This is an optimization exercise on Yosys and OpenROAD, whose aim is small area, a short achievable clock period and few clock cycles, not a production implementation. In this exercise RTL edits were held to simulation tests only and were not proved equivalent to the original. Some runs may be left out. An edit can pass the tests and still lose a function that they never use. Power is estimated from default activity; no workload was simulated.

Run 1, signal wires on met1:
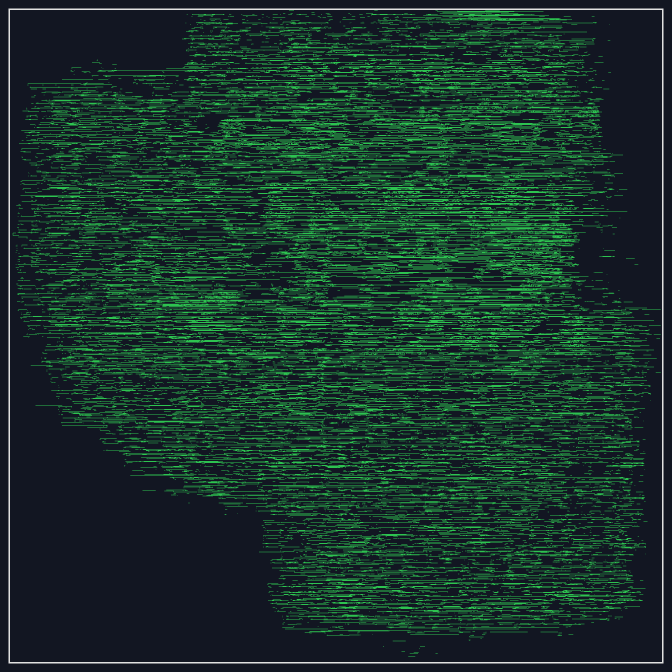
Run 1, M2 wires:
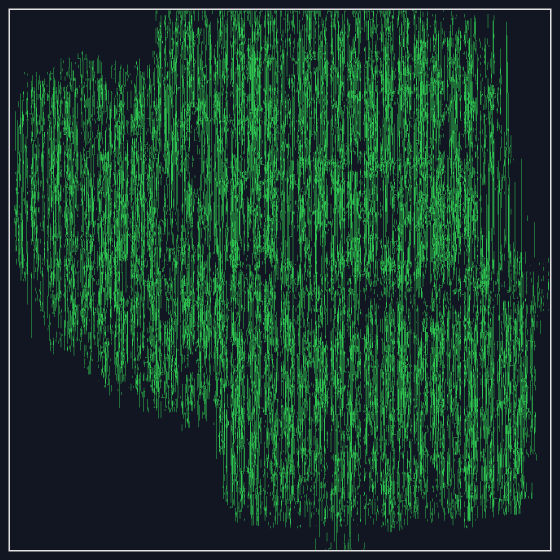
Run 1, met3 routing:
Bar = 100 um.
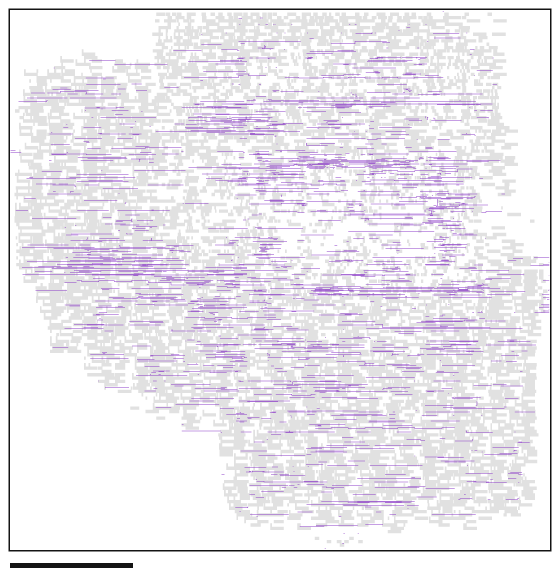
Run 1, the metal 4 layer:
Bar = 100 um.
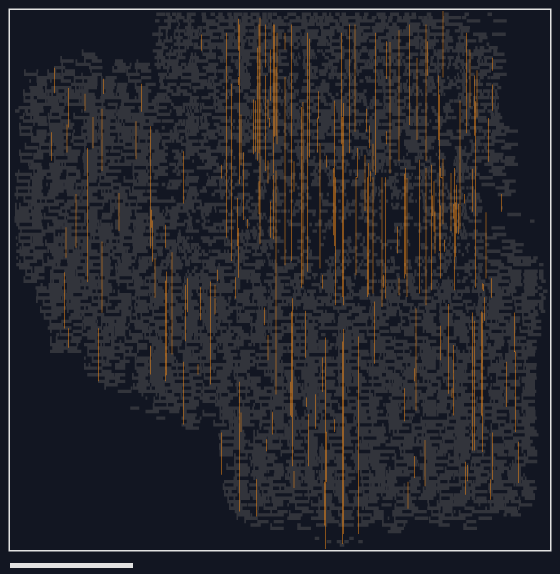
$ cat design.v
module ALU(A, B, op, zero, out);
	input signed[31:0] A, B;
	input[2:0] op;
	output zero;
	output[31:0] out;
	assign out = (op==3'b000) ? A + B:
			(op==3'b001) ? A - B:
			(op==3'b010) ? A & B:
			(op==3'b011) ? A | B:
			(op==3'b100) ? A ^ B:
			(op==3'b101) ? ((A < B)? 1 : 0) : 0;
	assign zero = ~|out;
endmodule
module adder32bit(A, B, out);
	input[31:0] A, B;
	output[31:0] out;
	assign out = A + B;
endmodule
module controller(op, func3, func7, regWrite, resultSrc, memWrite, jal, branch, jalr, ALUControl, ALUSrc, immSrc);
	input[6:0] op, func7;
	input[2:0] func3;
	output reg[2:0] ALUControl, immSrc;
	output reg[1:0] resultSrc;
	output reg memWrite, jal, branch, jalr, ALUSrc, regWrite;
	parameter[6:0] RTYPE = 7'b0110011, ITYPE = 7'b0010011, STYPE = 7'b0100011, JTYPE = 7'b1101111,
		 BTYPE = 7'b1100011, UTYPE = 7'b0110111, LWTYPE = 7'b0000011, JALRTYPE = 7'b1100111;
	parameter[9:0] ADD = 10'b0000000000, SUB = 10'b0100000000, AND = 10'b0000000111, OR = 10'b0000000110, SLT = 10'b0000000010;
	parameter[2:0] LW = 3'b010, ADDI = 3'b000, XORI = 3'b100, ORI = 3'b110, SLTI = 3'b010, JALR = 3'b000, 
			SW = 3'b010,
			BEQ = 3'b000, BNE = 3'b001, BLT = 3'b100, BGE = 3'b101; 
	always@(op, func3, func7)
	begin
		{regWrite, resultSrc, memWrite, jal, branch, jalr, ALUControl, ALUSrc, immSrc} = 14'b0;
		case(op)
			RTYPE:
			begin
				{regWrite, resultSrc, memWrite, jal, branch, jalr, ALUSrc} = 8'b1000_0000;
				case({func7, func3})
					ADD: ALUControl = 3'b000;
					SUB: ALUControl = 3'b001;
					AND: ALUControl = 3'b010;
					OR: ALUControl = 3'b011;
					SLT: ALUControl = 3'b101;
				endcase
			end
			ITYPE:
			begin
				{regWrite, resultSrc, memWrite, jal, branch, jalr, ALUSrc, immSrc} = 11'b1000_0001_000;
				case(func3)
					ADDI: ALUControl = 3'b000;
					XORI: ALUControl = 3'b100;
					ORI: ALUControl = 3'b011;
					SLTI: ALUControl = 3'b101;
				endcase
			end
			STYPE: {regWrite, memWrite, jal, branch, jalr, ALUControl, ALUSrc, immSrc} = 12'b0100_0000_1001;
			JTYPE: {regWrite, resultSrc, memWrite, jal, branch, jalr, immSrc} = 10'b1100_1000_10;
			BTYPE: 
			begin
				{regWrite, memWrite, jal, branch, jalr, ALUSrc, immSrc} = 9'b0001_0001_1;
				case(func3)
					BEQ:
					begin
						ALUControl <= 3'b001;
					end
					BNE:
					begin
						ALUControl <= 3'b001;
					end
					BLT:
					begin
						ALUControl <= 3'b101;
					end
					BGE:
					begin
						ALUControl <= 3'b101;
					end
				endcase
			end
			UTYPE: {regWrite, resultSrc, memWrite, jal, branch, jalr, immSrc} = 10'b1110_0001_00;
			LWTYPE: {regWrite, resultSrc, memWrite, jal, branch, jalr, ALUControl, ALUSrc, immSrc} = 14'b1010_0000_0010_00;
			JALRTYPE: {regWrite, resultSrc, memWrite, jal, branch, jalr, ALUControl, ALUSrc, immSrc} = 14'b1100_0010_0010_00;
		endcase
	end
endmodule
module decoder(jalr, jal, branch, zero, LSB, func3, PCSrc);
	input jalr, jal, branch, zero, LSB;
	input[2:0] func3;
	output reg[1:0] PCSrc;
	parameter[2:0] BEQ = 3'b000, BNE = 3'b001, BLT = 3'b100, BGE = 3'b101;
	always@(jalr, jal, branch, zero, LSB, func3)
	begin
		if(jal)
			PCSrc = 2'b01;
		else if(jalr)
			PCSrc = 2'b10;
		else if(branch)
		begin
			case(func3)
				BEQ: PCSrc = zero ? 2'b01 : 2'b00;
				BNE: PCSrc = zero ? 2'b00 : 2'b01;
				BLT: PCSrc = LSB ? 2'b01 : 2'b00;
				BGE: PCSrc = LSB ? 2'b00 : 2'b01;
				default: PCSrc = 2'b00;
			endcase
		end
		else
			PCSrc = 2'b00;
	end
endmodule
module FDReg(clk, en, clr, instRF, PCF, PCPlus4F, instRD, PCD, PCPlus4D);
	input clk, en, clr;
	input[31:0] instRF, PCF, PCPlus4F;
	output reg[31:0] instRD, PCD, PCPlus4D;
	always@(posedge clk)
	begin
		if(clr)
			{instRD, PCD, PCPlus4D} <= 96'b0;
		else if(~en) 
			{instRD, PCD, PCPlus4D} <= {instRF, PCF, PCPlus4F};
		else
			{instRD, PCD, PCPlus4D} <= {instRD, PCD, PCPlus4D};
	end
endmodule
module DEReg(clk, clr, regWriteD, resultSrcD, memWriteD, jalD, branchD, jalrD, ALUControlD, ALUSrcD,func3D ,RD1D, RD2D, PCD, RS1D, RS2D, RDD,
		immExtD, PCPlus4D, regWriteE, resultSrcE, memWriteE, jalE, branchE, jalrE, ALUControlE, ALUSrcE, func3E, RD1E, RD2E, PCE, RS1E,
		RS2E, RDE, immExtE, PCPlus4E);
	input clk, clr;
	input regWriteD;
	input[1:0] resultSrcD;
	input memWriteD, jalD, branchD, jalrD;
	input[2:0] ALUControlD;
	input ALUSrcD;
	input[2:0] func3D;
	input[31:0] RD1D, RD2D, PCD;
	input[4:0] RS1D, RS2D, RDD;
	input[31:0] immExtD, PCPlus4D;
	output reg regWriteE;
	output reg[1:0] resultSrcE;
	output reg memWriteE, jalE, branchE, jalrE;
	output reg[2:0] ALUControlE;
	output reg ALUSrcE;
	output reg[2:0] func3E;
	output reg[31:0] RD1E, RD2E, PCE;
	output reg[4:0] RS1E, RS2E, RDE;
	output reg[31:0] immExtE, PCPlus4E;
	always@(posedge clk)
	begin
		if(clr)
			{regWriteE, resultSrcE, memWriteE, jalE, branchE, jalrE, ALUControlE, ALUSrcE, func3E, RD1E, RD2E, PCE, RS1E, RS2E,
			RDE, immExtE, PCPlus4E} <= 0;
		else
			{regWriteE, resultSrcE, memWriteE, jalE, branchE, jalrE, ALUControlE, ALUSrcE, func3E, RD1E, RD2E, PCE, RS1E, RS2E, RDE,
			immExtE, PCPlus4E} <= {regWriteD, resultSrcD, memWriteD, jalD, branchD, jalrD, ALUControlD, ALUSrcD, func3D, RD1D, RD2D,
			PCD, RS1D, RS2D, RDD, immExtD, PCPlus4D};
	end
endmodule
module EMReg(clk, rst, regWriteE, resultSrcE, memWriteE, ALUResultE, writeDataE, RDE, immExtE, PCPlus4E, regWriteM, resultSrcM, memWriteM,
		ALUResultM, writeDataM, RDM, immExtM, PCPlus4M);
	input clk, rst;
	input regWriteE;
	input[1:0] resultSrcE;
	input memWriteE;
	input[31:0] ALUResultE, writeDataE;
	input[4:0] RDE;
	input[31:0] immExtE, PCPlus4E;
	output reg regWriteM;
	output reg[1:0] resultSrcM;
	output reg memWriteM;
	output reg[31:0] ALUResultM, writeDataM;
	output reg[4:0] RDM;
	output reg[31:0] immExtM, PCPlus4M;
	always@(posedge clk)
	begin
		if(rst)
			{regWriteM, resultSrcM, memWriteM} <= 0;
		else
		{regWriteM, resultSrcM, memWriteM, ALUResultM, writeDataM, RDM, immExtM, PCPlus4M} <= {regWriteE, resultSrcE, memWriteE,
		ALUResultE, writeDataE, RDE, immExtE, PCPlus4E};
	end
endmodule
module MWReg(clk, rst, regWriteM, resultSrcM, ALUResultM, readDataM, RDM, immExtM, PCPlus4M, regWriteW, resultSrcW, ALUResultW, readDataW, RDW,
		immExtW, PCPlus4W);
	input clk, rst;
	input regWriteM;
	input[1:0] resultSrcM;
	input[31:0] ALUResultM, readDataM;
	input[4:0] RDM;
	input[31:0] immExtM, PCPlus4M;
	output reg regWriteW;
	output reg[1:0] resultSrcW;
	output reg[31:0] ALUResultW, readDataW;
	output reg[4:0] RDW;
	output reg[31:0] immExtW, PCPlus4W;
	always@(posedge clk)
	begin
		if(rst)
			{regWriteW, resultSrcW} <= 0;
		else
		{regWriteW, resultSrcW, ALUResultW, readDataW, RDW, immExtW, PCPlus4W} <= {regWriteM, resultSrcM, ALUResultM, readDataM, RDM,
		immExtM, PCPlus4M};
	end
endmodule
module hazardUnit(RS1D, RS2D, RS1E, RS2E, RDE, PCSrcE, resultSrcE, RDM, regWriteM, RDW, regWriteW, resultSrcM, resultSrcW, stallF, stallD, flushD, flushE, forwardAE,
		forwardBE);
	input[4:0] RS1D, RS2D, RS1E, RS2E, RDE;
	input[1:0] PCSrcE, resultSrcE;
	input[4:0] RDM;
	input regWriteM;
	input[4:0] RDW;
	input regWriteW;
	input[1:0] resultSrcM, resultSrcW;
	output reg stallF, stallD, flushD, flushE;
	output reg[1:0] forwardAE, forwardBE;
	reg lwStall;
	always@(RS1D, RS2D, RS1E, RS2E, RDE, PCSrcE, resultSrcE, RDM, regWriteM, RDW, regWriteW, resultSrcM, resultSrcW)
	begin
		{stallF, stallD, flushD, flushE, forwardAE, forwardBE} = 0; 
		if(RS1E == RDM && resultSrcM==2'b11 && RS1E!=0)
			forwardAE = 2'b11;
		else if (((RS1E == RDM) && regWriteM) && RS1E!=0)
			forwardAE = 2'b10;
		else if ((RS1E == RDW && regWriteW && RS1E!=0) || (RS1E == RDW && resultSrcW==2'b11 && RS1E!=0))
			forwardAE = 2'b01;
		else
			forwardAE = 2'b00;
		if(RS2E == RDM && resultSrcM==2'b11 && RS2E!=0)
			forwardBE = 2'b11;
		else if (((RS2E == RDM) && regWriteM) && RS2E!=0)
			forwardBE = 2'b10;
		else if ((RS2E == RDW && regWriteW && RS2E!=0) || (RS2E == RDW && resultSrcW==2'b11 && RS2E!=0))
			forwardBE = 2'b01;
		else
			forwardBE = 2'b00;
		if(((RS1D == RDE) || (RS2D == RDE)) && (resultSrcE == 2'b01))
			lwStall = 1'b1;
		else
			lwStall = 1'b0;
		{stallF, stallD} = {lwStall, lwStall};
		if(PCSrcE != 2'b00)
			flushD = 1'b1;
		else
			flushD = 1'b0;
		if(PCSrcE != 2'b00 || lwStall == 1)
			flushE = 1'b1;
		else
			flushE = 1'b0;
	end
endmodule
module immExtend(in, immSrc, out);
	input[31:7] in;
	input[2:0] immSrc;
	output[31:0] out;
	assign out = (immSrc == 3'b000) ? {{20{in[31]}}, in[31:20]}:
		(immSrc == 3'b001) ? {{20{in[31]}}, in[31:25], in[11:7]}:
		(immSrc == 3'b010) ? {{12{in[31]}}, in[31], in[19:12], in[20], in[30:21], 1'b0}:
		(immSrc == 3'b011) ? {{19{in[31]}}, in[31], in[7], in[30:25], in[11:8], 1'b0}:
		(immSrc == 3'b100) ? {in[31:12], 12'b0}:
		32'b0;
endmodule
module mux2to1(i0, i1, sel, out);
	input[31:0] i0, i1;
	input sel;
	output[31:0] out;
	assign out = (sel==1'b0) ? i0:
			(sel==1'b1) ? i1 : 0;
endmodule
module mux3to1(i0, i1, i2, sel, out);
	input[31:0] i0, i1, i2;
	input[1:0] sel;
	output[31:0] out;
	assign out = (sel==2'b00) ? i0:
			(sel==2'b01) ? i1:
			(sel==2'b10) ? i2: 0;
endmodule
module mux4to1(i0, i1, i2, i3, sel, out);
	input[31:0] i0, i1, i2, i3;
	input[1:0] sel;
	output[31:0] out;
	assign out = (sel==2'b00) ? i0:
			(sel==2'b01) ? i1:
			(sel==2'b10) ? i2:
			(sel==2'b11) ? i3: 0;
endmodule
module reg32bit(in, clk, rst, en, out);
	input[31:0] in;
	input clk, rst, en;
	output reg[31:0] out;
	always@(posedge clk)
	begin
		if(rst)
			out <= 32'b0;
		else if(~en)
			out <= in;
		else
			out <= out;
	end
endmodule
module regFile(A1, A2, A3, WD, regWrite, clk, RD1, RD2);
	input[4:0] A1, A2, A3;
	input[31:0] WD;
	input regWrite, clk;
	output[31:0] RD1, RD2;
	reg[31:0] mem[0:31];
	assign RD1 = (A1 == 5'b0) ? 32'b0 : mem[A1];
	assign RD2 = (A2 == 5'b0) ? 32'b0 : mem[A2];
	always@(negedge clk) 
	begin
		if(regWrite && A3!=32'b0)
			mem[A3] <= WD;
		else
			mem[A3] <= mem[A3];
	end
endmodule
module dataPath(clk, rst, instRF, readDataM, PCFOut, ALUResultMOut, writeDataMOut, memWriteMOut, regWriteD, resultSrcD, memWriteD, jalD, branchD, jalrD, ALUControlD, ALUSrcD, immSrcD, stallF, stallD, flushD, 
		flushE, forwardAE, forwardBE, op, func3, func7, RS1DOut, RS2DOut, RS1EOut, RS2EOut, RDEOut, PCSrcEOut, resultSrcEOut,
		RDMOut, regWriteMOut, RDWOut, regWriteWOut, resultSrcMOut, resultSrcWOut);
	input clk, rst;
	input[31:0] instRF, readDataM;
	output[31:0] PCFOut, ALUResultMOut, writeDataMOut;
	output memWriteMOut;
	input regWriteD;
	input[1:0] resultSrcD;
	input memWriteD, jalD, branchD, jalrD;
	input[2:0] ALUControlD;
	input ALUSrcD;
	input[2:0] immSrcD;
	input stallF, stallD, flushD, flushE;
	input[1:0] forwardAE, forwardBE;
	output[6:0] op;
	output[2:0] func3;
	output[6:0] func7;
	output[4:0] RS1DOut, RS2DOut;
	output[4:0] RS1EOut, RS2EOut, RDEOut;
	output[1:0] PCSrcEOut, resultSrcEOut;
	output[4:0] RDMOut;
	output regWriteMOut;
	output[4:0] RDWOut;
	output regWriteWOut;
	output[1:0] resultSrcMOut, resultSrcWOut;
	wire[31:0] PCFNext, PCF, PCPlus4F;
	wire[31:0] instRD;
	wire[2:0] func3D; 
	wire[31:0] RD1D, RD2D, PCD;
	wire[4:0] RS1D, RS2D, RDD; 
	wire[31:0] immExtD, PCPlus4D;
	wire regWriteE;
	wire[1:0] resultSrcE;
	wire memWriteE, jalE, branchE, jalrE;
	wire[2:0] ALUControlE;
	wire ALUSrcE;
	wire[2:0] func3E;
	wire[31:0] RD1E, RD2E, PCE;
	wire[4:0] RS1E, RS2E, RDE;
	wire[31:0] immExtE, PCPlus4E;
	wire[31:0] srcAE, srcBE, writeDataE, ALUResultE, PCTargetE;
	wire zeroE;
	wire regWriteM;
	wire[1:0] resultSrcM;
	wire memWriteM;
	wire[31:0] ALUResultM, writeDataM;
	wire[4:0] RDM;
	wire[31:0] immExtM, PCPlus4M;
	wire regWriteW;
	wire[1:0] resultSrcW;
	wire[31:0] ALUResultW, readDataW;
	wire[4:0] RDW;
	wire[31:0] immExtW, PCPlus4W, resultW;
	wire[1:0] PCSrcE;
	mux3to1 PCMux(PCPlus4F, PCTargetE, ALUResultE, PCSrcE, PCFNext);
	reg32bit PCReg(PCFNext, clk, rst, stallF, PCF);
	adder32bit addWith4(PCF, 4, PCPlus4F);
	FDReg myFDReg(clk, stallD, flushD | rst, instRF, PCF, PCPlus4F, instRD, PCD, PCPlus4D);
	regFile myRegFile(instRD[19:15], instRD[24:20], RDW, resultW, regWriteW, clk, RD1D, RD2D);
	immExtend myImmExt(instRD[31:7], immSrcD, immExtD);
	DEReg myDEReg(clk, flushE | rst, regWriteD, resultSrcD, memWriteD, jalD, branchD, jalrD, ALUControlD, ALUSrcD, func3D, RD1D, RD2D, PCD, RS1D,
			RS2D, RDD, immExtD, PCPlus4D, regWriteE, resultSrcE, memWriteE, jalE, branchE, jalrE, ALUControlE, ALUSrcE, func3E,
			RD1E, RD2E, PCE, RS1E, RS2E, RDE, immExtE, PCPlus4E);
	mux4to1 forwardAMux(RD1E, resultW, ALUResultM, immExtM, forwardAE, srcAE);
	mux4to1 forwardBMux(RD2E, resultW, ALUResultM, immExtM,forwardBE, writeDataE);
	mux2to1 srcBEMux(writeDataE, immExtE, ALUSrcE, srcBE);
	adder32bit addWithImm(PCE, immExtE, PCTargetE);
	ALU myALU(srcAE, srcBE, ALUControlE, zeroE, ALUResultE);
	EMReg myEMReg(clk, rst, regWriteE, resultSrcE, memWriteE, ALUResultE, writeDataE, RDE, immExtE, PCPlus4E, regWriteM, resultSrcM, memWriteM,
		ALUResultM, writeDataM, RDM, immExtM, PCPlus4M);
	MWReg myMWReg(clk, rst, regWriteM, resultSrcM, ALUResultM, readDataM, RDM, immExtM, PCPlus4M, regWriteW, resultSrcW, ALUResultW, readDataW,
			RDW, immExtW, PCPlus4W);
	mux4to1 resultMux(ALUResultW, readDataW, PCPlus4W, immExtW, resultSrcW, resultW);
	decoder DCD(jalrE, jalE, branchE, zeroE, ALUResultE[0], func3E, PCSrcE);
	assign func3D = instRD[14:12];
	assign RS1D = instRD[19:15];
	assign RS2D = instRD[24:20];
	assign RDD = instRD[11:7];
	assign op = instRD[6:0];
	assign func3 = instRD[14:12];
	assign func7 = instRD[31:25];
	assign PCFOut = PCF;
	assign ALUResultMOut = ALUResultM;
	assign writeDataMOut = writeDataM;
	assign memWriteMOut = memWriteM;
	assign RS1DOut = RS1D;
	assign RS2DOut = RS2D;
	assign RS1EOut = RS1E;
	assign RS2EOut = RS2E;
	assign RDEOut = RDE;
	assign PCSrcEOut = PCSrcE;
	assign resultSrcEOut = resultSrcE;
	assign RDMOut = RDM;
	assign regWriteMOut = regWriteM;
	assign RDWOut = RDW;
	assign regWriteWOut = regWriteW;
	assign resultSrcMOut = resultSrcM;
	assign resultSrcWOut = resultSrcW;
endmodule
module CPU(clk, rst, imem_addr, imem_rdata, dmem_addr, dmem_wdata, dmem_we, dmem_rdata);
	input clk, rst;
	output[31:0] imem_addr;
	input[31:0] imem_rdata;
	output[31:0] dmem_addr, dmem_wdata;
	output dmem_we;
	input[31:0] dmem_rdata;
	wire[4:0] RS1D, RS2D, RS1E, RS2E, RDE;
	wire[1:0] PCSrcE, resultSrcE;
	wire[4:0] RDM;
	wire regWriteM;
	wire[4:0] RDW;
	wire regWriteW, stallF, stallD, flushD, flushE;
	wire[1:0] forwardAE, forwardBE;
	wire[1:0] resultSrcM, resultSrcW;
	wire[6:0] op;
	wire[2:0] func3;
	wire[6:0] func7;
	wire regWrite;
	wire[1:0] resultSrc;
	wire memWrite, jal, branch, jalr;
	wire[2:0] ALUControl;
	wire ALUSrc;
	wire[2:0] immSrc;
	hazardUnit HU(RS1D, RS2D, RS1E, RS2E, RDE, PCSrcE, resultSrcE, RDM, regWriteM, RDW, regWriteW, resultSrcM, resultSrcW, stallF,
			stallD, flushD, flushE, forwardAE, forwardBE);
	dataPath DP(clk, rst, imem_rdata, dmem_rdata, imem_addr, dmem_addr, dmem_wdata, dmem_we, regWrite, resultSrc, memWrite, jal, branch, jalr, ALUControl, ALUSrc, immSrc, stallF, stallD, flushD, 
		flushE, forwardAE, forwardBE, op, func3, func7, RS1D, RS2D, RS1E, RS2E, RDE, PCSrcE, resultSrcE,
		RDM, regWriteM, RDW, regWriteW, resultSrcM, resultSrcW);
	controller CU(op, func3, func7, regWrite, resultSrc, memWrite, jal, branch, jalr, ALUControl, ALUSrc, immSrc);
endmodule
$ cat run.sh
#!/bin/bash
# synth_recipe.tcl (not shown) runs the flow's synth.tcl, then flattens the netlist and writes it again
# the make line also repeats each setting of config.mk as NAME=value (left out here)
make -C /OpenROAD-flow-scripts/flow DESIGN_CONFIG=/design/flow/config.mk WORK_HOME=/design/flow/orfs CLKGATE_MAP_FILE= SYNTH_SCRIPT=/design/flow/synth_recipe.tcl finish
$ cat config.mk
export PLATFORM = sky130hd
export DESIGN_NAME = CPU
export DESIGN_NICKNAME = CPU
export VERILOG_FILES = /design/flow/design.v
export SDC_FILE = /design/flow/constraint.sdc
export NUM_CORES = 4
export LEC_CHECK = 0
export CAP_MARGIN = 20
export CORE_MARGIN = 2
export CORE_UTILIZATION = 40
export SLEW_MARGIN = 20
$ cat constraint.sdc
create_clock -name core_clock -period 10.0 [get_ports {clk}]
set_input_delay 2.0000 -clock core_clock [delete_from_list [all_inputs] [get_ports {clk}]]
set_output_delay 2.0000 -clock core_clock [all_outputs]
set_load 0.01 [all_outputs]
==> run_results.csv, run 1 <==
group,metric,value,unit
drt,routedWlPerCell,29.13,um
sta,skew,106.9,ps
die,design.die.area,0.1936,mm^2
sta,clock.fmax,0.1053,GHz
sta,tns,0,ps
synthesis,avgSynthCellArea,15.30,um^2
synthesis,synth_cell_types,92,
worst_setup_path,r2r_cells,27,
layout,final_net_count,6341,
synthesis,yosysTopAreaCellShare,50.94,%
synthesis,synth_edf_count,1290,
synthesis,yosysTopAreaCell,"edfxtp_1",
cts,cts.path.max_buffers,3,
sta,fin_crit,9500,ps
worst_setup_path,critPathSlowestCell,"a2111oi_4",
worst_setup_path,cp-end-kind,"flop",
die,num_io_pins,163,
power,ir_drop,0.1498,mV
cts,path_clk_slew,60,ps
worst_setup_path,cpPeakStageDelay,700,ps
die,die_width,440,um
cts,numClockSinks,1610,
layout,area_growth,19.44,%
synthesis,netlist_instances,4971,
layout,finalInstanceArea,0.09082,mm^2
sta,finalMaxSlewViolations,0,
worst_setup_path,worst-setup-path-type,"reg2reg",
grt,grt_pass1_vias,53640,
synthesis,synth_area_leaders,"edfxtp_1 51%, mux4_2 20%, dfxtp_1 8.4%, ha_1 2.1%, nand2_1 1.7%",
cts,clock_latency,880,ps
die,dieHeight,440,um
place,gp_congestion,0.9804,
cts,cts_tree,"yes",
layout,drive_gt1_share,18.76,%
cts,h-tree-depth,4,
place,postPlaceCellArea,0.08103,mm^2
layout,fillers,16530,
place,numPortBuffers,162,
worst_setup_path,critical_path_required,10680,ps
grt,grt_pass1_wl,364.0,mm
grt,grt_max_degree,161,
power,p_total,17.64,mW
synthesis,synth-main-ff-cell,"edfxtp_1",
die,num_rows,160,
sta,worst_slew_pin_slew,1223,ps
worst_setup_path,arrival,10180,ps
run_status,status,"no timing/DRC/antenna violations",
layout,largest_reg_flops,1024,
sta,finalSetupViolCount,0,
sta,finalCritPeriodShare,95.00,%
power,leakagePower,34.54,nW
die,fp.coreArea,0.1896,mm^2
place,dp_hpwl,164.4,mm
grt,antenna_found_initial,6,
grt,grt-busiest-layer,"met2",
layout,top_register,"DP.myRegFile.mem",
synthesis,ys_ff_latch,1610,
synthesis,syn_area,0.07604,mm^2
sta,finalHoldViolations,0,
worst_setup_path,startpoint_type,"flop",
power,power.density,194.3,mW/mm^2
sta,rsz0062_at_grt,"no",
die,start_util,40.11,%
drt,drt_iter0_markers,6013,
cts,numCtsBuffers,175,
drt,dr.pass1.iters,9,
cts,cts_root_buf,"clkbuf_16",
drt,ant_nets,0,
synthesis,yosysWarnings,9,
grt,grt.overflow.total,0,
grt,grtUsageTotal,26.28,%
hold_path,hold_class,"reg2reg",
synthesis,yosysSeqAreaShare,59.37,%
hold_path,min_delay_path_depth,0,
worst_setup_path,cp_max_fo,32,
drt,routed_via_density,5.895,
flow_run,max-cap-violations,0,
drt,drc,0,
sta,max-slew-margin-rel,18.17,%
synthesis,async_flop_share,0,%
Testbench counts for the RTL of run 1, summed over its fixed seeds: cycles 338,225.
Notes on 'signal wires on met1' above:
The layer carries 100 mm of wire. The layer holds 39% of the routed length. The longest straight run is 121 um. The wires run mostly horizontal. 6125 nets have wire on it.
GRT met1 Usage: 34.02%
Vias: 51870
Routed WL: 256.3 mm

Notes on 'M2 wires' above:
The layer carries 124 mm of wire. 5644 nets have wire on it.
met2 usage: 42.00%

Notes on 'met3 routing' above:
657 nets have wire on it. The layer carries 21.1 mm of wire. The layer holds 8.2% of the routed length. The wires run mostly horizontal.
met3 Use GR: 5.643%

Notes on 'the metal 4 layer' above:
The wires run mostly vertical. The layer carries 11300 um of wire.

## run 1: per-layer routing
layer  share of wire, %  up-vias
met3                8.2      450
met2                 48     2628
met1                 39    26770
met5                  0        -
met4                4.4        0
li1                   -    22020
## run 1: final timing paths
path                                start                      end  slack [ps]
setup / recovery        DP.myEMReg.RDM[0]   DP.myDEReg.immExtE[27]         500
hold / removal    DP.myDEReg.PCPlus4E[11]  DP.myEMReg.PCPlus4M[11]         400
setup reg to reg        DP.myEMReg.RDM[0]   DP.myDEReg.immExtE[27]         500
hold reg to reg   DP.myDEReg.PCPlus4E[11]  DP.myEMReg.PCPlus4M[11]         400
## run 1: layout make-up
cell class                      count  area (um^2)  share of cell area, %
Antenna cell                        3        7.507               0.008266
Sequential cell                  1610        45190                  49.75
Clock buffer                      198         4568                  5.030
Clock inverter                   1144         5213                  5.740
Inverter                          152        578.1                 0.6365
Multi-Input combinational cell   2887        29370                  32.34
Timing Repair Buffer              294         2753                  3.031
Tap cell                         2511         3142                  3.459
## run 1: cells by family after synthesis
| family | Yosys count | synth area share [%] |
|---|---|---|
| multiplexers | 762 | 21.11 |
| AND/OR/NAND/NOR | 1091 | 6.705 |
| flip-flops | 1610 | 59.37 |
| buffers and inverters | 505 | 2.546 |
| AO/OA/AOI/OAI | 767 | 6.878 |
| other | 1 | 0.004932 |
| XOR/XNOR | 104 | 1.198 |
| adder cells (fa/ha/maj) | 131 | 2.185 |
## run 1: stage by stage
step	worst slack (ps)	util, %	hold WS, ps	std cells
2_1_floorplan	1077	-	385.5	5002
3_3_place_gp	816.7	42.73	386.7	7454
3_5_place_dp	700.2	42.74	388.7	7455
4_1_cts	645.5	47.90	403.0	8796
5_1_grt	28.94	47.90	408.0	8796
6_report	500.3	47.90	403.8	8799
## run 1: placed cells by master, fill, tap and decap left out, drive strengths merged, types with 26 or more instances in the layout
cell type / count
nor2b: 41
and2: 93
a222oi: 32
mux2i: 87
xnor2: 67
a22oi: 32
conb: 32
a21o: 38
inv: 1212
nand2: 349
ha: 128
dfxtp: 320
nand3: 65
nor2: 322
edfxtp: 1290
a31oi: 27
a211oi: 54
nor3: 61
o21ai: 125
clkbuf: 198
a21oi: 216
clkinv: 42
mux4: 673
buf: 133
xor2: 37
and3: 26
clkdlybuf4s50: 161
o21a: 46
## run 1: synth_stat cells, types with 22 or more instances
cell         n
xor2_1      37
and3_1      26
a22oi_1     32
xnor2_1     67
ha_1       128
buf_1       64
clkbuf_1   262
o21a_1      46
a21oi_1    216
nor3_1      60
nor2_1     322
mux2i_1     86
buf_2       23
mux4_2     673
a211oi_1    53
edfxtp_1  1290
nor2b_1     41
nand2b_1    23
and2_1      92
inv_1      150
nor4_1      22
a31oi_1     27
nand2_1    349
o21ai_0    119
nand3_1     65
dfxtp_1    320
a21o_1      38
a222oi_1    32
## run 1: report_power, final
part	switching, mW	internal (mW)
Sequential	0.184	7.51
Clock	3.96	4.29
Combinational	1.05	0.655
Total	5.19	12.5
## run 1: critical path, delay by kind of cell, from the launching register on
kind	cells	cell delay [ps]
DFF	1	440
buffers and inverters	4	980
and+or+nand+nor	8	3040
adders and majority gates	1	380
muxes	2	620
xor gates and xnor gates	1	190
AOI/OAI and AO/OA	11	3600
## run 1: what timing repair did
item | in CTS | in global routing
endpoints found under the setup margin | 0 | 14
hold buffers | 0 | 0
setup buffers | 0 | 0
endpoints found under the hold margin | 0 | 0
gates resized for setup | 0 | 1
Run 1, clock tree after CTS:
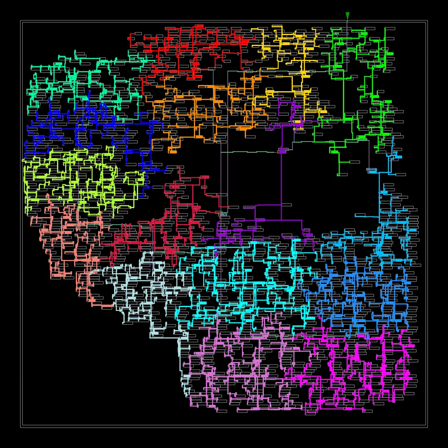

--- run 2 (changed files replaced; the others as in run 1) ---
==> design.v <==
module adder32bit(a, b, cin, s);
	parameter N = 32;
	input[N-1:0] a, b;
	input cin;
	output[N-1:0] s;
	wire[N-1:0] g[0:5];
	wire[N-1:0] p[0:5];
	wire[N-1:0] p0 = a ^ b;
	assign g[0] = (a & b) | {{(N-1){1'b0}}, p0[0] & cin};
	assign p[0] = p0;
	genvar l, i;
	generate
		for (l = 0; l < 5; l = l + 1) begin : lvl
			for (i = 0; i < N; i = i + 1) begin : bitl
				if (i >= (1 << l)) begin : node
					assign g[l+1][i] = g[l][i] | (p[l][i] & g[l][i-(1<<l)]);
					assign p[l+1][i] = p[l][i] & p[l][i-(1<<l)];
				end else begin : pass
					assign g[l+1][i] = g[l][i];
					assign p[l+1][i] = p[l][i];
				end
			end
		end
	endgenerate
	assign s = p0 ^ {g[5][N-2:0], cin};
endmodule
module CPU(clk, rst, imem_addr, imem_rdata, dmem_addr, dmem_wdata, dmem_we, dmem_rdata);
	input clk, rst;
	output[31:0] imem_addr;
	input[31:0] imem_rdata;
	output[31:0] dmem_addr, dmem_wdata;
	output dmem_we;
	input[31:0] dmem_rdata;
	reg[31:0] eA, eB, eC;	 
	reg[4:0] eRd;
	reg eWe, eSt, eLd, eFwdLd, eBr, eJalr, ePred, eBrLt, eBrInv, eCin;
	reg eSelSum, eSelAnd, eSelOr, eSelXor, eSelSlt;
	reg[31:0] mRes, mData;
	reg[4:0] mRd;
	reg mWe, mSt, mLd;
	wire[31:0] sum;
	adder32bit aluAdd(eA, eB, eCin, sum);
	wire[31:0] andv = eA & eB;
	wire[31:0] orv = eA | eB;
	wire[31:0] xorv = eA ^ eB;
	wire lt = (eA[31] == eB[31]) ? eA[31] : sum[31];
	wire eq = &xorv;
	wire selC = ~(eSelSum | eSelAnd | eSelOr | eSelXor | eSelSlt);
	wire[31:0] eRes = ({32{eSelSum}} & sum) | ({32{eSelAnd}} & andv) | ({32{eSelOr}} & orv) |
			({32{eSelXor}} & xorv) | {31'b0, eSelSlt & lt} | ({32{selC}} & eC);
	wire taken = (eBrLt ? lt : eq) ^ eBrInv;
	wire redirect = eJalr | (eBr & (taken ^ ePred));
	wire[31:0] redirPC = eJalr ? sum : eC;
	assign dmem_addr = mRes;
	assign dmem_wdata = mData;
	assign dmem_we = mSt;
	wire[31:0] mWb = mLd ? dmem_rdata : mRes;
	reg[31:0] rf[1:31];
	always @(posedge clk)
		if (mWe)
			rf[mRd] <= mWb;
	reg[31:0] pc;
	assign imem_addr = pc;
	wire[31:0] inst = imem_rdata;
	wire[4:0] op = inst[6:2];
	wire[4:0] rd = inst[11:7];
	wire[2:0] f3 = inst[14:12];
	wire[4:0] rs1 = inst[19:15];
	wire[4:0] rs2 = inst[24:20];
	wire isR = op == 5'b01100;
	wire isI = op == 5'b00100;
	wire isLW = op == 5'b00000;
	wire isSW = op == 5'b01000;
	wire isBR = op == 5'b11000;
	wire isJAL = op == 5'b11011;
	wire isJALR = op == 5'b11001;
	wire isLUI = op == 5'b01101;
	wire isALU = isR | isI;
	wire use1 = isALU | isLW | isSW | isBR | isJALR;
	wire use2 = isR | isSW | isBR;
	reg[31:0] rf1, rf2;
	integer i;
	always @* begin
		rf1 = 32'd0;
		rf2 = 32'd0;
		for (i = 1; i < 32; i = i + 1) begin
			rf1 = rf1 | ({32{rs1 == i}} & rf[i]);
			rf2 = rf2 | ({32{rs2 == i}} & rf[i]);
		end
	end
	wire e1 = eWe & (eRd == rs1);
	wire e2 = eWe & (eRd == rs2);
	wire m1 = mWe & (mRd == rs1);
	wire m2 = mWe & (mRd == rs2);
	wire[31:0] rv1 = e1 ? eRes : m1 ? mWb : rf1;
	wire[31:0] rv2 = e2 ? eRes : m2 ? mWb : rf2;
	wire stall = eLd & ((e1 & use1) | (e2 & use2 & ~isSW));
	wire fwdLd = eLd & e2;
	wire[31:0] immI = {{20{inst[31]}}, inst[31:20]};
	wire[31:0] immS = {{20{inst[31]}}, inst[31:25], inst[11:7]};
	wire[31:0] immB = {{19{inst[31]}}, inst[31], inst[7], inst[30:25], inst[11:8], 1'b0};
	wire[31:0] immJ = {{11{inst[31]}}, inst[31], inst[19:12], inst[20], inst[30:21], 1'b0};
	wire[31:0] immU = {inst[31:12], 12'b0};
	wire inv = (isR & inst[30] & (f3 == 3'b000)) | (isALU & (f3 == 3'b010)) | isBR;
	wire useImm = isI | isLW | isSW | isJALR;
	wire[31:0] bval = (useImm ? (isSW ? immS : immI) : rv2) ^ {32{inv}};
	wire pred = isJAL | (isBR & (inst[31] | (f3 == 3'b001)));
	wire[31:0] pc4 = pc + 32'd4;
	wire[31:0] target;
	adder32bit tgtAdd(pc, inst[2] ? immJ : immB, 1'b0, target);
	wire[31:0] altPC = pred ? pc4 : target;
	wire[31:0] cval = isSW ? rv2 : isLUI ? immU : (isJAL | isJALR) ? pc4 : altPC;
	always @(posedge clk) begin
		if (rst)
			pc <= 32'd0;
		else if (redirect)
			pc <= redirPC;
		else if (!stall)
			pc <= pred ? target : pc4;
		eA <= rv1;
		eB <= bval;
		eC <= cval;
		eRd <= rd;
		ePred <= pred;
		eBrLt <= f3[2];
		eBrInv <= f3[0];
		eCin <= inv;
		eSelSum <= (isALU & (f3 == 3'b000)) | isLW | isSW;
		eSelAnd <= isALU & (f3 == 3'b111);
		eSelOr <= isALU & (f3 == 3'b110);
		eSelXor <= isALU & (f3 == 3'b100);
		eSelSlt <= isALU & (f3 == 3'b010);
		eLd <= isLW;
		eFwdLd <= fwdLd;
		if (rst | redirect | stall) begin
			eWe <= 1'b0;
			eSt <= 1'b0;
			eBr <= 1'b0;
			eJalr <= 1'b0;
		end else begin
			eWe <= ~(isSW | isBR) & (rd != 5'd0);
			eSt <= isSW;
			eBr <= isBR;
			eJalr <= isJALR;
		end
		mRes <= eRes;
		mData <= eFwdLd ? dmem_rdata : eC;
		mRd <= eRd;
		mLd <= eLd;
		if (rst) begin
			mWe <= 1'b0;
			mSt <= 1'b0;
		end else begin
			mWe <= eWe;
			mSt <= eSt;
		end
	end
endmodule
==> config.mk <==
export PLATFORM = sky130hd
export DESIGN_NAME = CPU
export DESIGN_NICKNAME = CPU
export VERILOG_FILES = /design/flow/design.v
export SDC_FILE = /design/flow/constraint.sdc
export NUM_CORES = 4
export LEC_CHECK = 0
export CAP_MARGIN = 20
export CORE_AREA = 2.3 2.72 361.9 361.48
export DIE_AREA = 0 0 364.2 364.2
export SETUP_SLACK_MARGIN = 5
export SLEW_MARGIN = 20
Run 2, clock tree after CTS:
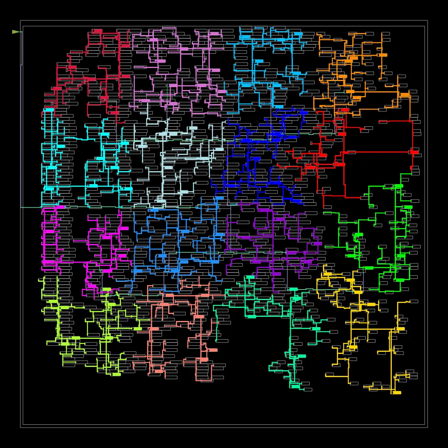
cts bufs inserted: 131
CTS HTree Levels: 4
Sink Count: 1212

Run 2, the metal 4 layer:
Bar = 100 um.
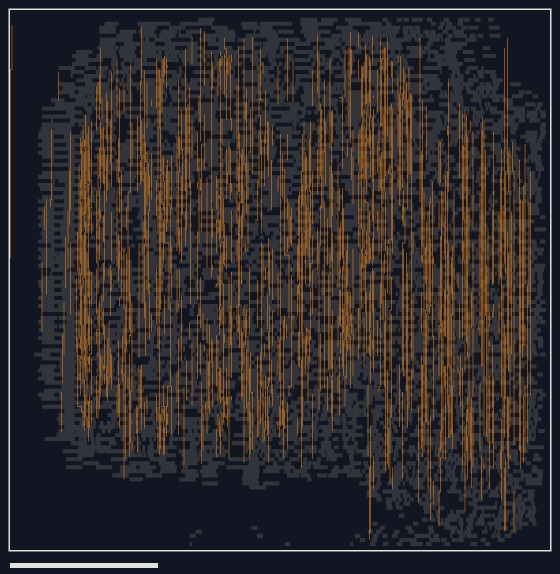
The layer holds 11% of the routed length. The layer carries 32.2 mm of wire. The longest straight run is 212 um.
Vias: 52140
Routed WL: 295.7 mm

==> run 2 against run 1 <==
  * Non-clock buffer count grew 99
  * Critical path depth shrank 16
  * Maximum frequency grew 81%
  * First-iteration DRC count grew 100%
  * Clock-buffer cell count shrank 32
==> run_results.csv, run 2 <==
group,metric,value,unit
place,numPortBuffers,160,
grt,grtUsageTotal,43.23,%
sta,worst_slew_pin_slew,1195,ps
synthesis,ys_top_cells_by_count,"992 x edfxtp_1, 780 x a22oi_1, 488 x nand2_1",
cts,path_clk_slew,50,ps
layout,layout_common_cells,"992 x edfxtp_1, 778 x a22oi_1, 485 x nand2_1",
place,place_ws,2745,ps
die,num_rows,131,
grt,antenna_found_initial,22,
synthesis,ys_ff_latch,1212,
grt,grt_pass1_wl,392.2,mm
sta,rsz0062_at_grt,"yes",
cts,clock_latency,770,ps
synthesis,synth_cell_types,97,
sta,tns,0,ps
hold_path,min_from,"eRd[3]",
place,dp_hpwl,169.7,mm
drt,ant_nets,0,
sta,fin_ws,4740,ps
drt,drt_iter0_markers,12000,
layout,largest_reg_flops,992,
synthesis,yosysTopAreaCell,"edfxtp_1",
worst_setup_path,cp_max_fo,20,
layout,layout.cells.most_common,"edfxtp_1",
hold_path,hold_class,"reg2reg",
worst_setup_path,cpPeakStageDelay,610,ps
die,die_width,364.2,um
layout,drive_gt1_share,14.45,%
worst_setup_path,startpoint_type,"input pin",
worst_setup_path,critPathSlowestCell,"a2111oi_1",
die,num_io_pins,163,
cts,cts_root_buf,"clkbuf_16",
sta,fin_crit,5260,ps
run_status,status,"no timing/DRC/antenna violations",
grt,grt_pass1_vias,47770,
sta,finalSetupViolCount,0,
die,dieHeight,364.2,um
worst_setup_path,r2r_start,"eB[0]",
synthesis,yosysTopAreaCellShare,51.96,%
die,fp.coreArea,0.1280,mm^2
place,gp_congestion,0.9971,
drt,dr.pass1.iters,12,
worst_setup_path,arrival,5870,ps
worst_setup_path,cp-startpoint,"imem_rdata[22]",
worst_setup_path,path_buf_inv,2,
synthesis,avgSynthCellArea,11.66,um^2
cts,cts_tree,"yes",
worst_setup_path,path_cells,"clkdlybuf4s15_2 -> and3b_1 -> buf_4 -> and2_4 -> a2111oi_1 -> nand3_1 -> nor4_1 -> a31oi_2 -> mux2i_2 -> a21oi_1 -> xor2_1",
synthesis,yosysSeqAreaShare,59.64,%
power,ir_drop,0.1294,mV
sta,clock.fmax,0.1901,GHz
flow_run,max-cap-violations,0,
synthesis,synth_edf_count,992,
drt,routedWlPerCell,42.54,um
layout,top_register,"rf",
synthesis,synth.most_common_cell,"edfxtp_1",
synthesis,netlist_instances,4918,
cts,ctsHoldBuffers,0,
sta,finalMaxSlewViolations,0,
layout,final_net_count,5263,
worst_setup_path,cp_top_family,"simple AND/OR/NAND/NOR gates",
synthesis,synth_area_leaders,"edfxtp_1 52%, a22oi_1 10%, dfxtp_1 7.7%, nand2_1 3.2%, ha_1 2.1%",
cts,cts.path.max_buffers,3,
power,leakagePower,23.83,nW
layout,area_growth,17.00,%
sta,finalCritPeriodShare,52.60,%
sta,max-slew-margin-rel,20.12,%
grt,grt.overflow.total,0,
worst_setup_path,critical_path_required,10620,ps
synthesis,synth-main-ff-cell,"edfxtp_1",
synthesis,yosysWarnings,2,
worst_setup_path,cp-end-kind,"flop",
sta,finalHoldViolations,0,
worst_setup_path,worst-setup-path-type,"in2reg",
drt,routed_via_density,7.502,
synthesis,async_flop_share,0,%
grt,grt_max_degree,60,
synthesis,syn_area,0.05733,mm^2
drt,drc,0,
power,power.density,197.0,mW/mm^2
die,start_util,44.79,%
sta,skew,41.52,ps
die,design.die.area,0.1326,mm^2
Testbench counts for the RTL of run 2, summed over its fixed seeds: cycles 280,847.
Run 2, M2 wires:
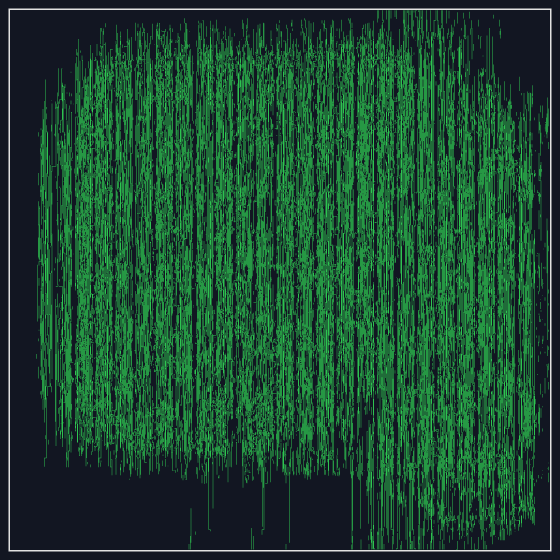
The wires run mostly vertical. The longest straight run is 129 um.
met2 usage: 61.25%

-- run 2: changes by cell type after synthesis, moves of 45 or more --
cell / change
clkbuf_1: -64
a22oi_1: +748
mux2i_1: -61
nand3_1: +97
edfxtp_1: -298
and3_1: +86
nor4_1: +45
a21oi_1: -61
dfxtp_1: -100
mux2_2: +73
and2_1: -53
nand2_1: +139
buf_2: +92
mux4_2: -673
-- run 2: final timing paths --
| kind | end | cells after the start | slack (ps) |
|---|---|---|---|
| hold / removal | mRd[3] | 0 | 390 |
| hold reg to reg | mRd[3] | 0 | 390 |
| setup / recovery | eB[4] | 11 | 4740 |
| setup reg to reg | pc[8] | 18 | 5070 |
-- run 2: metal layers --
metal  GRT usage [%]  wire length [um]
met1           49.63             93370
met2           61.25            118800
met3           20.27             51220
met4           35.59             32240
met5          0.1452               127
-- run 2: area by class of cell --
class	instances	area, um^2
Fill cell	10970	60930
Clock buffer	166	3525
Tap cell	1729	2163
Antenna cell	24	60.06
Clock inverter	67	630.6
Multi-Input combinational cell	3242	22470
Timing Repair Buffer	393	3596
Sequential cell	1212	34200
Inverter	118	442.9
-- run 2: kinds of logic after synthesis --
logic type / after synthesis / share of synthesized area [%]
DFF: 1212 / 59.64
and+or+nand+nor: 1402 / 11.65
AOI/OAI and AO/OA: 1507 / 19.19
xor gates and xnor gates: 129 / 1.971
muxes: 100 / 1.910
adders and majority gates: 99 / 2.213
buffers and inverters: 469 / 3.422
-- run 2: what timing repair did --
item	CTS	global route
setup endpoints to repair	125	94
setup buffers	48	25
cloned	4	2
pin swaps	28	16
gates resized for setup	119	90
-- run 2: power by group --
group	switching, mW	internal [mW]
sequential	0.173	5.87
clock	2.11	2.74
combinational	1.64	0.686
total	3.92	9.30
-- run 2: through the flow --
stage,utilization (%),power (mW),instances,hold WS (ps),instance area (um^2)
2_1_floorplan,-,7.186,4918,371.2,57340
3_3_place_gp,47.95,8.223,6615,384.8,61390
3_5_place_dp,47.95,8.238,6615,387.1,61380
4_1_cts,51.86,12.99,6900,396.2,66380
5_1_grt,52.36,13.43,6929,404.0,67020
6_report,52.40,13.22,6951,394.8,67080
Run 2, signal wires on met1:
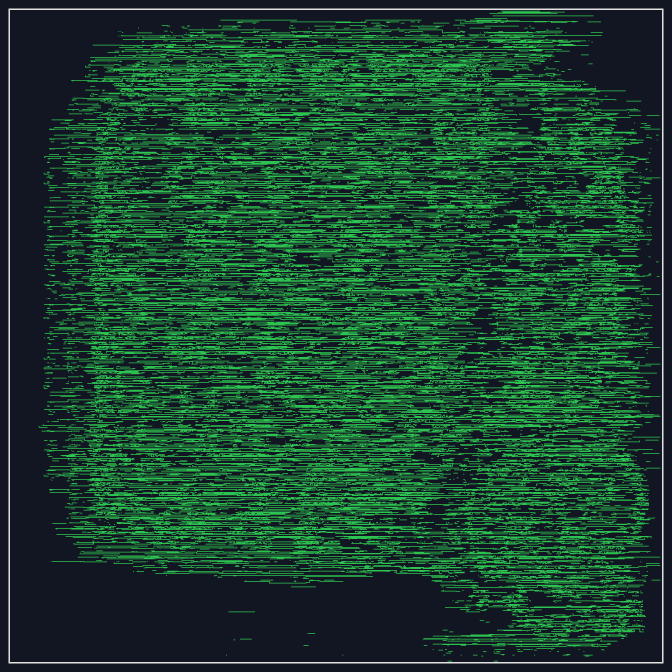

--- run 3 (diff from run 2) ---
--- a/design.v
+++ b/design.v
@@ -1,3 +1,34 @@
+module ALU(a, b, lt, eq);
+	input[31:0] a, b;
+	output lt, eq;
+	wire[31:0] l0 = {a[31] & ~b[31], ~a[30:0] & b[30:0]};
+	wire[31:0] e0 = ~(a ^ b);
+	wire[15:0] l1, e1;
+	wire[7:0] l2, e2;
+	wire[3:0] l3, e3;
+	wire[1:0] l4, e4;
+	genvar i;
+	generate
+		for (i = 0; i < 16; i = i + 1) begin : g1
+			assign l1[i] = l0[2*i+1] | (e0[2*i+1] & l0[2*i]);
+			assign e1[i] = e0[2*i+1] & e0[2*i];
+		end
+		for (i = 0; i < 8; i = i + 1) begin : g2
+			assign l2[i] = l1[2*i+1] | (e1[2*i+1] & l1[2*i]);
+			assign e2[i] = e1[2*i+1] & e1[2*i];
+		end
+		for (i = 0; i < 4; i = i + 1) begin : g3
+			assign l3[i] = l2[2*i+1] | (e2[2*i+1] & l2[2*i]);
+			assign e3[i] = e2[2*i+1] & e2[2*i];
+		end
+		for (i = 0; i < 2; i = i + 1) begin : g4
+			assign l4[i] = l3[2*i+1] | (e3[2*i+1] & l3[2*i]);
+			assign e4[i] = e3[2*i+1] & e3[2*i];
+		end
+	endgenerate
+	assign lt = l4[1] | (e4[1] & l4[0]);
+	assign eq = e4[1] & e4[0];
+endmodule
 module adder32bit(a, b, cin, s);
 	parameter N = 32;
 	input[N-1:0] a, b;
@@ -39,12 +70,12 @@
 	reg[4:0] mRd;
 	reg mWe, mSt, mLd;
 	wire[31:0] sum;
-	adder32bit aluAdd(eA, eB, eCin, sum);
+	adder32bit aluAdd(eA, eB ^ {32{eCin}}, eCin, sum);
 	wire[31:0] andv = eA & eB;
 	wire[31:0] orv = eA | eB;
 	wire[31:0] xorv = eA ^ eB;
-	wire lt = (eA[31] == eB[31]) ? eA[31] : sum[31];
-	wire eq = &xorv;
+	wire lt, eq;
+	ALU cmp(eA, eB, lt, eq);
 	wire selC = ~(eSelSum | eSelAnd | eSelOr | eSelXor | eSelSlt);
 	wire[31:0] eRes = ({32{eSelSum}} & sum) | ({32{eSelAnd}} & andv) | ({32{eSelOr}} & orv) |
 			({32{eSelXor}} & xorv) | {31'b0, eSelSlt & lt} | ({32{selC}} & eC);
@@ -101,13 +132,15 @@
 	wire[31:0] immB = {{19{inst[31]}}, inst[31], inst[7], inst[30:25], inst[11:8], 1'b0};
 	wire[31:0] immJ = {{11{inst[31]}}, inst[31], inst[19:12], inst[20], inst[30:21], 1'b0};
 	wire[31:0] immU = {inst[31:12], 12'b0};
-	wire inv = (isR & inst[30] & (f3 == 3'b000)) | (isALU & (f3 == 3'b010)) | isBR;
+	wire inv = isR & inst[30] & (f3 == 3'b000);
 	wire useImm = isI | isLW | isSW | isJALR;
-	wire[31:0] bval = (useImm ? (isSW ? immS : immI) : rv2) ^ {32{inv}};
+	wire[31:0] bval = useImm ? (isSW ? immS : immI) : rv2;
 	wire pred = isJAL | (isBR & (inst[31] | (f3 == 3'b001)));
 	wire[31:0] pc4 = pc + 32'd4;
-	wire[31:0] target;
-	adder32bit tgtAdd(pc, inst[2] ? immJ : immB, 1'b0, target);
+	wire[31:0] targetJ, targetB;
+	adder32bit tgtAddJ(pc, immJ, 1'b0, targetJ);
+	adder32bit tgtAddB(pc, immB, 1'b0, targetB);
+	wire[31:0] target = inst[2] ? targetJ : targetB;
 	wire[31:0] altPC = pred ? pc4 : target;
 	wire[31:0] cval = isSW ? rv2 : isLUI ? immU : (isJAL | isJALR) ? pc4 : altPC;
 	always @(posedge clk) begin
==> flow/run.sh (new file) <==
#!/bin/bash
# Layout flow: the standard ORFS flow (standard.sh, standard synthesis and
# all steps unchanged) with two settings changed:
#  - the port buffers are plain buf_4 cells instead of delay buffers.
# make's full output goes to standard.log here; ORFS's own step logs are in orfs/logs.
set -euo pipefail
cd "$(dirname "$0")/.."
bash standard.sh SETUP_SLACK_MARGIN=5.8 "BUFFER_PORTS_ARGS=-buffer_cell sky130_fd_sc_hd__buf_4" finish > standard.log 2>&1
==> standard.sh (new file) <==
#!/bin/bash
# synth_recipe.tcl (not shown) runs the flow's synth.tcl, then flattens the netlist and writes it again
# the make line also repeats each setting of config.mk as NAME=value (left out here)
make -C /OpenROAD-flow-scripts/flow DESIGN_CONFIG=/design/flow/config.mk WORK_HOME=/design/flow/orfs CLKGATE_MAP_FILE= SYNTH_SCRIPT=/design/flow/synth_recipe.tcl "${@:-finish}"
--- a/config.mk
+++ b/config.mk
@@ -8,5 +8,4 @@
 export CAP_MARGIN = 20
 export CORE_AREA = 2.3 2.72 361.9 361.48
 export DIE_AREA = 0 0 364.2 364.2
-export SETUP_SLACK_MARGIN = 5
 export SLEW_MARGIN = 20
removed: run.sh
Run 3, signal wires on met1:
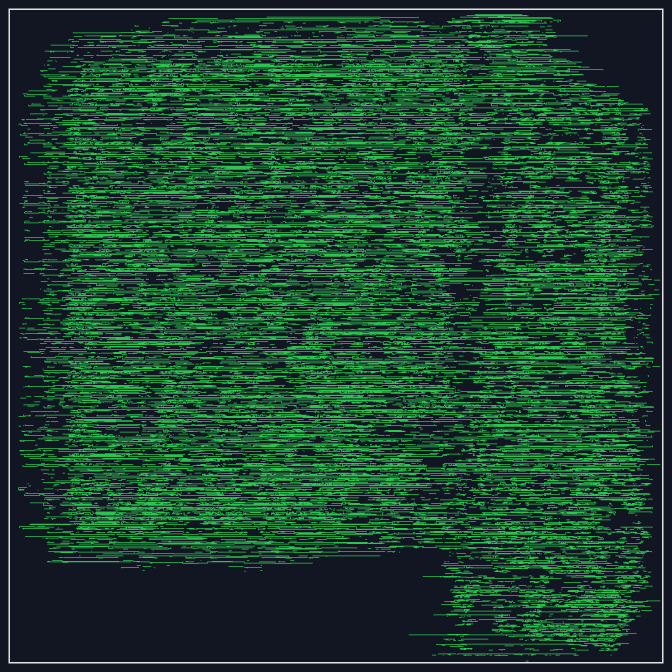
4907 nets have wire on it. The layer holds 32% of the routed length. The layer carries 95.1 mm of wire.
Routed WL: 295.5 mm
Vias: 52150

Run 3, met3 routing:
Bar = 100 um.
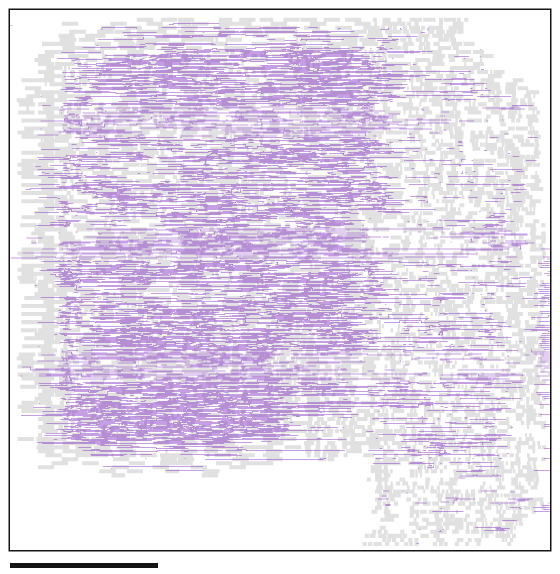
met3 Use GR: 19.78%

==> run 3 against run 2 <==
  * Still clean
  * Via count about the same
  * Die area stayed put
  * Global-route usage up 0.11 points
  * Area after synthesis up 1.2%
  * Synthesized cell count decreased by 1.4%
  * Non-clock buffer count grew 6
  * Combinational power rose by 3%
  * Power increased by 0.62%
  * Register-to-register slack improved by 810 ps
  * Cell area up 1.6%
  * Critical path type unchanged
  * Largest cell class unchanged
  * Largest power group unchanged
==> run_results.csv, run 3 <==
group,metric,value,unit
die,die_width,364.2,um
sta,finalMaxSlewViolations,0,
sta,fin_crit,4379,ps
synthesis,ys_ff_latch,1212,
run_status,status,"no timing/DRC/antenna violations",
power,leakagePower,24.13,nW
worst_setup_path,critical_path_required,10640,ps
synthesis,synth_area_leaders,"edfxtp_1 51%, a22oi_1 8.4%, dfxtp_1 7.6%, ha_1 3.7%, nand2_1 2.3%",
power,power.density,195.1,mW/mm^2
sta,tns,0,ps
layout,largest_reg_flops,992,
layout,final_util,53.25,%
sta,finalSetupViolCount,0,
grt,grt.overflow.total,0,
synthesis,syn_area,0.05800,mm^2
drt,routedWlPerCell,42.93,um
grt,grt_pass1_wl,394.5,mm
cts,clock_latency,790,ps
worst_setup_path,cp_max_fo,20,
sta,rsz0062_at_grt,"yes",
cts,cts_root_buf,"clkbuf_16",
sta,clock.fmax,0.2284,GHz
synthesis,async_flop_share,0,%
place,numPortBuffers,160,
drt,ant_nets,0,
die,dieHeight,364.2,um
sta,skew,27.13,ps
cts,cts.path.max_buffers,3,
drt,drt_iter0_markers,12320,
power,ir_drop,0.1688,mV
synthesis,synth.most_common_cell,"edfxtp_1",
grt,grtUsageTotal,43.34,%
die,design.die.area,0.1326,mm^2
layout,layout.cells.most_common,"edfxtp_1",
drt,dr.pass1.iters,11,
synthesis,avgSynthCellArea,11.97,um^2
drt,drc,0,
layout,layout_common_cells,"992 x edfxtp_1, 649 x a22oi_1, 341 x buf_4",
synthesis,synth_edf_count,992,
die,num_io_pins,163,
worst_setup_path,worst-setup-path-type,"in2reg",
sta,worst_slew_pin_slew,1149,ps
synthesis,yosysTopAreaCellShare,51.36,%
die,start_util,45.31,%
worst_setup_path,startpoint_type,"input pin",
worst_setup_path,cp-end-kind,"flop",
cts,path_clk_slew,70,ps
grt,antenna_found_initial,20,
die,num_rows,131,
worst_setup_path,arrival,5020,ps
grt,grt_max_degree,60,
synthesis,yosysSeqAreaShare,58.95,%
sta,max-slew-margin-rel,23.43,%
synthesis,yosysTopAreaCell,"edfxtp_1",
synthesis,synth-main-ff-cell,"edfxtp_1",
layout,fillers,10950,
synthesis,yosysWarnings,2,
sta,finalCritPeriodShare,43.79,%
synthesis,netlist_instances,4847,
layout,area_growth,17.53,%
sta,finalHoldViolations,0,
layout,drive_gt1_share,18.45,%
drt,routed_via_density,7.577,
cts,h-tree-depth,3,
Testbench counts for the RTL of run 3, summed over its fixed seeds: cycles 280,847.
Run 3, M2 wires:
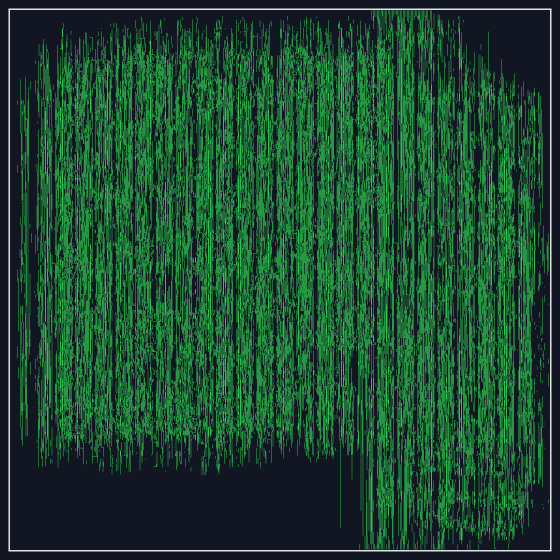
The longest straight run is 139 um. The wires run mostly vertical. 4469 nets have wire on it.
met2 usage: 61.40%

==> run 3: cell count changes in the layout (fill, tap and decap cells not counted), sizes merged, moves of 25 or more <==
cell / change
a221oi: +97
a22o: +99
a22oi: -131
a31oi: -25
and2: -32
and3: -94
buf: +164
clkbuf: -26
clkdlybuf4s50: -150
ha: +75
nand2: -140
nand3: -25
nand4: +52
nor4: -27
==> run 3: cell families after synthesis <==
logic type / after synthesis / synth area share, %
AO/OA/AOI/OAI: 1619 / 20.90
XOR/XNOR: 138 / 2.084
adder cells (fa/ha/maj): 173 / 3.771
buffers and inverters: 458 / 3.128
flip-flops: 1212 / 58.95
multiplexers: 92 / 1.754
AND/OR/NAND/NOR: 1155 / 9.412
==> run 3: cell type report <==
| cell class | count | area [um^2] | area share, % |
|---|---|---|---|
| Sequential cell | 1212 | 34200 | 50.17 |
| Multi-Input combinational cell | 3178 | 23710 | 34.78 |
| Timing Repair Buffer | 399 | 3436 | 5.040 |
| Clock buffer | 141 | 3194 | 4.686 |
| Tap cell | 1729 | 2163 | 3.174 |
| Clock inverter | 86 | 957.2 | 1.404 |
| Inverter | 128 | 484.2 | 0.7104 |
| Antenna cell | 9 | 22.52 | 0.03304 |
| Timing Repair inverter | 1 | 5.005 | 0.007342 |
==> run 3: final timing paths <==
kind / start / to / slack [ps] / depth (start not counted)
worst max-delay path: imem_rdata[17] / eA[27] / 5620 / 12
worst min register to register: eRd[3] / mRd[3] / 400 / 0
worst min-delay path: eRd[3] / mRd[3] / 400 / 0
worst max register to register: eCin / eA[23] / 5880 / 11
==> run 3: critical path, stage by stage <==
cell      delay (ps)
buf_4            190
or3_1            550
nor2_4           120
buf_4            390
buf_8            390
a22o_1           200
a221oi_1          50
nand3_1           90
nor3_1           100
a21oi_4          400
nor2_1           130
a21oi_1          360
==> run 3: repair_timing <==
item | in CTS | in global routing
pin swaps | 34 | 43
buffers inserted | 66 | 22
resized for setup | 132 | 120
cloned | 1 | 2
hold buffers | 0 | 0
endpoints found under the setup margin | 130 | 94
==> run 3: through the flow <==
step	area [um^2]	std cells	hold WS (ps)	setup slack, ps
final	68170	6883	399.8	5621
after floorplan	58070	4847	358.3	5624
after CTS	67350	6850	400.3	5730
after global placement	62010	6556	376.3	3989
after global routing	68140	6874	416.4	5705
after detailed placement	62010	6556	377.9	3940
==> run 3: metal layers <==
metal	up-vias	global-route usage, %	wire length (um)	part of all wire [%]
met5	-	1.816	742	0.25
met4	28	32.98	29830	10
met3	1670	19.78	50330	17
met2	5691	61.40	119500	40
met1	25010	51.03	95080	32
li1	19750	-	-	-
==> run 3: power breakdown <==
part	switching (mW)	internal [mW]	total [mW]
clock network	2.11	2.75	4.86
registers	0.196	5.85	6.05
logic	1.68	0.711	2.39
Run 3, IR drop map:
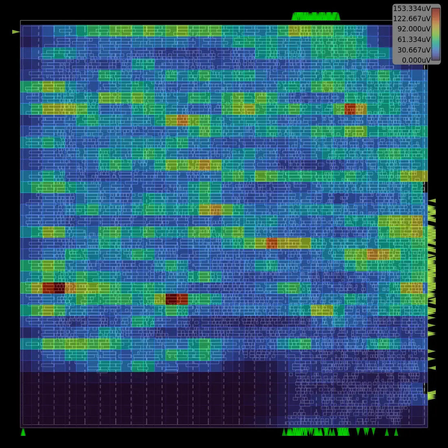

--- run 4 (diff from run 3) ---
--- a/design.v
+++ b/design.v
@@ -92,7 +92,9 @@
 			rf[mRd] <= mWb;
 	reg[31:0] pc;
 	assign imem_addr = pc;
-	wire[31:0] inst = imem_rdata;
+	reg[31:0] dInst, dPC;
+	reg dValid;
+	wire[31:0] inst = dInst;
 	wire[4:0] op = inst[6:2];
 	wire[4:0] rd = inst[11:7];
 	wire[2:0] f3 = inst[14:12];
@@ -125,7 +127,7 @@
 	wire m2 = mWe & (mRd == rs2);
 	wire[31:0] rv1 = e1 ? eRes : m1 ? mWb : rf1;
 	wire[31:0] rv2 = e2 ? eRes : m2 ? mWb : rf2;
-	wire stall = eLd & ((e1 & use1) | (e2 & use2 & ~isSW));
+	wire stall = dValid & eLd & ((e1 & use1) | (e2 & use2 & ~isSW));
 	wire fwdLd = eLd & e2;
 	wire[31:0] immI = {{20{inst[31]}}, inst[31:20]};
 	wire[31:0] immS = {{20{inst[31]}}, inst[31:25], inst[11:7]};
@@ -135,14 +137,12 @@
 	wire inv = isR & inst[30] & (f3 == 3'b000);
 	wire useImm = isI | isLW | isSW | isJALR;
 	wire[31:0] bval = useImm ? (isSW ? immS : immI) : rv2;
-	wire pred = isJAL | (isBR & (inst[31] | (f3 == 3'b001)));
+	wire pred = dValid & (isJAL | (isBR & (inst[31] | (f3 == 3'b001))));
+	wire[31:0] target;
+	adder32bit tgtAdd(dPC, inst[2] ? immJ : immB, 1'b0, target);
+	wire[31:0] altPC = pred ? pc : target;
+	wire[31:0] cval = isSW ? rv2 : isLUI ? immU : (isJAL | isJALR) ? pc : altPC;
 	wire[31:0] pc4 = pc + 32'd4;
-	wire[31:0] targetJ, targetB;
-	adder32bit tgtAddJ(pc, immJ, 1'b0, targetJ);
-	adder32bit tgtAddB(pc, immB, 1'b0, targetB);
-	wire[31:0] target = inst[2] ? targetJ : targetB;
-	wire[31:0] altPC = pred ? pc4 : target;
-	wire[31:0] cval = isSW ? rv2 : isLUI ? immU : (isJAL | isJALR) ? pc4 : altPC;
 	always @(posedge clk) begin
 		if (rst)
 			pc <= 32'd0;
@@ -150,6 +150,14 @@
 			pc <= redirPC;
 		else if (!stall)
 			pc <= pred ? target : pc4;
+		if (rst | redirect | (pred & !stall))
+			dValid <= 1'b0;
+		else if (!stall)
+			dValid <= 1'b1;
+		if (!stall) begin
+			dInst <= imem_rdata;
+			dPC <= pc;
+		end
 		eA <= rv1;
 		eB <= bval;
 		eC <= cval;
@@ -165,7 +173,7 @@
 		eSelSlt <= isALU & (f3 == 3'b010);
 		eLd <= isLW;
 		eFwdLd <= fwdLd;
-		if (rst | redirect | stall) begin
+		if (rst | redirect | stall | !dValid) begin
 			eWe <= 1'b0;
 			eSt <= 1'b0;
 			eBr <= 1'b0;
--- a/flow/run.sh
+++ b/flow/run.sh
@@ -5,4 +5,4 @@
 # make's full output goes to standard.log here; ORFS's own step logs are in orfs/logs.
 set -euo pipefail
 cd "$(dirname "$0")/.."
-bash standard.sh SETUP_SLACK_MARGIN=5.8 "BUFFER_PORTS_ARGS=-buffer_cell sky130_fd_sc_hd__buf_4" finish > standard.log 2>&1
+bash standard.sh SETUP_SLACK_MARGIN=6.5 "BUFFER_PORTS_ARGS=-buffer_cell sky130_fd_sc_hd__buf_4" finish > standard.log 2>&1
--- a/config.mk
+++ b/config.mk
@@ -7,5 +7,7 @@
 export LEC_CHECK = 0
 export CAP_MARGIN = 20
 export CORE_AREA = 2.3 2.72 361.9 361.48
+export CTS_CLUSTER_DIAMETER = 60
+export CTS_CLUSTER_SIZE = 20
 export DIE_AREA = 0 0 364.2 364.2
 export SLEW_MARGIN = 20
Run 4, IR drop map:
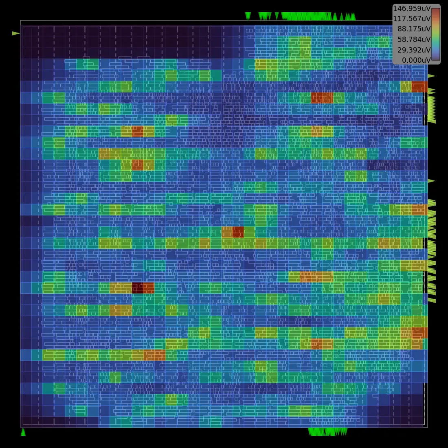
P per Cell Area: 190.9 mW/mm^2
Power Total: 13.60 mW
P_sw: 4.212 mW

Run 4, met3 routing:
Bar = 100 um.
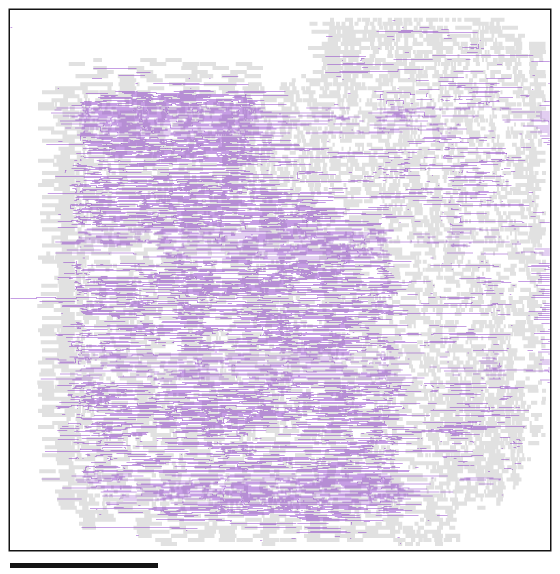
The layer holds 16% of the routed length. The longest straight run is 207 um. 1047 nets have wire on it. The wires run mostly horizontal. The layer carries 48.8 mm of wire.
Routed WL: 296.0 mm
met3 Use GR: 17.84%

Run 4, M2 wires:
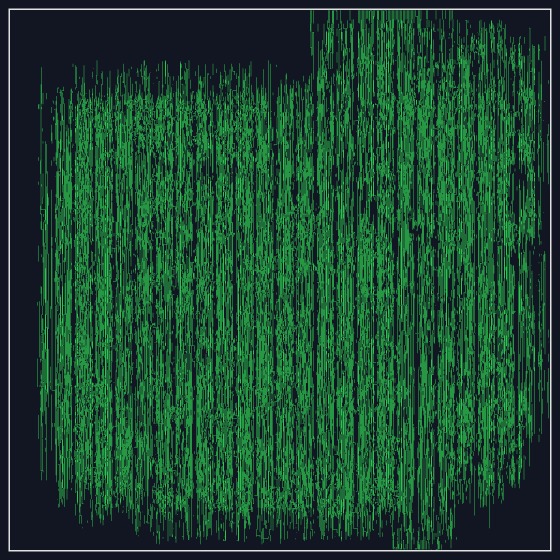
4553 nets have wire on it. The wires run mostly vertical. The layer holds 41% of the routed length. The longest straight run is 151 um.
met2 usage: 61.74%
Vias: 52350

==> run 4 against run 3 <==
  * Sequential cell count up 63
  * Largest power group unchanged
  * Via count grew 0.38%
  * Global-route usage shrank 0.41 points
  * Clock power decreased by 2%
  * First-iteration DRC count is 6.4% lower
  * Combinational power increased by 7%
  * Cell count increased by 1.5%
  * Largest cell class unchanged
  * Clock-buffer cell count shrank 23
  * Sequential share of layout area grew 0.55 points
==> run_results.csv, run 4 <==
group,metric,value,unit
run_status,status,"no timing/DRC/antenna violations",
layout,fin_cells,6987,
layout,layout_common_cells,"1054 x edfxtp_1, 679 x a22oi_1, 453 x buf_4",
cts,path_clk_slew,80,ps
grt,antenna_found_initial,15,
sta,finalMaxSlewViolations,0,
drt,ant_nets,0,
power,leakagePower,25.21,nW
worst_setup_path,cp_max_fo,25,
synthesis,yosysSeqAreaShare,61.04,%
layout,largest_reg_flops,992,
synthesis,yosysWarnings,2,
place,numPortBuffers,160,
worst_setup_path,critical_path_required,10580,ps
place,postPlaceCellArea,0.06315,mm^2
layout,top_register,"rf",
cts,numClockSinks,1275,
synthesis,synth_edf_count,1054,
synthesis,synth-main-ff-cell,"edfxtp_1",
sta,finalCritPeriodShare,37.09,%
sta,rsz0062_at_grt,"yes",
layout,fillers,10550,
sta,tns,0,ps
layout,layout.cells.most_common,"edfxtp_1",
die,num_io_pins,163,
sta,skew,48.44,ps
synthesis,async_flop_share,0,%
synthesis,yosysTopAreaCell,"edfxtp_1",
worst_setup_path,path_buf_inv,2,
drt,drc,0,
layout,finalInstanceArea,0.07128,mm^2
cts,cts.path.max_buffers,3,
synthesis,ys_ff_latch,1275,
sta,clock.fmax,0.2696,GHz
grt,grt_max_degree,53,
layout,register_area,0.03615,mm^2
worst_setup_path,cp_top_family,"compound AO/OA/AOI/OAI gates",
worst_setup_path,cp-end-kind,"flop",
sta,max-slew-margin-rel,15.90,%
power,ir_drop,0.1804,mV
grt,grt_pass1_vias,48020,
worst_setup_path,path_cells,"buf_4 -> nand2_1 -> nor2_4 -> buf_4 -> a22oi_1 -> nand3_1 -> nor2_1 -> nand4_1 -> o22ai_1 -> o21ai_0",
synthesis,avgSynthCellArea,12.19,um^2
sta,finalHoldViolations,0,
die,dieHeight,364.2,um
grt,grt_pass1_wl,391.3,mm
die,design.die.area,0.1326,mm^2
cts,h-tree-depth,3,
worst_setup_path,startpoint_type,"flop",
layout,final_net_count,5381,
sta,finalSetupViolCount,0,
worst_setup_path,arrival,4290,ps
sta,fin_crit,3709,ps
sta,worst_slew_pin_slew,1262,ps
worst_setup_path,worst-setup-path-type,"reg2reg",
place,placed_cells,6563,
synthesis,synth.most_common_cell,"edfxtp_1",
synthesis,syn_area,0.05910,mm^2
worst_setup_path,cpPeakStageDelay,1000,ps
drt,routedWlPerCell,42.37,um
drt,routed_via_density,7.493,
worst_setup_path,critPathSlowestCell,"o22ai_1",
grt,grtUsageTotal,42.93,%
worst_setup_path,cpMostUsedCell,"buf_4",
place,dp_hpwl,166.9,mm
drt,dr.pass1.iters,12,
synthesis,ys_top_cells_by_count,"1054 x edfxtp_1, 679 x a22oi_1, 390 x nand2_1",
grt,grt.overflow.total,0,
drt,drt_iter0_markers,11540,
cts,cts_root_buf,"clkbuf_16",
flow_run,max-cap-violations,0,
die,fp.coreArea,0.1280,mm^2
die,num_rows,131,
place,gp_congestion,0.9692,
die,start_util,46.17,%
die,die_width,364.2,um
hold_path,hold_class,"reg2reg",
layout,drive_gt1_share,23.65,%
cts,clock_latency,770,ps
synthesis,netlist_instances,4846,
synthesis,yosysTopAreaCellShare,53.56,%
cts,numCtsBuffers,109,
layout,multi_input_area,0.02408,mm^2
synthesis,synth_area_leaders,"edfxtp_1 54%, a22oi_1 8.6%, dfxtp_1 7.5%, ha_1 3.3%, nand2_1 2.5%",
layout,area_growth,20.62,%
cts,cts_tree,"yes",
layout,final_util,55.69,%
synthesis,synth_cell_types,84,
Testbench counts for the RTL of run 4, summed over its fixed seeds: cycles 311,396.
[run 4: final timing paths]
kind                            startpoint      to  slack, ps  cells after the start
worst max-delay path             dInst[16]  eA[27]       6290                     10
worst min-delay path                   eLd     mLd        380                      0
worst max register to register   dInst[16]  eA[27]       6290                     10
worst min register to register         eLd     mLd        380                      0
[run 4: final cells by class]
cell class / count / area share (%)
diodes: 7 / 0.02457
clock buffers: 118 / 3.962
clock inverters: 88 / 1.583
inverters: 130 / 0.6881
multi-input cells: 3117 / 33.78
flip-flops and latches: 1275 / 50.72
well taps: 1729 / 3.035
repair buffers: 523 / 6.212
[run 4: cells by family (layout without fill, tap and decap cells)]
group	count (synthesis)	in the layout	share of synthesized area, %
adder cells (fa/ha/maj)	159	159	3.392
multiplexers	103	103	1.893
AND/OR/NAND/NOR	1156	1158	9.079
AO/OA/AOI/OAI	1562	1562	19.65
other	0	7	0
flip-flops	1275	1275	61.04
XOR/XNOR	135	135	2.001
buffers and inverters	456	859	2.945
[run 4: metal layers]
layer,wire length [um],up-vias,GRT usage [%]
met4,31160,20,34.00
met3,48800,1697,17.84
met2,120700,5510,61.74
met1,94940,25230,50.46
li1,-,19900,-
met5,414,-,1.198
[run 4: repair_timing]
item / in CTS / in global routing
hold buffers: 0 / 0
buffers inserted: 95 / 109
cloned: 3 / 4
endpoints found under the setup margin: 164 / 160
pin swaps: 61 / 110
gates resized for setup: 229 / 283
[run 4: through the flow]
stage	setup slack, ps	power, mW	hold slack (ps)
after detailed placement	4737	8.309	370.4
after floorplan	6550	7.339	343.6
final	6291	13.60	378.8
after CTS	6341	13.18	380.9
after global placement	4754	8.300	371.8
after global routing	6308	13.86	400.5
[run 4: where the power goes]
part	switching, mW	internal (mW)
Clock	2.34	2.41
Combinational	1.67	0.889
Sequential	0.199	6.09
Total	4.21	9.39
Run 4, signal wires on met1:
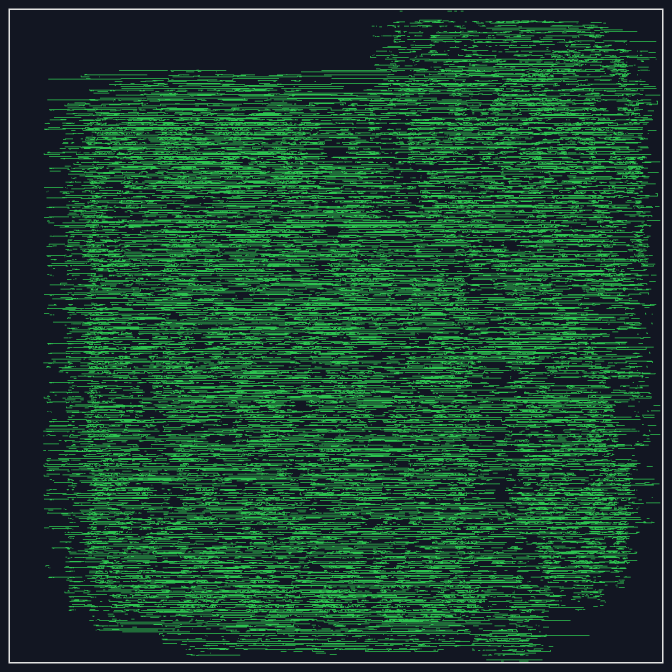

--- run 5 (diff from run 4) ---
--- a/config.mk
+++ b/config.mk
@@ -10,4 +10,5 @@
 export CTS_CLUSTER_DIAMETER = 60
 export CTS_CLUSTER_SIZE = 20
 export DIE_AREA = 0 0 364.2 364.2
+export PLACE_DENSITY = 0.7
 export SLEW_MARGIN = 20
Run 5, signal wires on met1:
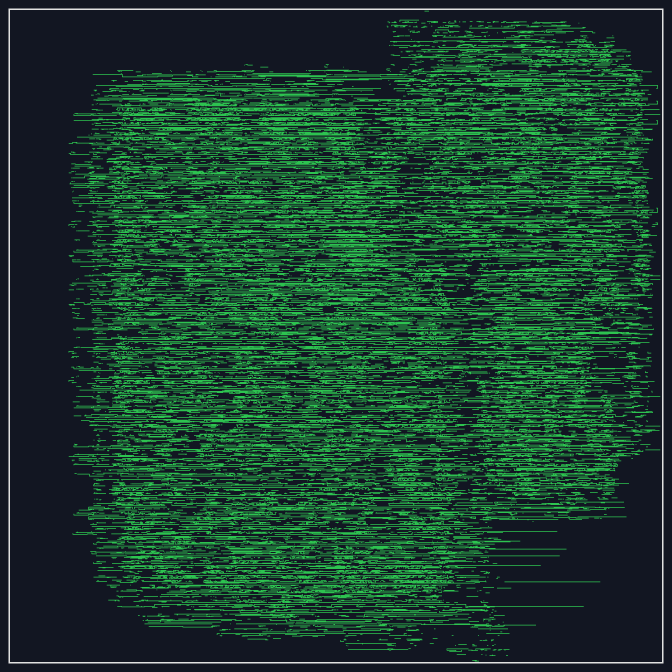
The layer carries 84.9 mm of wire. 4958 nets have wire on it. The wires run mostly horizontal. The layer holds 31% of the routed length.
Vias: 52630
Routed WL: 277.4 mm

Run 5, M2 wires:
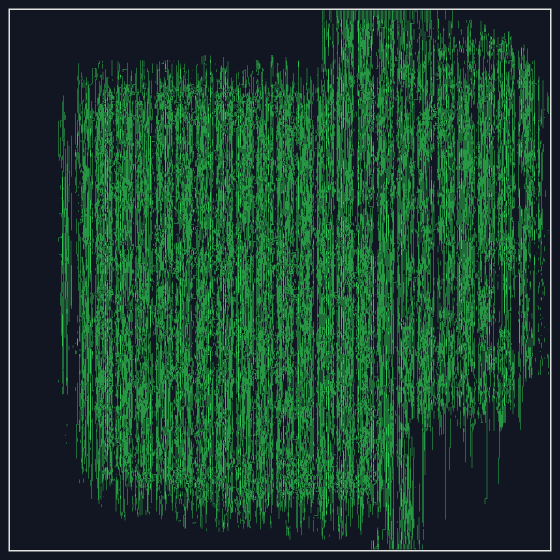
The wires run mostly vertical. The layer carries 111 mm of wire. The longest straight run is 112 um.
met2 usage: 57.10%

Run 5, clock tree after CTS:
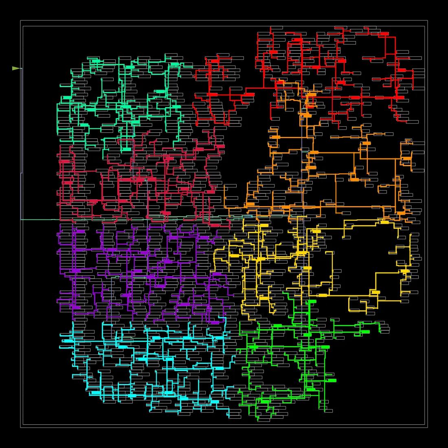
Sink Count: 1275
cts bufs inserted: 99

==> run 5 against run 4 <==
  * Sequential power about the same
  * Power is 4.7% lower
  * Clock skew rose by 6.5 ps
  * Critical endpoint is now eB[24]
  * Maximum frequency fell by 0.62%
  * Setup slack got worse by 23 ps
  * Cell count is 1.3% lower
  * Area after synthesis is the same
  * Global-route usage decreased by 2.5 points
==> run_results.csv, run 5 <==
group,metric,value,unit
grt,grt_pass1_wl,373.9,mm
sta,fin_crit,3733,ps
sta,rsz0062_at_grt,"yes",
cts,h-tree-depth,3,
flow_run,max-cap-violations,0,
layout,top_register,"rf",
die,num_io_pins,163,
die,design.die.area,0.1326,mm^2
drt,drc,0,
layout,area_growth,17.88,%
drt,dr.pass1.iters,13,
drt,routed_via_density,7.628,
synthesis,synth-main-ff-cell,"edfxtp_1",
worst_setup_path,worst-setup-path-type,"reg2reg",
place,gp_congestion,0.9966,
grt,antenna_found_initial,16,
synthesis,synth.most_common_cell,"edfxtp_1",
layout,final_net_count,5305,
worst_setup_path,r2r_slack,6270,ps
synthesis,netlist_instances,4846,
synthesis,yosysSeqAreaShare,61.04,%
worst_setup_path,startpoint_type,"flop",
synthesis,synth_cell_types,84,
synthesis,async_flop_share,0,%
worst_setup_path,arrival,4400,ps
worst_setup_path,cpPeakStageDelay,790,ps
synthesis,yosysTopAreaCellShare,53.56,%
run_status,status,"no timing/DRC/antenna violations",
grt,grt_max_degree,53,
grt,grt_pass1_vias,48450,
layout,layout.cells.most_common,"edfxtp_1",
cts,cts.path.max_buffers,3,
place,placed_cells,6545,
drt,drt_iter0_markers,13000,
synthesis,ys_ff_latch,1275,
cts,clock_latency,760,ps
die,die_width,364.2,um
layout,largest_reg_flops,992,
cts,path_clk_slew,80,ps
sta,finalCritPeriodShare,37.32,%
cts,cts_root_buf,"clkbuf_16",
synthesis,synth_edf_count,1054,
place,place_ws,5227,ps
power,ir_drop,0.1452,mV
layout,layout_common_cells,"1054 x edfxtp_1, 678 x a22oi_1, 415 x buf_4",
worst_setup_path,cp_max_fo,19,
sta,finalSetupViolCount,0,
sta,worst_slew_pin_slew,1154,ps
layout,final_util,54.42,%
power,leakagePower,24.47,nW
worst_setup_path,endpoint,"eB[24]",
sta,tns,0,ps
sta,skew,54.98,ps
synthesis,yosysWarnings,2,
grt,grtUsageTotal,40.43,%
drt,ant_nets,0,
worst_setup_path,critPathSlowestCell,"a31oi_1",
synthesis,avgSynthCellArea,12.19,um^2
synthesis,syn_area,0.05910,mm^2
hold_path,hold_class,"reg2reg",
worst_setup_path,critical_path_required,10670,ps
cts,cts_tree,"yes",
hold_path,min_from,"eLd",
worst_setup_path,r2r_end,"eB[24]",
power,p_total,12.97,mW
synthesis,yosysTopAreaCell,"edfxtp_1",
worst_setup_path,r2r_cells,11,
layout,drive_gt1_share,21.57,%
cts,ctsHoldBuffers,0,
sta,finalMaxSlewViolations,0,
die,start_util,46.17,%
die,dieHeight,364.2,um
sta,clock.fmax,0.2679,GHz
synthesis,ys_top_cells_by_count,"1054 x edfxtp_1, 679 x a22oi_1, 390 x nand2_1",
layout,fin_cells,6899,
power,power.density,186.1,mW/mm^2
grt,grt.overflow.total,0,
worst_setup_path,cp-startpoint,"dInst[23]",
die,num_rows,131,
drt,routedWlPerCell,40.21,um
die,fp.coreArea,0.1280,mm^2
worst_setup_path,cp-end-kind,"flop",
sta,finalHoldViolations,0,
synthesis,synth_area_leaders,"edfxtp_1 54%, a22oi_1 8.6%, dfxtp_1 7.5%, ha_1 3.3%, nand2_1 2.5%",
place,dp_hpwl,156.1,mm
sta,max-slew-margin-rel,23.08,%
worst_setup_path,r2r_start,"dInst[23]",
sta,fin_ws,6268,ps
place,numPortBuffers,160,
worst_setup_path,path_cells,"buf_12 -> or3b_2 -> nor2_4 -> buf_4 -> buf_8 -> a22oi_1 -> nand2_1 -> nor3_1 -> a31oi_1 -> mux2i_2 -> a21oi_1",
-- run 5: cell counts after synthesis --
Identical to the previous run, type by type.
-- run 5: how the worst min path moves through the flow --
| stage | endpoint | slack (ps) | cells after the start |
|---|---|---|---|
| 6_report | mLd | 370 | 0 |
| 3_5_place_dp | mLd | 360 | 0 |
| 2_1_floorplan | mLd | 340 | 0 |
| 3_3_place_gp | mLd | 360 | 0 |
| 5_1_grt | mLd | 370 | 0 |
| 4_1_cts | mLd | 370 | 0 |
-- run 5: cells by family (layout without fill, tap and decap cells) --
family,count (synthesis),after routing,share of synthesized area (%)
compound gates,1562,1562,19.65
simple gates,1156,1158,9.079
other cells,0,14,0
flops,1275,1275,61.04
fa+ha+maj,159,159,3.392
mux,103,103,1.893
buf+inv,456,764,2.945
xor+xnor,135,135,2.001
-- run 5: final cells by class --
cell class,count,area (um^2)
repair buffers,457,3719
multi-input cells,3117,23690
diodes,14,35.03
inverters,130,493.0
flip-flops and latches,1275,36150
clock buffers,104,2549
fillers,10390,58350
clock inverters,73,860.8
well taps,1729,2163
-- run 5: report_power, final --
group / internal (mW) / switching (mW)
combinational: 0.831 / 1.58
clock: 2.07 / 2.20
sequential: 6.09 / 0.196
-- run 5: per-layer routing --
metal / vias to the layer above / global-route usage [%] / wire length (um)
li1: 19730 / - / -
met1: 24890 / 46.19 / 84860
met2: 5942 / 57.10 / 111200
met3: 2037 / 20.38 / 50730
met4: 30 / 31.34 / 29840
met5: - / 2.832 / 751
-- run 5: critical path: cells and delay by family, from the launching register on --
| kind | cells | cell delay [ps] |
|---|---|---|
| buffers and inverters | 3 | 1000 |
| AND/OR/NAND/NOR | 4 | 890 |
| flip-flops | 1 | 420 |
| multiplexers | 1 | 220 |
| AO/OA/AOI/OAI | 3 | 1090 |
-- run 5: what timing repair did --
action	in CTS	in global routing
resized for setup	202	215
pin swaps	69	73
buffers inserted	108	51
gates cloned	4	0
setup endpoints to repair	157	156
-- run 5: stage by stage --
step	cell area [um^2]	hold WS, ps
4_1_cts	68240	369.9
5_1_grt	69630	370.9
3_3_place_gp	62990	357.5
3_5_place_dp	62990	357.9
2_1_floorplan	59110	343.6
6_report	69660	372.5
Run 5, the metal 4 layer:
Bar = 100 um.
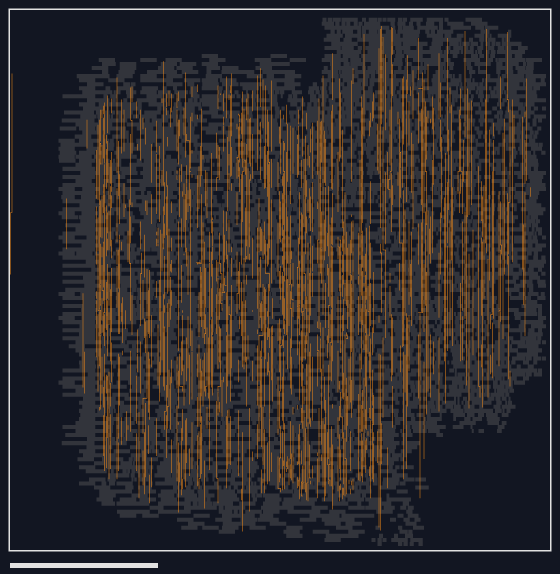

--- run 6 (diff from run 5) ---
--- a/flow/run.sh
+++ b/flow/run.sh
@@ -5,4 +5,4 @@
 # make's full output goes to standard.log here; ORFS's own step logs are in orfs/logs.
 set -euo pipefail
 cd "$(dirname "$0")/.."
-bash standard.sh SETUP_SLACK_MARGIN=6.5 "BUFFER_PORTS_ARGS=-buffer_cell sky130_fd_sc_hd__buf_4" finish > standard.log 2>&1
+bash standard.sh SETUP_SLACK_MARGIN=6.7 "BUFFER_PORTS_ARGS=-buffer_cell sky130_fd_sc_hd__buf_4" finish > standard.log 2>&1
--- a/config.mk
+++ b/config.mk
@@ -10,5 +10,4 @@
 export CTS_CLUSTER_DIAMETER = 60
 export CTS_CLUSTER_SIZE = 20
 export DIE_AREA = 0 0 364.2 364.2
-export PLACE_DENSITY = 0.7
 export SLEW_MARGIN = 20
Run 6, the metal 4 layer:
Bar = 100 um.
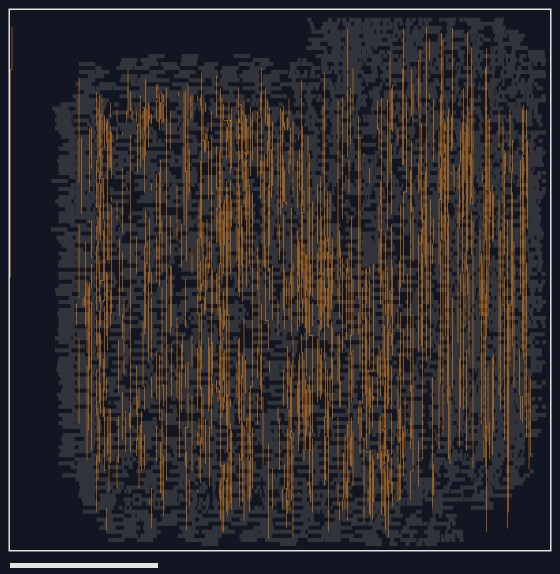
331 nets have wire on it. The wires run mostly vertical. The layer carries 29.9 mm of wire. The layer holds 10% of the routed length. The longest straight run is 265 um.
Vias: 52750
Routed WL: 294.2 mm

Run 6, IR drop map:
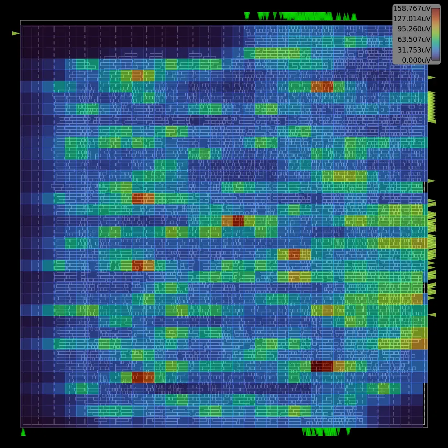
Power Total: 13.50 mW
Int Power: 9.316 mW
P per Cell Area: 187.3 mW/mm^2

==> run 6 against run 5 <==
  * Clock-buffer cell count rose by 7
  * Worst hold slack gained 7.8 ps
  * Still clean
  * Sequential share of layout area is 1.6 points lower
  * Power is 4.1% higher
  * First-iteration DRC count fell by 8.6%
  * Maximum frequency decreased by 0.28%
  * Clock power up 5.6%
  * Global-route usage increased by 2.7 points
==> run_results.csv, run 6 <==
group,metric,value,unit
sta,skew,38.89,ps
hold_path,hold_class,"reg2reg",
layout,fillers,10310,
sta,tns,0,ps
worst_setup_path,arrival,4440,ps
cts,h-tree-depth,3,
synthesis,yosysWarnings,2,
synthesis,yosysTopAreaCellShare,53.56,%
sta,fin_hold_ws,380.3,ps
grt,grt_pass1_wl,393.8,mm
run_status,status,"no timing/DRC/antenna violations",
synthesis,yosysSeqAreaShare,61.04,%
sta,fin_ws,6257,ps
synthesis,syn_area,0.05910,mm^2
power,p_seq_share,46.5,%
layout,layout_common_cells,"1054 x edfxtp_1, 678 x a22oi_1, 477 x buf_4",
synthesis,synth_area_leaders,"edfxtp_1 54%, a22oi_1 8.6%, dfxtp_1 7.5%, ha_1 3.3%, nand2_1 2.5%",
cts,cts_tree,"yes",
synthesis,ys_top_cells_by_count,"1054 x edfxtp_1, 679 x a22oi_1, 390 x nand2_1",
worst_setup_path,cp-end-kind,"flop",
grt,grt_pass1_vias,48620,
worst_setup_path,cp_max_fo,17,
sta,finalMaxSlewViolations,0,
synthesis,ys_ff_latch,1275,
synthesis,synth_edf_count,1054,
synthesis,yosysTopAreaCell,"edfxtp_1",
power,comb_power_share,20.0,%
drt,routedWlPerCell,41.92,um
worst_setup_path,worst-setup-path-type,"reg2reg",
synthesis,synth.most_common_cell,"edfxtp_1",
drt,drc,0,
die,design.die.area,0.1326,mm^2
cts,numCtsBuffers,107,
worst_setup_path,cpPeakStageDelay,610,ps
drt,routed_via_density,7.516,
worst_setup_path,critPathSlowestCell,"a31oi_1",
sta,rsz0062_at_grt,"yes",
sta,finalHoldViolations,0,
power,swShare,30.98,%
power,leakagePower,25.51,nW
place,dp_hpwl,162.0,mm
place,numPortBuffers,160,
sta,finalCritPeriodShare,37.43,%
place,gp_congestion,1.014,
sta,fin_crit,3743,ps
worst_setup_path,cpMostUsedCell,"buf_4",
sta,finalSetupViolCount,0,
cts,clock_latency,770,ps
place,placed_cells,6567,
synthesis,synth-main-ff-cell,"edfxtp_1",
grt,grt_max_degree,56,
cts,numClockSinks,1275,
synthesis,avgSynthCellArea,12.19,um^2
die,num_io_pins,163,
power,ir_drop,0.1589,mV
sta,clock.fmax,0.2672,GHz
place,place_ws,4924,ps
cts,cts_root_buf,"clkbuf_16",
die,num_rows,131,
flow_run,max-cap-violations,0,
die,start_util,46.17,%
die,die_width,364.2,um
worst_setup_path,path_cells,"buf_6 -> buf_4 -> or3b_2 -> nor2_4 -> buf_4 -> buf_8 -> a222oi_1 -> nand3_1 -> nor2_1 -> a31oi_1 -> mux2_4 -> o2bb2ai_2",
layout,layout.cells.most_common,"edfxtp_1",
drt,ant_nets,0,
grt,grtUsageTotal,43.16,%
sta,max-slew-margin-rel,17.44,%
worst_setup_path,critical_path_required,10690,ps
grt,antenna_found_initial,13,
layout,fin_cells,7018,
power,power.switching,4.181,mW
layout,drive_gt1_share,25.80,%
synthesis,synth_cell_types,84,
cts,path_clk_slew,80,ps
cts,cts.path.max_buffers,3,
synthesis,async_flop_share,0,%
sta,worst_slew_pin_slew,1230,ps
synthesis,netlist_instances,4846,
grt,grt.overflow.total,0,
layout,largest_reg_flops,992,
layout,area_growth,21.92,%
die,fp.coreArea,0.1280,mm^2
layout,final_net_count,5420,
power,power_frac_clock,33.4,%
drt,dr.pass1.iters,11,
worst_setup_path,startpoint_type,"flop",
layout,top_register,"rf",
die,dieHeight,364.2,um
drt,drt_iter0_markers,11880,
Run 6, met3 routing:
Bar = 100 um.
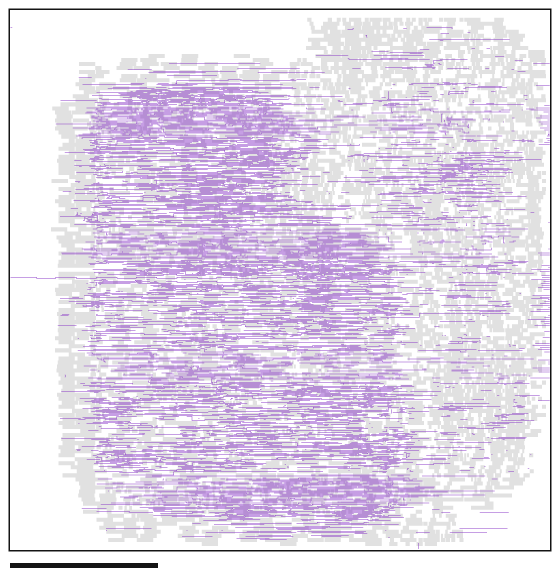
The wires run mostly horizontal. 1025 nets have wire on it. The layer holds 17% of the routed length.
met3 Use GR: 17.75%

run 6: cell count changes in the layout (fill, tap and decap cells not counted), sizes merged:
cell	delta
buf	+103
clkbuf	+11
inv	+10
diode	-4
clkinvlp	-2
bufbuf	+1
clkinv	+1
or2	-1
run 6: timing repair:
item / in CTS / in global routing
hold buffers: 0 / 0
buffers inserted: 166 / 75
resized for setup: 447 / 232
pin swaps: 125 / 108
setup endpoints to repair: 202 / 152
cloned: 5 / 2
run 6: cells by family after synthesis:
family	after synthesis	synth area share [%]
XOR/XNOR	135	2.001
AO/OA/AOI/OAI	1562	19.65
AND/OR/NAND/NOR	1156	9.079
flip-flops	1275	61.04
buffers and inverters	456	2.945
adder cells (fa/ha/maj)	159	3.392
multiplexers	103	1.893
run 6: through the flow:
step	utilization [%]	cell area (um^2)	total power, mW
floorplan	-	59150	7.341
global placement	49.36	63180	8.251
finish	56.29	72050	13.50
global route	56.27	72030	13.75
detailed placement	49.36	63180	8.266
CTS	54.89	70270	13.09
run 6: worst paths after layout:
check / cells after the start / slack, ps / startpoint / to
setup / recovery: 12 / 6260 / dInst[21] / eC[30]
hold / removal: 0 / 380 / eLd / mLd
hold reg to reg: 0 / 380 / eLd / mLd
setup reg to reg: 12 / 6260 / dInst[21] / eC[30]
run 6: critical path: cells and delay by family, from the launching register on:
family,cells,cell delay (ps)
buffers and inverters,4,1070
DFF,1,380
AOI/OAI and AO/OA,3,950
muxes,1,380
and+or+nand+nor,4,870
run 6: per-layer routing:
metal	wire, um	share of wire [%]	vias up	track usage [%]
met4	29880	10	18	32.73
li1	-	-	19950	-
met2	120000	41	5550	61.64
met3	49080	17	1661	17.75
met5	218	0.074	-	0.2542
met1	95080	32	25570	51.89
run 6: power groups by stage:
| stage | Clock [mW] | Combinational [mW] | Sequential (mW) |
|---|---|---|---|
| 2_1_floorplan | 0 | 1.03 | 6.31 |
| 3_3_place_gp | 0 | 1.86 | 6.39 |
| 3_5_place_dp | 0 | 1.87 | 6.39 |
| 4_1_cts | 4.50 | 2.34 | 6.26 |
| 5_1_grt | 4.69 | 2.78 | 6.28 |
| 6_report | 4.51 | 2.71 | 6.28 |
run 6: layout make-up:
class	instances	area, um^2	area share (%)
tap	1729	2163	3.002
clock inverter	82	934.6	1.297
clock buffer	111	2756	3.826
inverter	130	493.0	0.6842
timing repair buffer	565	4933	6.847
antenna	10	25.02	0.03473
sequential	1275	36270	50.33
multi-input combinational	3116	24480	33.98
Run 6, M2 wires:
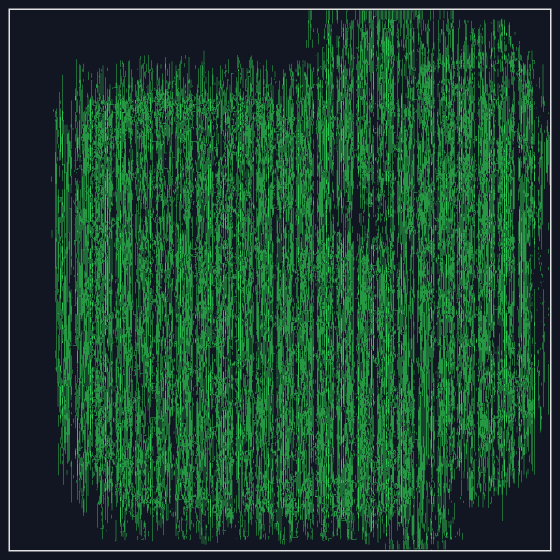

--- run 7 (diff from run 6) ---
--- a/flow/run.sh
+++ b/flow/run.sh
@@ -5,4 +5,4 @@
 # make's full output goes to standard.log here; ORFS's own step logs are in orfs/logs.
 set -euo pipefail
 cd "$(dirname "$0")/.."
-bash standard.sh SETUP_SLACK_MARGIN=6.7 "BUFFER_PORTS_ARGS=-buffer_cell sky130_fd_sc_hd__buf_4" finish > standard.log 2>&1
+bash standard.sh SETUP_SLACK_MARGIN=6.3 "BUFFER_PORTS_ARGS=-buffer_cell sky130_fd_sc_hd__buf_4" finish > standard.log 2>&1
Run 7, M2 wires:
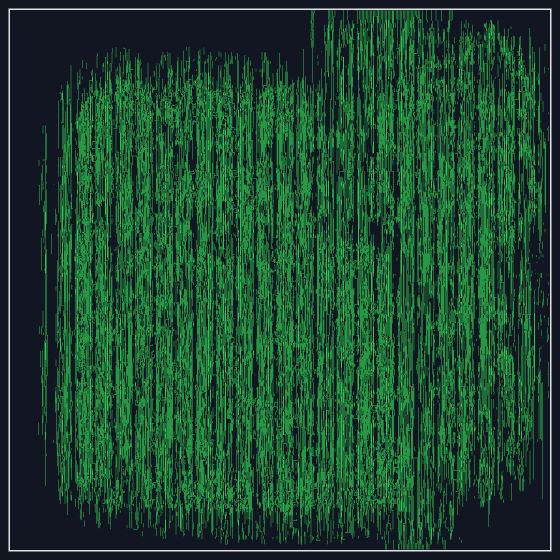
The wires run mostly vertical. 4454 nets have wire on it. The layer carries 118 mm of wire.
Vias: 51400
Routed WL: 289.1 mm
met2 usage: 60.32%

Run 7, met3 routing:
Bar = 100 um.
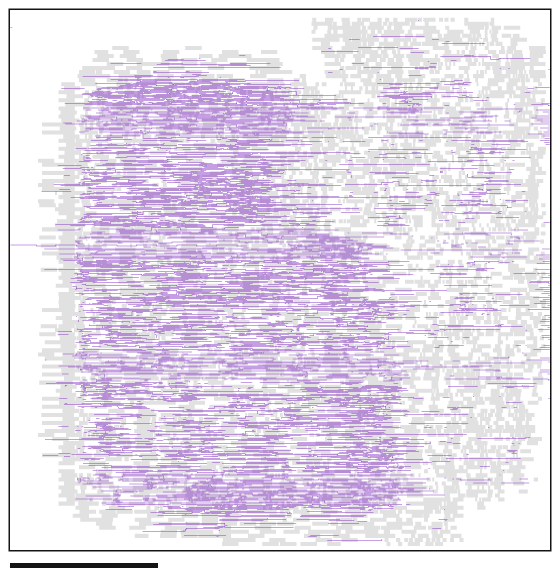
The wires run mostly horizontal. The layer carries 47.3 mm of wire. The longest straight run is 223 um. 940 nets have wire on it.
met3 Use GR: 16.62%

==> run 7 against run 6 <==
  * Die area did not move
  * Critical endpoint is now eC[15]
  * Critical path type unchanged
  * Highest routed layer unchanged
  * Maximum frequency fell by 2.0%
  * Clock skew barely moved
  * Power fell by 2.6%
  * Sequential share of layout area rose by 1.8 points
  * Utilization fell by 2.2 points
  * Setup slack got worse by 76 ps
  * Largest cell class unchanged
  * Critical path depth did not move
  * Global-route usage fell by 0.97 points
  * Synthesized cell count did not move
  * First-iteration DRC count fell by 4.2%
==> run_results.csv, run 7 <==
group,metric,value,unit
synthesis,synth.most_common_cell,"edfxtp_1",
die,fp.coreArea,0.1280,mm^2
power,power.density,190.1,mW/mm^2
sta,fin_crit,3819,ps
grt,global_route.usage.met1,51.12,%
synthesis,netlist_instances,4846,
run_status,status,"no timing/DRC/antenna violations",
grt,grt_max_degree,52,
worst_setup_path,path_buf_inv,2,
synthesis,yosysTopAreaCellShare,53.56,%
layout,drive_gt1_share,19.37,%
layout,final_net_count,5278,
layout,largest_reg_flops,992,
sta,fin_ws,6181,ps
hold_path,hold_class,"reg2reg",
cts,cts.path.max_buffers,3,
cts,path_clk_slew,80,ps
layout,fillers,10730,
worst_setup_path,path_cells,"clkbuf_2 -> or3b_2 -> nor2_4 -> clkbuf_8 -> a22oi_1 -> nand2_1 -> nor4_1 -> a31oi_2 -> nor2_1 -> a21oi_2 -> nand2_1 -> o21ai_0",
grt,grt-busiest-layer,"met2",
drt,routed_via_density,7.475,
layout,layout_common_cells,"1054 x edfxtp_1, 678 x a22oi_1, 386 x nand2_1",
worst_setup_path,cp_top_family,"simple AND/OR/NAND/NOR gates",
worst_setup_path,cp-end-kind,"flop",
cts,clock_latency,770,ps
worst_setup_path,startpoint_type,"flop",
sta,finalHoldViolations,0,
grt,antenna_found_initial,11,
sta,skew,39.21,ps
synthesis,synth-main-ff-cell,"edfxtp_1",
sta,fin_hold_ws,378.8,ps
worst_setup_path,cp_max_fo,26,
synthesis,yosysTopAreaCell,"edfxtp_1",
synthesis,avgSynthCellArea,12.19,um^2
die,num_io_pins,163,
die,num_rows,131,
sta,clock.fmax,0.2619,GHz
sta,tns,0,ps
synthesis,yosysSeqAreaShare,61.04,%
synthesis,synth_edf_count,1054,
synthesis,ys_top_cells_by_count,"1054 x edfxtp_1, 679 x a22oi_1, 390 x nand2_1",
layout,top_register,"rf",
synthesis,yosysWarnings,2,
grt,grt_pass1_wl,384.6,mm
place,dp_hpwl,167.0,mm
worst_setup_path,cpMostUsedCell,"nand2_1",
place,numPortBuffers,160,
synthesis,ys_ff_latch,1275,
worst_setup_path,critical_path_required,10650,ps
cts,cts_root_buf,"clkbuf_16",
worst_setup_path,r2r_slack,6180,ps
sta,worst_slew_pin_slew,1200,ps
die,dieHeight,364.2,um
synthesis,syn_area,0.05910,mm^2
layout,layout.cells.most_common,"edfxtp_1",
die,die_width,364.2,um
worst_setup_path,cpPeakStageDelay,590,ps
grt,grtUsageTotal,42.18,%
grt,grt.overflow.total,0,
drt,dr.pass1.iters,16,
drt,routedWlPerCell,42.05,um
grt,grt_pass1_vias,47180,
cts,cts_tree,"yes",
worst_setup_path,critPathSlowestCell,"or3b_2",
drt,ant_nets,0,
cts,h-tree-depth,3,
sta,max-slew-margin-rel,19.32,%
flow_run,max-cap-violations,0,
drt,drc,0,
power,ir_drop,0.1396,mV
worst_setup_path,worst-setup-path-type,"reg2reg",
sta,finalMaxSlewViolations,0,
sta,finalCritPeriodShare,38.19,%
cts,numCtsBuffers,106,
layout,final_util,54.04,%
die,design.die.area,0.1326,mm^2
sta,finalSetupViolCount,0,
die,start_util,46.17,%
layout,area_growth,17.06,%
cts,numClockSinks,1275,
synthesis,synth_cell_types,84,
place,place_ws,4482,ps
place,gp_congestion,0.9929,
drt,drt_iter0_markers,11390,
power,leakagePower,24.38,nW
worst_setup_path,arrival,4470,ps
synthesis,async_flop_share,0,%
sta,rsz0062_at_grt,"yes",
synthesis,synth_area_leaders,"edfxtp_1 54%, a22oi_1 8.6%, dfxtp_1 7.5%, ha_1 3.3%, nand2_1 2.5%",
Run 7, the metal 4 layer:
Bar = 100 um.
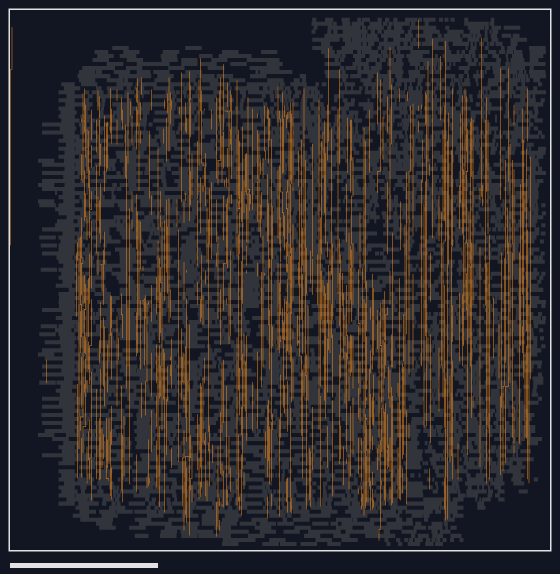
The layer holds 10% of the routed length. The layer carries 28.9 mm of wire. 309 nets have wire on it. The wires run mostly vertical. The longest straight run is 255 um.

run 7: final timing paths:
kind             start     end  depth (start not counted)
max reg2reg  dInst[22]  eC[15]                         12
min                eLd     mLd                          0
max          dInst[22]  eC[15]                         12
min reg2reg        eLd     mLd                          0
run 7: worst reg2reg max path: cells and delay by family, from the launching register on:
family / cells / cell delay [ps]
buffers and inverters: 2 / 780
flip-flops: 1 / 470
AND/OR/NAND/NOR: 6 / 1410
AO/OA/AOI/OAI: 4 / 1080
run 7: cell type report:
type                            instances  area (um^2)  area share, %
Inverter                              130        490.5         0.7090
Clock buffer                          113         2774          4.010
Clock inverter                         80        955.9          1.382
Antenna cell                            9        22.52        0.03255
Multi-Input combinational cell       3120        23240          33.60
Tap cell                             1729         2163          3.127
Timing Repair Buffer                  420         3446          4.981
Sequential cell                      1275        36080          52.16
run 7: report_power, final:
group	internal (mW)	total, mW	switching (mW)
Sequential	6.09	6.27	0.186
Combinational	0.760	2.33	1.57
Clock	2.26	4.55	2.29
Total	9.11	13.2	4.04
run 7: stage by stage:
step	area, um^2	std cells	total power [mW]
final	69180	6876	13.15
after detailed placement	63010	6547	8.295
after floorplan	59100	4846	7.339
after CTS	68070	6816	12.91
after global placement	63010	6547	8.283
after global routing	69160	6867	13.42
run 7: cell families after synthesis:
family	after synthesis	synth area share (%)
buffers and inverters	456	2.945
XOR/XNOR	135	2.001
AND/OR/NAND/NOR	1156	9.079
AO/OA/AOI/OAI	1562	19.65
flip-flops	1275	61.04
multiplexers	103	1.893
adder cells (fa/ha/maj)	159	3.392
run 7: layer usage:
layer  wire length [um]  vias to the layer above
li1                   -                    19680
met1              94610                    24870
met2             118200                     5258
met3              47280                     1579
met4              28910                       12
met5                164                        -
run 7: timing repair:
item	in CTS	in global routing
hold buffers	0	0
setup endpoints to repair	157	118
gates resized for setup	147	128
cloned	3	3
buffers inserted	73	48
pin swaps	39	40
Run 7, IR drop map:
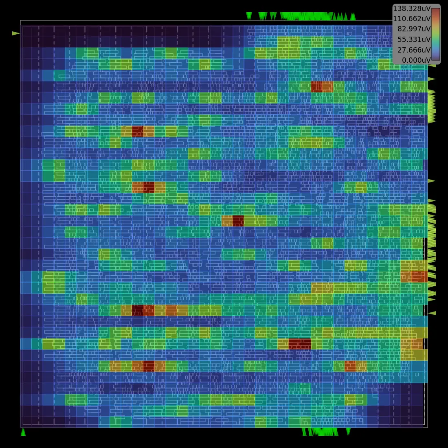

--- run 8 (diff from run 7) ---
--- a/flow/run.sh
+++ b/flow/run.sh
@@ -5,4 +5,4 @@
 # make's full output goes to standard.log here; ORFS's own step logs are in orfs/logs.
 set -euo pipefail
 cd "$(dirname "$0")/.."
-bash standard.sh SETUP_SLACK_MARGIN=6.3 "BUFFER_PORTS_ARGS=-buffer_cell sky130_fd_sc_hd__buf_4" finish > standard.log 2>&1
+bash standard.sh SETUP_SLACK_MARGIN=6.6 "BUFFER_PORTS_ARGS=-buffer_cell sky130_fd_sc_hd__buf_4" finish > standard.log 2>&1
--- a/config.mk
+++ b/config.mk
@@ -10,4 +10,5 @@
 export CTS_CLUSTER_DIAMETER = 60
 export CTS_CLUSTER_SIZE = 20
 export DIE_AREA = 0 0 364.2 364.2
+export PLACE_DENSITY = 0.7
 export SLEW_MARGIN = 20
Run 8, IR drop map:
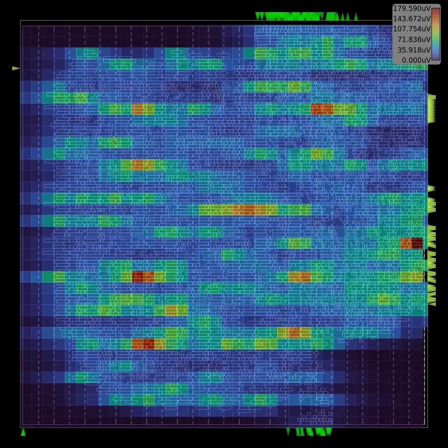
Int Power: 9.291 mW
P_sw: 4.065 mW

Run 8, the metal 4 layer:
Bar = 100 um.
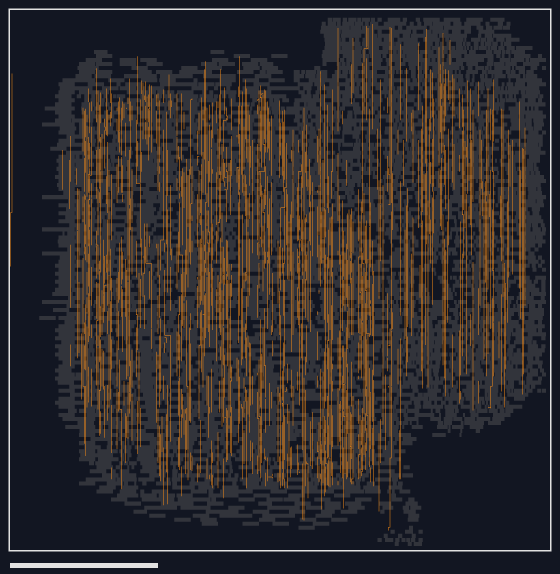
344 nets have wire on it. The layer carries 31.4 mm of wire. The wires run mostly vertical. The layer holds 11% of the routed length. The longest straight run is 166 um.
Vias: 52920
Routed WL: 282.1 mm

Run 8, signal wires on met1:
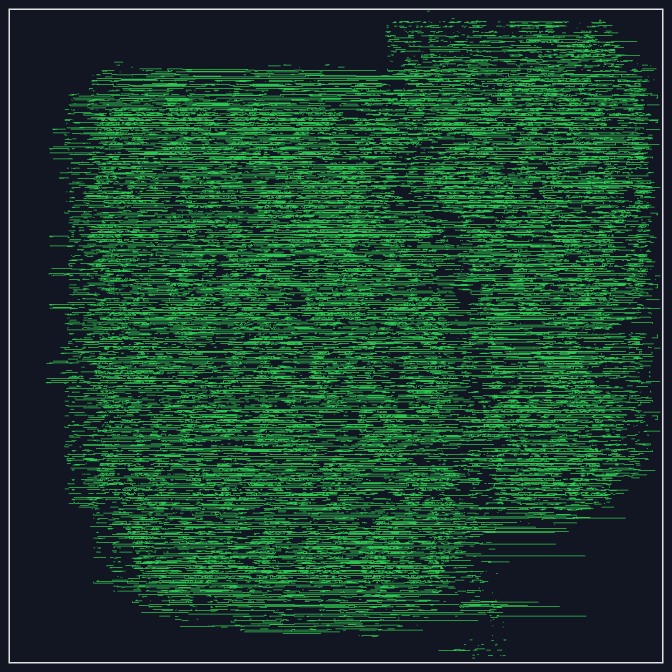
GRT met1 Usage: 48.71%

==> run 8 against run 7 <==
  * Clock skew is 18 ps higher
  * Sequential power hardly changed
  * Worst hold slack better by 1.7 ps
  * Combinational power is 9.4% higher
  * Sequential share of layout area is 1.8 points lower
  * Maximum frequency is 6.8% higher
==> run_results.csv, run 8 <==
group,metric,value,unit
synthesis,synth_edf_count,1054,
sta,finalSetupViolCount,0,
synthesis,yosysTopAreaCell,"edfxtp_1",
die,dieHeight,364.2,um
layout,final_net_count,5389,
synthesis,avgSynthCellArea,12.19,um^2
die,num_io_pins,163,
die,start_util,46.17,%
sta,finalCritPeriodShare,35.76,%
die,fp.coreArea,0.1280,mm^2
cts,path_clk_slew,70,ps
place,postPlaceCellArea,0.06308,mm^2
die,design.die.area,0.1326,mm^2
cts,numCtsBuffers,102,
layout,layout.cells.most_common,"edfxtp_1",
layout,area_growth,21.54,%
grt,grtUsageTotal,40.87,%
worst_setup_path,cp-end-kind,"flop",
drt,routedWlPerCell,40.34,um
cts,ctsHoldBuffers,0,
sta,tns,0,ps
drt,routed_via_density,7.568,
synthesis,yosysTopAreaCellShare,53.56,%
power,power.density,185.9,mW/mm^2
synthesis,async_flop_share,0,%
place,numPortBuffers,160,
sta,skew,56.82,ps
synthesis,yosysWarnings,2,
cts,cts_root_buf,"clkbuf_16",
worst_setup_path,cp_max_fo,4,
layout,layout_common_cells,"1054 x edfxtp_1, 678 x a22oi_1, 452 x buf_4",
power,ir_drop,0.1454,mV
die,num_rows,131,
sta,finalMaxSlewViolations,0,
power,p_total,13.36,mW
grt,grt_max_degree,53,
place,gp_congestion,0.9906,
layout,top_register,"rf",
place,dp_hpwl,157.5,mm
worst_setup_path,startpoint_type,"flop",
layout,drive_gt1_share,25.03,%
grt,grt.overflow.total,0,
sta,max-slew-margin-rel,25.18,%
layout,largest_reg_flops,992,
hold_path,hold_class,"reg2reg",
cts,numClockSinks,1275,
die,die_width,364.2,um
run_status,status,"no timing/DRC/antenna violations",
drt,drc,0,
synthesis,ys_ff_latch,1275,
sta,rsz0062_at_grt,"yes",
power,leakagePower,25.31,nW
sta,finalHoldViolations,0,
synthesis,yosysSeqAreaShare,61.04,%
synthesis,syn_area,0.05910,mm^2
synthesis,ys_top_cells_by_count,"1054 x edfxtp_1, 679 x a22oi_1, 390 x nand2_1",
cts,cts_tree,"yes",
worst_setup_path,critical_path_required,10610,ps
worst_setup_path,arrival,4180,ps
hold_path,min_delay_path_depth,0,
cts,clock_latency,770,ps
drt,ant_nets,0,
grt,grt-busiest-layer,"met2",
synthesis,synth-main-ff-cell,"edfxtp_1",
drt,drt_iter0_markers,13020,
sta,worst_slew_pin_slew,1122,ps
synthesis,synth_cell_types,84,
flow_run,max-cap-violations,0,
drt,dr.pass1.iters,17,
grt,grt_pass1_vias,48350,
cts,cts.path.max_buffers,3,
sta,fin_crit,3576,ps
grt,grtUsageMet2,56.96,%
grt,antenna_found_initial,15,
layout,finalInstanceArea,0.07183,mm^2
worst_setup_path,worst-setup-path-type,"reg2reg",
sta,clock.fmax,0.2797,GHz
layout,fillers,10190,
[run 8: cell counts after synthesis]
Identical to the previous run, type by type.
[run 8: stage by stage]
stage                     instances  util [%]  hold slack, ps  worst slack, ps
final                          6993     56.11           380.5             6424
after global routing           6979     56.08           400.1             6333
after CTS                      6883     54.22           381.5             6466
after detailed placement       6558     49.28           371.0             5156
after global placement         6558     49.28           365.0             5156
after floorplan                4846         -           343.6             6612
[run 8: final timing paths]
check | from | endpoint | slack [ps]
worst max-delay path | dInst[2] | eC[19] | 6420
worst min-delay path | eLd | mLd | 380
worst max register to register | dInst[2] | eC[19] | 6420
worst min register to register | eLd | mLd | 380
[run 8: metal layers]
layer / wire length (um) / share of wire (%)
met1: 87620 / 31
met2: 111900 / 40
met3: 50780 / 18
met4: 31420 / 11
met5: 373 / 0.13
[run 8: cells by family (layout without fill, tap and decap cells)]
kind of cell,count (synthesis),after routing,share of synthesized area [%]
xor gates and xnor gates,135,135,2.001
DFF,1275,1275,61.04
buffers and inverters,456,859,2.945
and+or+nand+nor,1156,1157,9.079
AOI/OAI and AO/OA,1562,1562,19.65
adders and majority gates,159,159,3.392
muxes,103,103,1.893
other,0,14,0
[run 8: critical path, cell delays in order (launching register included)]
cell and delay, ps:
edfxtp_1 530, buf_6 180, mux2_4 300, ha_4 170, fa_2 390, a211oi_4 260
o21ai_2 100, nand3b_1 190, a21boi_2 120, o221ai_4 240, buf_6 150, xor2_4 200
o21ai_2 70, o211ai_1 400, o21ai_1 140
[run 8: cell type report]
type	count	area (um^2)	share of cell area [%]
Sequential cell	1275	36180	50.37
Multi-Input combinational cell	3116	24560	34.19
Timing Repair Buffer	539	4695	6.536
Clock buffer	112	2675	3.724
Tap cell	1729	2163	3.012
Clock inverter	78	1021	1.421
Inverter	130	495.5	0.6898
Antenna cell	14	35.03	0.04878
[run 8: report_power, final]
group	internal [mW]	switching (mW)	leakage, nW
registers	6.09	0.198	11.5
clock network	2.28	2.23	1.79
logic	0.918	1.63	12.0
[run 8: repair_timing]
action	CTS	global route
setup buffers	129	92
gates cloned	6	4
gates resized for setup	325	318
endpoints found under the setup margin	183	133
pin swaps	95	127
hold endpoints to repair	0	0

==> layout pictures side by side <==
Met3 routing.
Bar = 100 um.
panel A
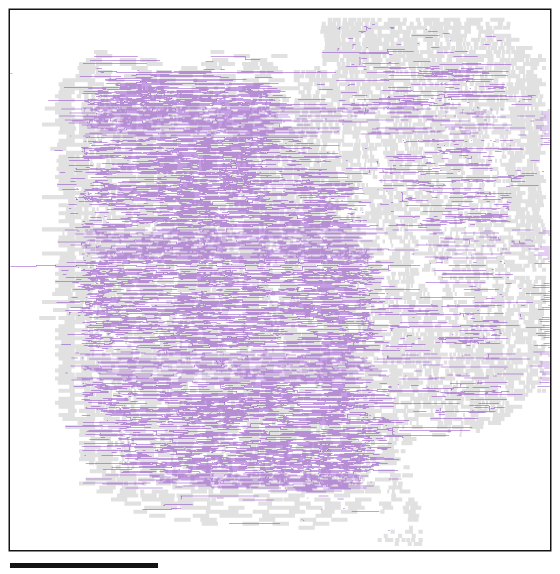
panel B
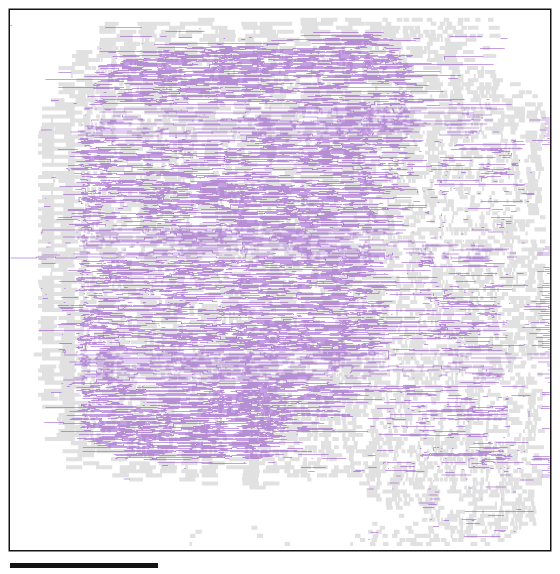
run 2: panel B
run 8: panel A

Key to panel B:
The layer carries 51.2 mm of wire. The wires run mostly horizontal.

[re-timing with driven ports]
Ports are ideal in the flow. The routed layouts listed here were re-timed in OpenROAD.
Step 1 (the two cells are an assumption about what drives the block):
set clk [get_ports {clk}]
set_driving_cell -lib_cell sky130_fd_sc_hd__clkbuf_16 $clk
set_driving_cell -lib_cell sky130_fd_sc_hd__buf_2 [delete_from_list [all_inputs] $clk]
Step 2, shift: input delay + t, output delay - t, t = (earliest + latest rising clock arrival at the registers) / 2. This alone moves slack from input paths to output paths.
Slacks: ideal ports / drivers / drivers and shift; pairs: ideal ports / drivers.
run	t (ns)	slack for setup (ns)	worst setup path at the end	pins driven straight from the clock port
run 2	0.827	4.740 / 4.790 / 3.963	input to register	1
run 3	0.851	5.621 / 5.668 / 4.818	input to register	1
run 4	0.824	6.291 / 6.291 / 5.860	input to register	1
run 5	0.807	6.267 / 6.268 / 5.883	input to register	1
run 6	0.830	6.257 / 6.257 / 5.964	input to register	1
run 7	0.822	6.181 / 6.181 / 5.939	input to register	1
run 8	0.817	6.424 / 6.424 / 5.911	input to register	1
After both steps setup and hold are still met in every run listed. For run 3, which loses most, drivers alone change the setup slack by +0.047 ns; drivers and shift together by -0.803 ns.
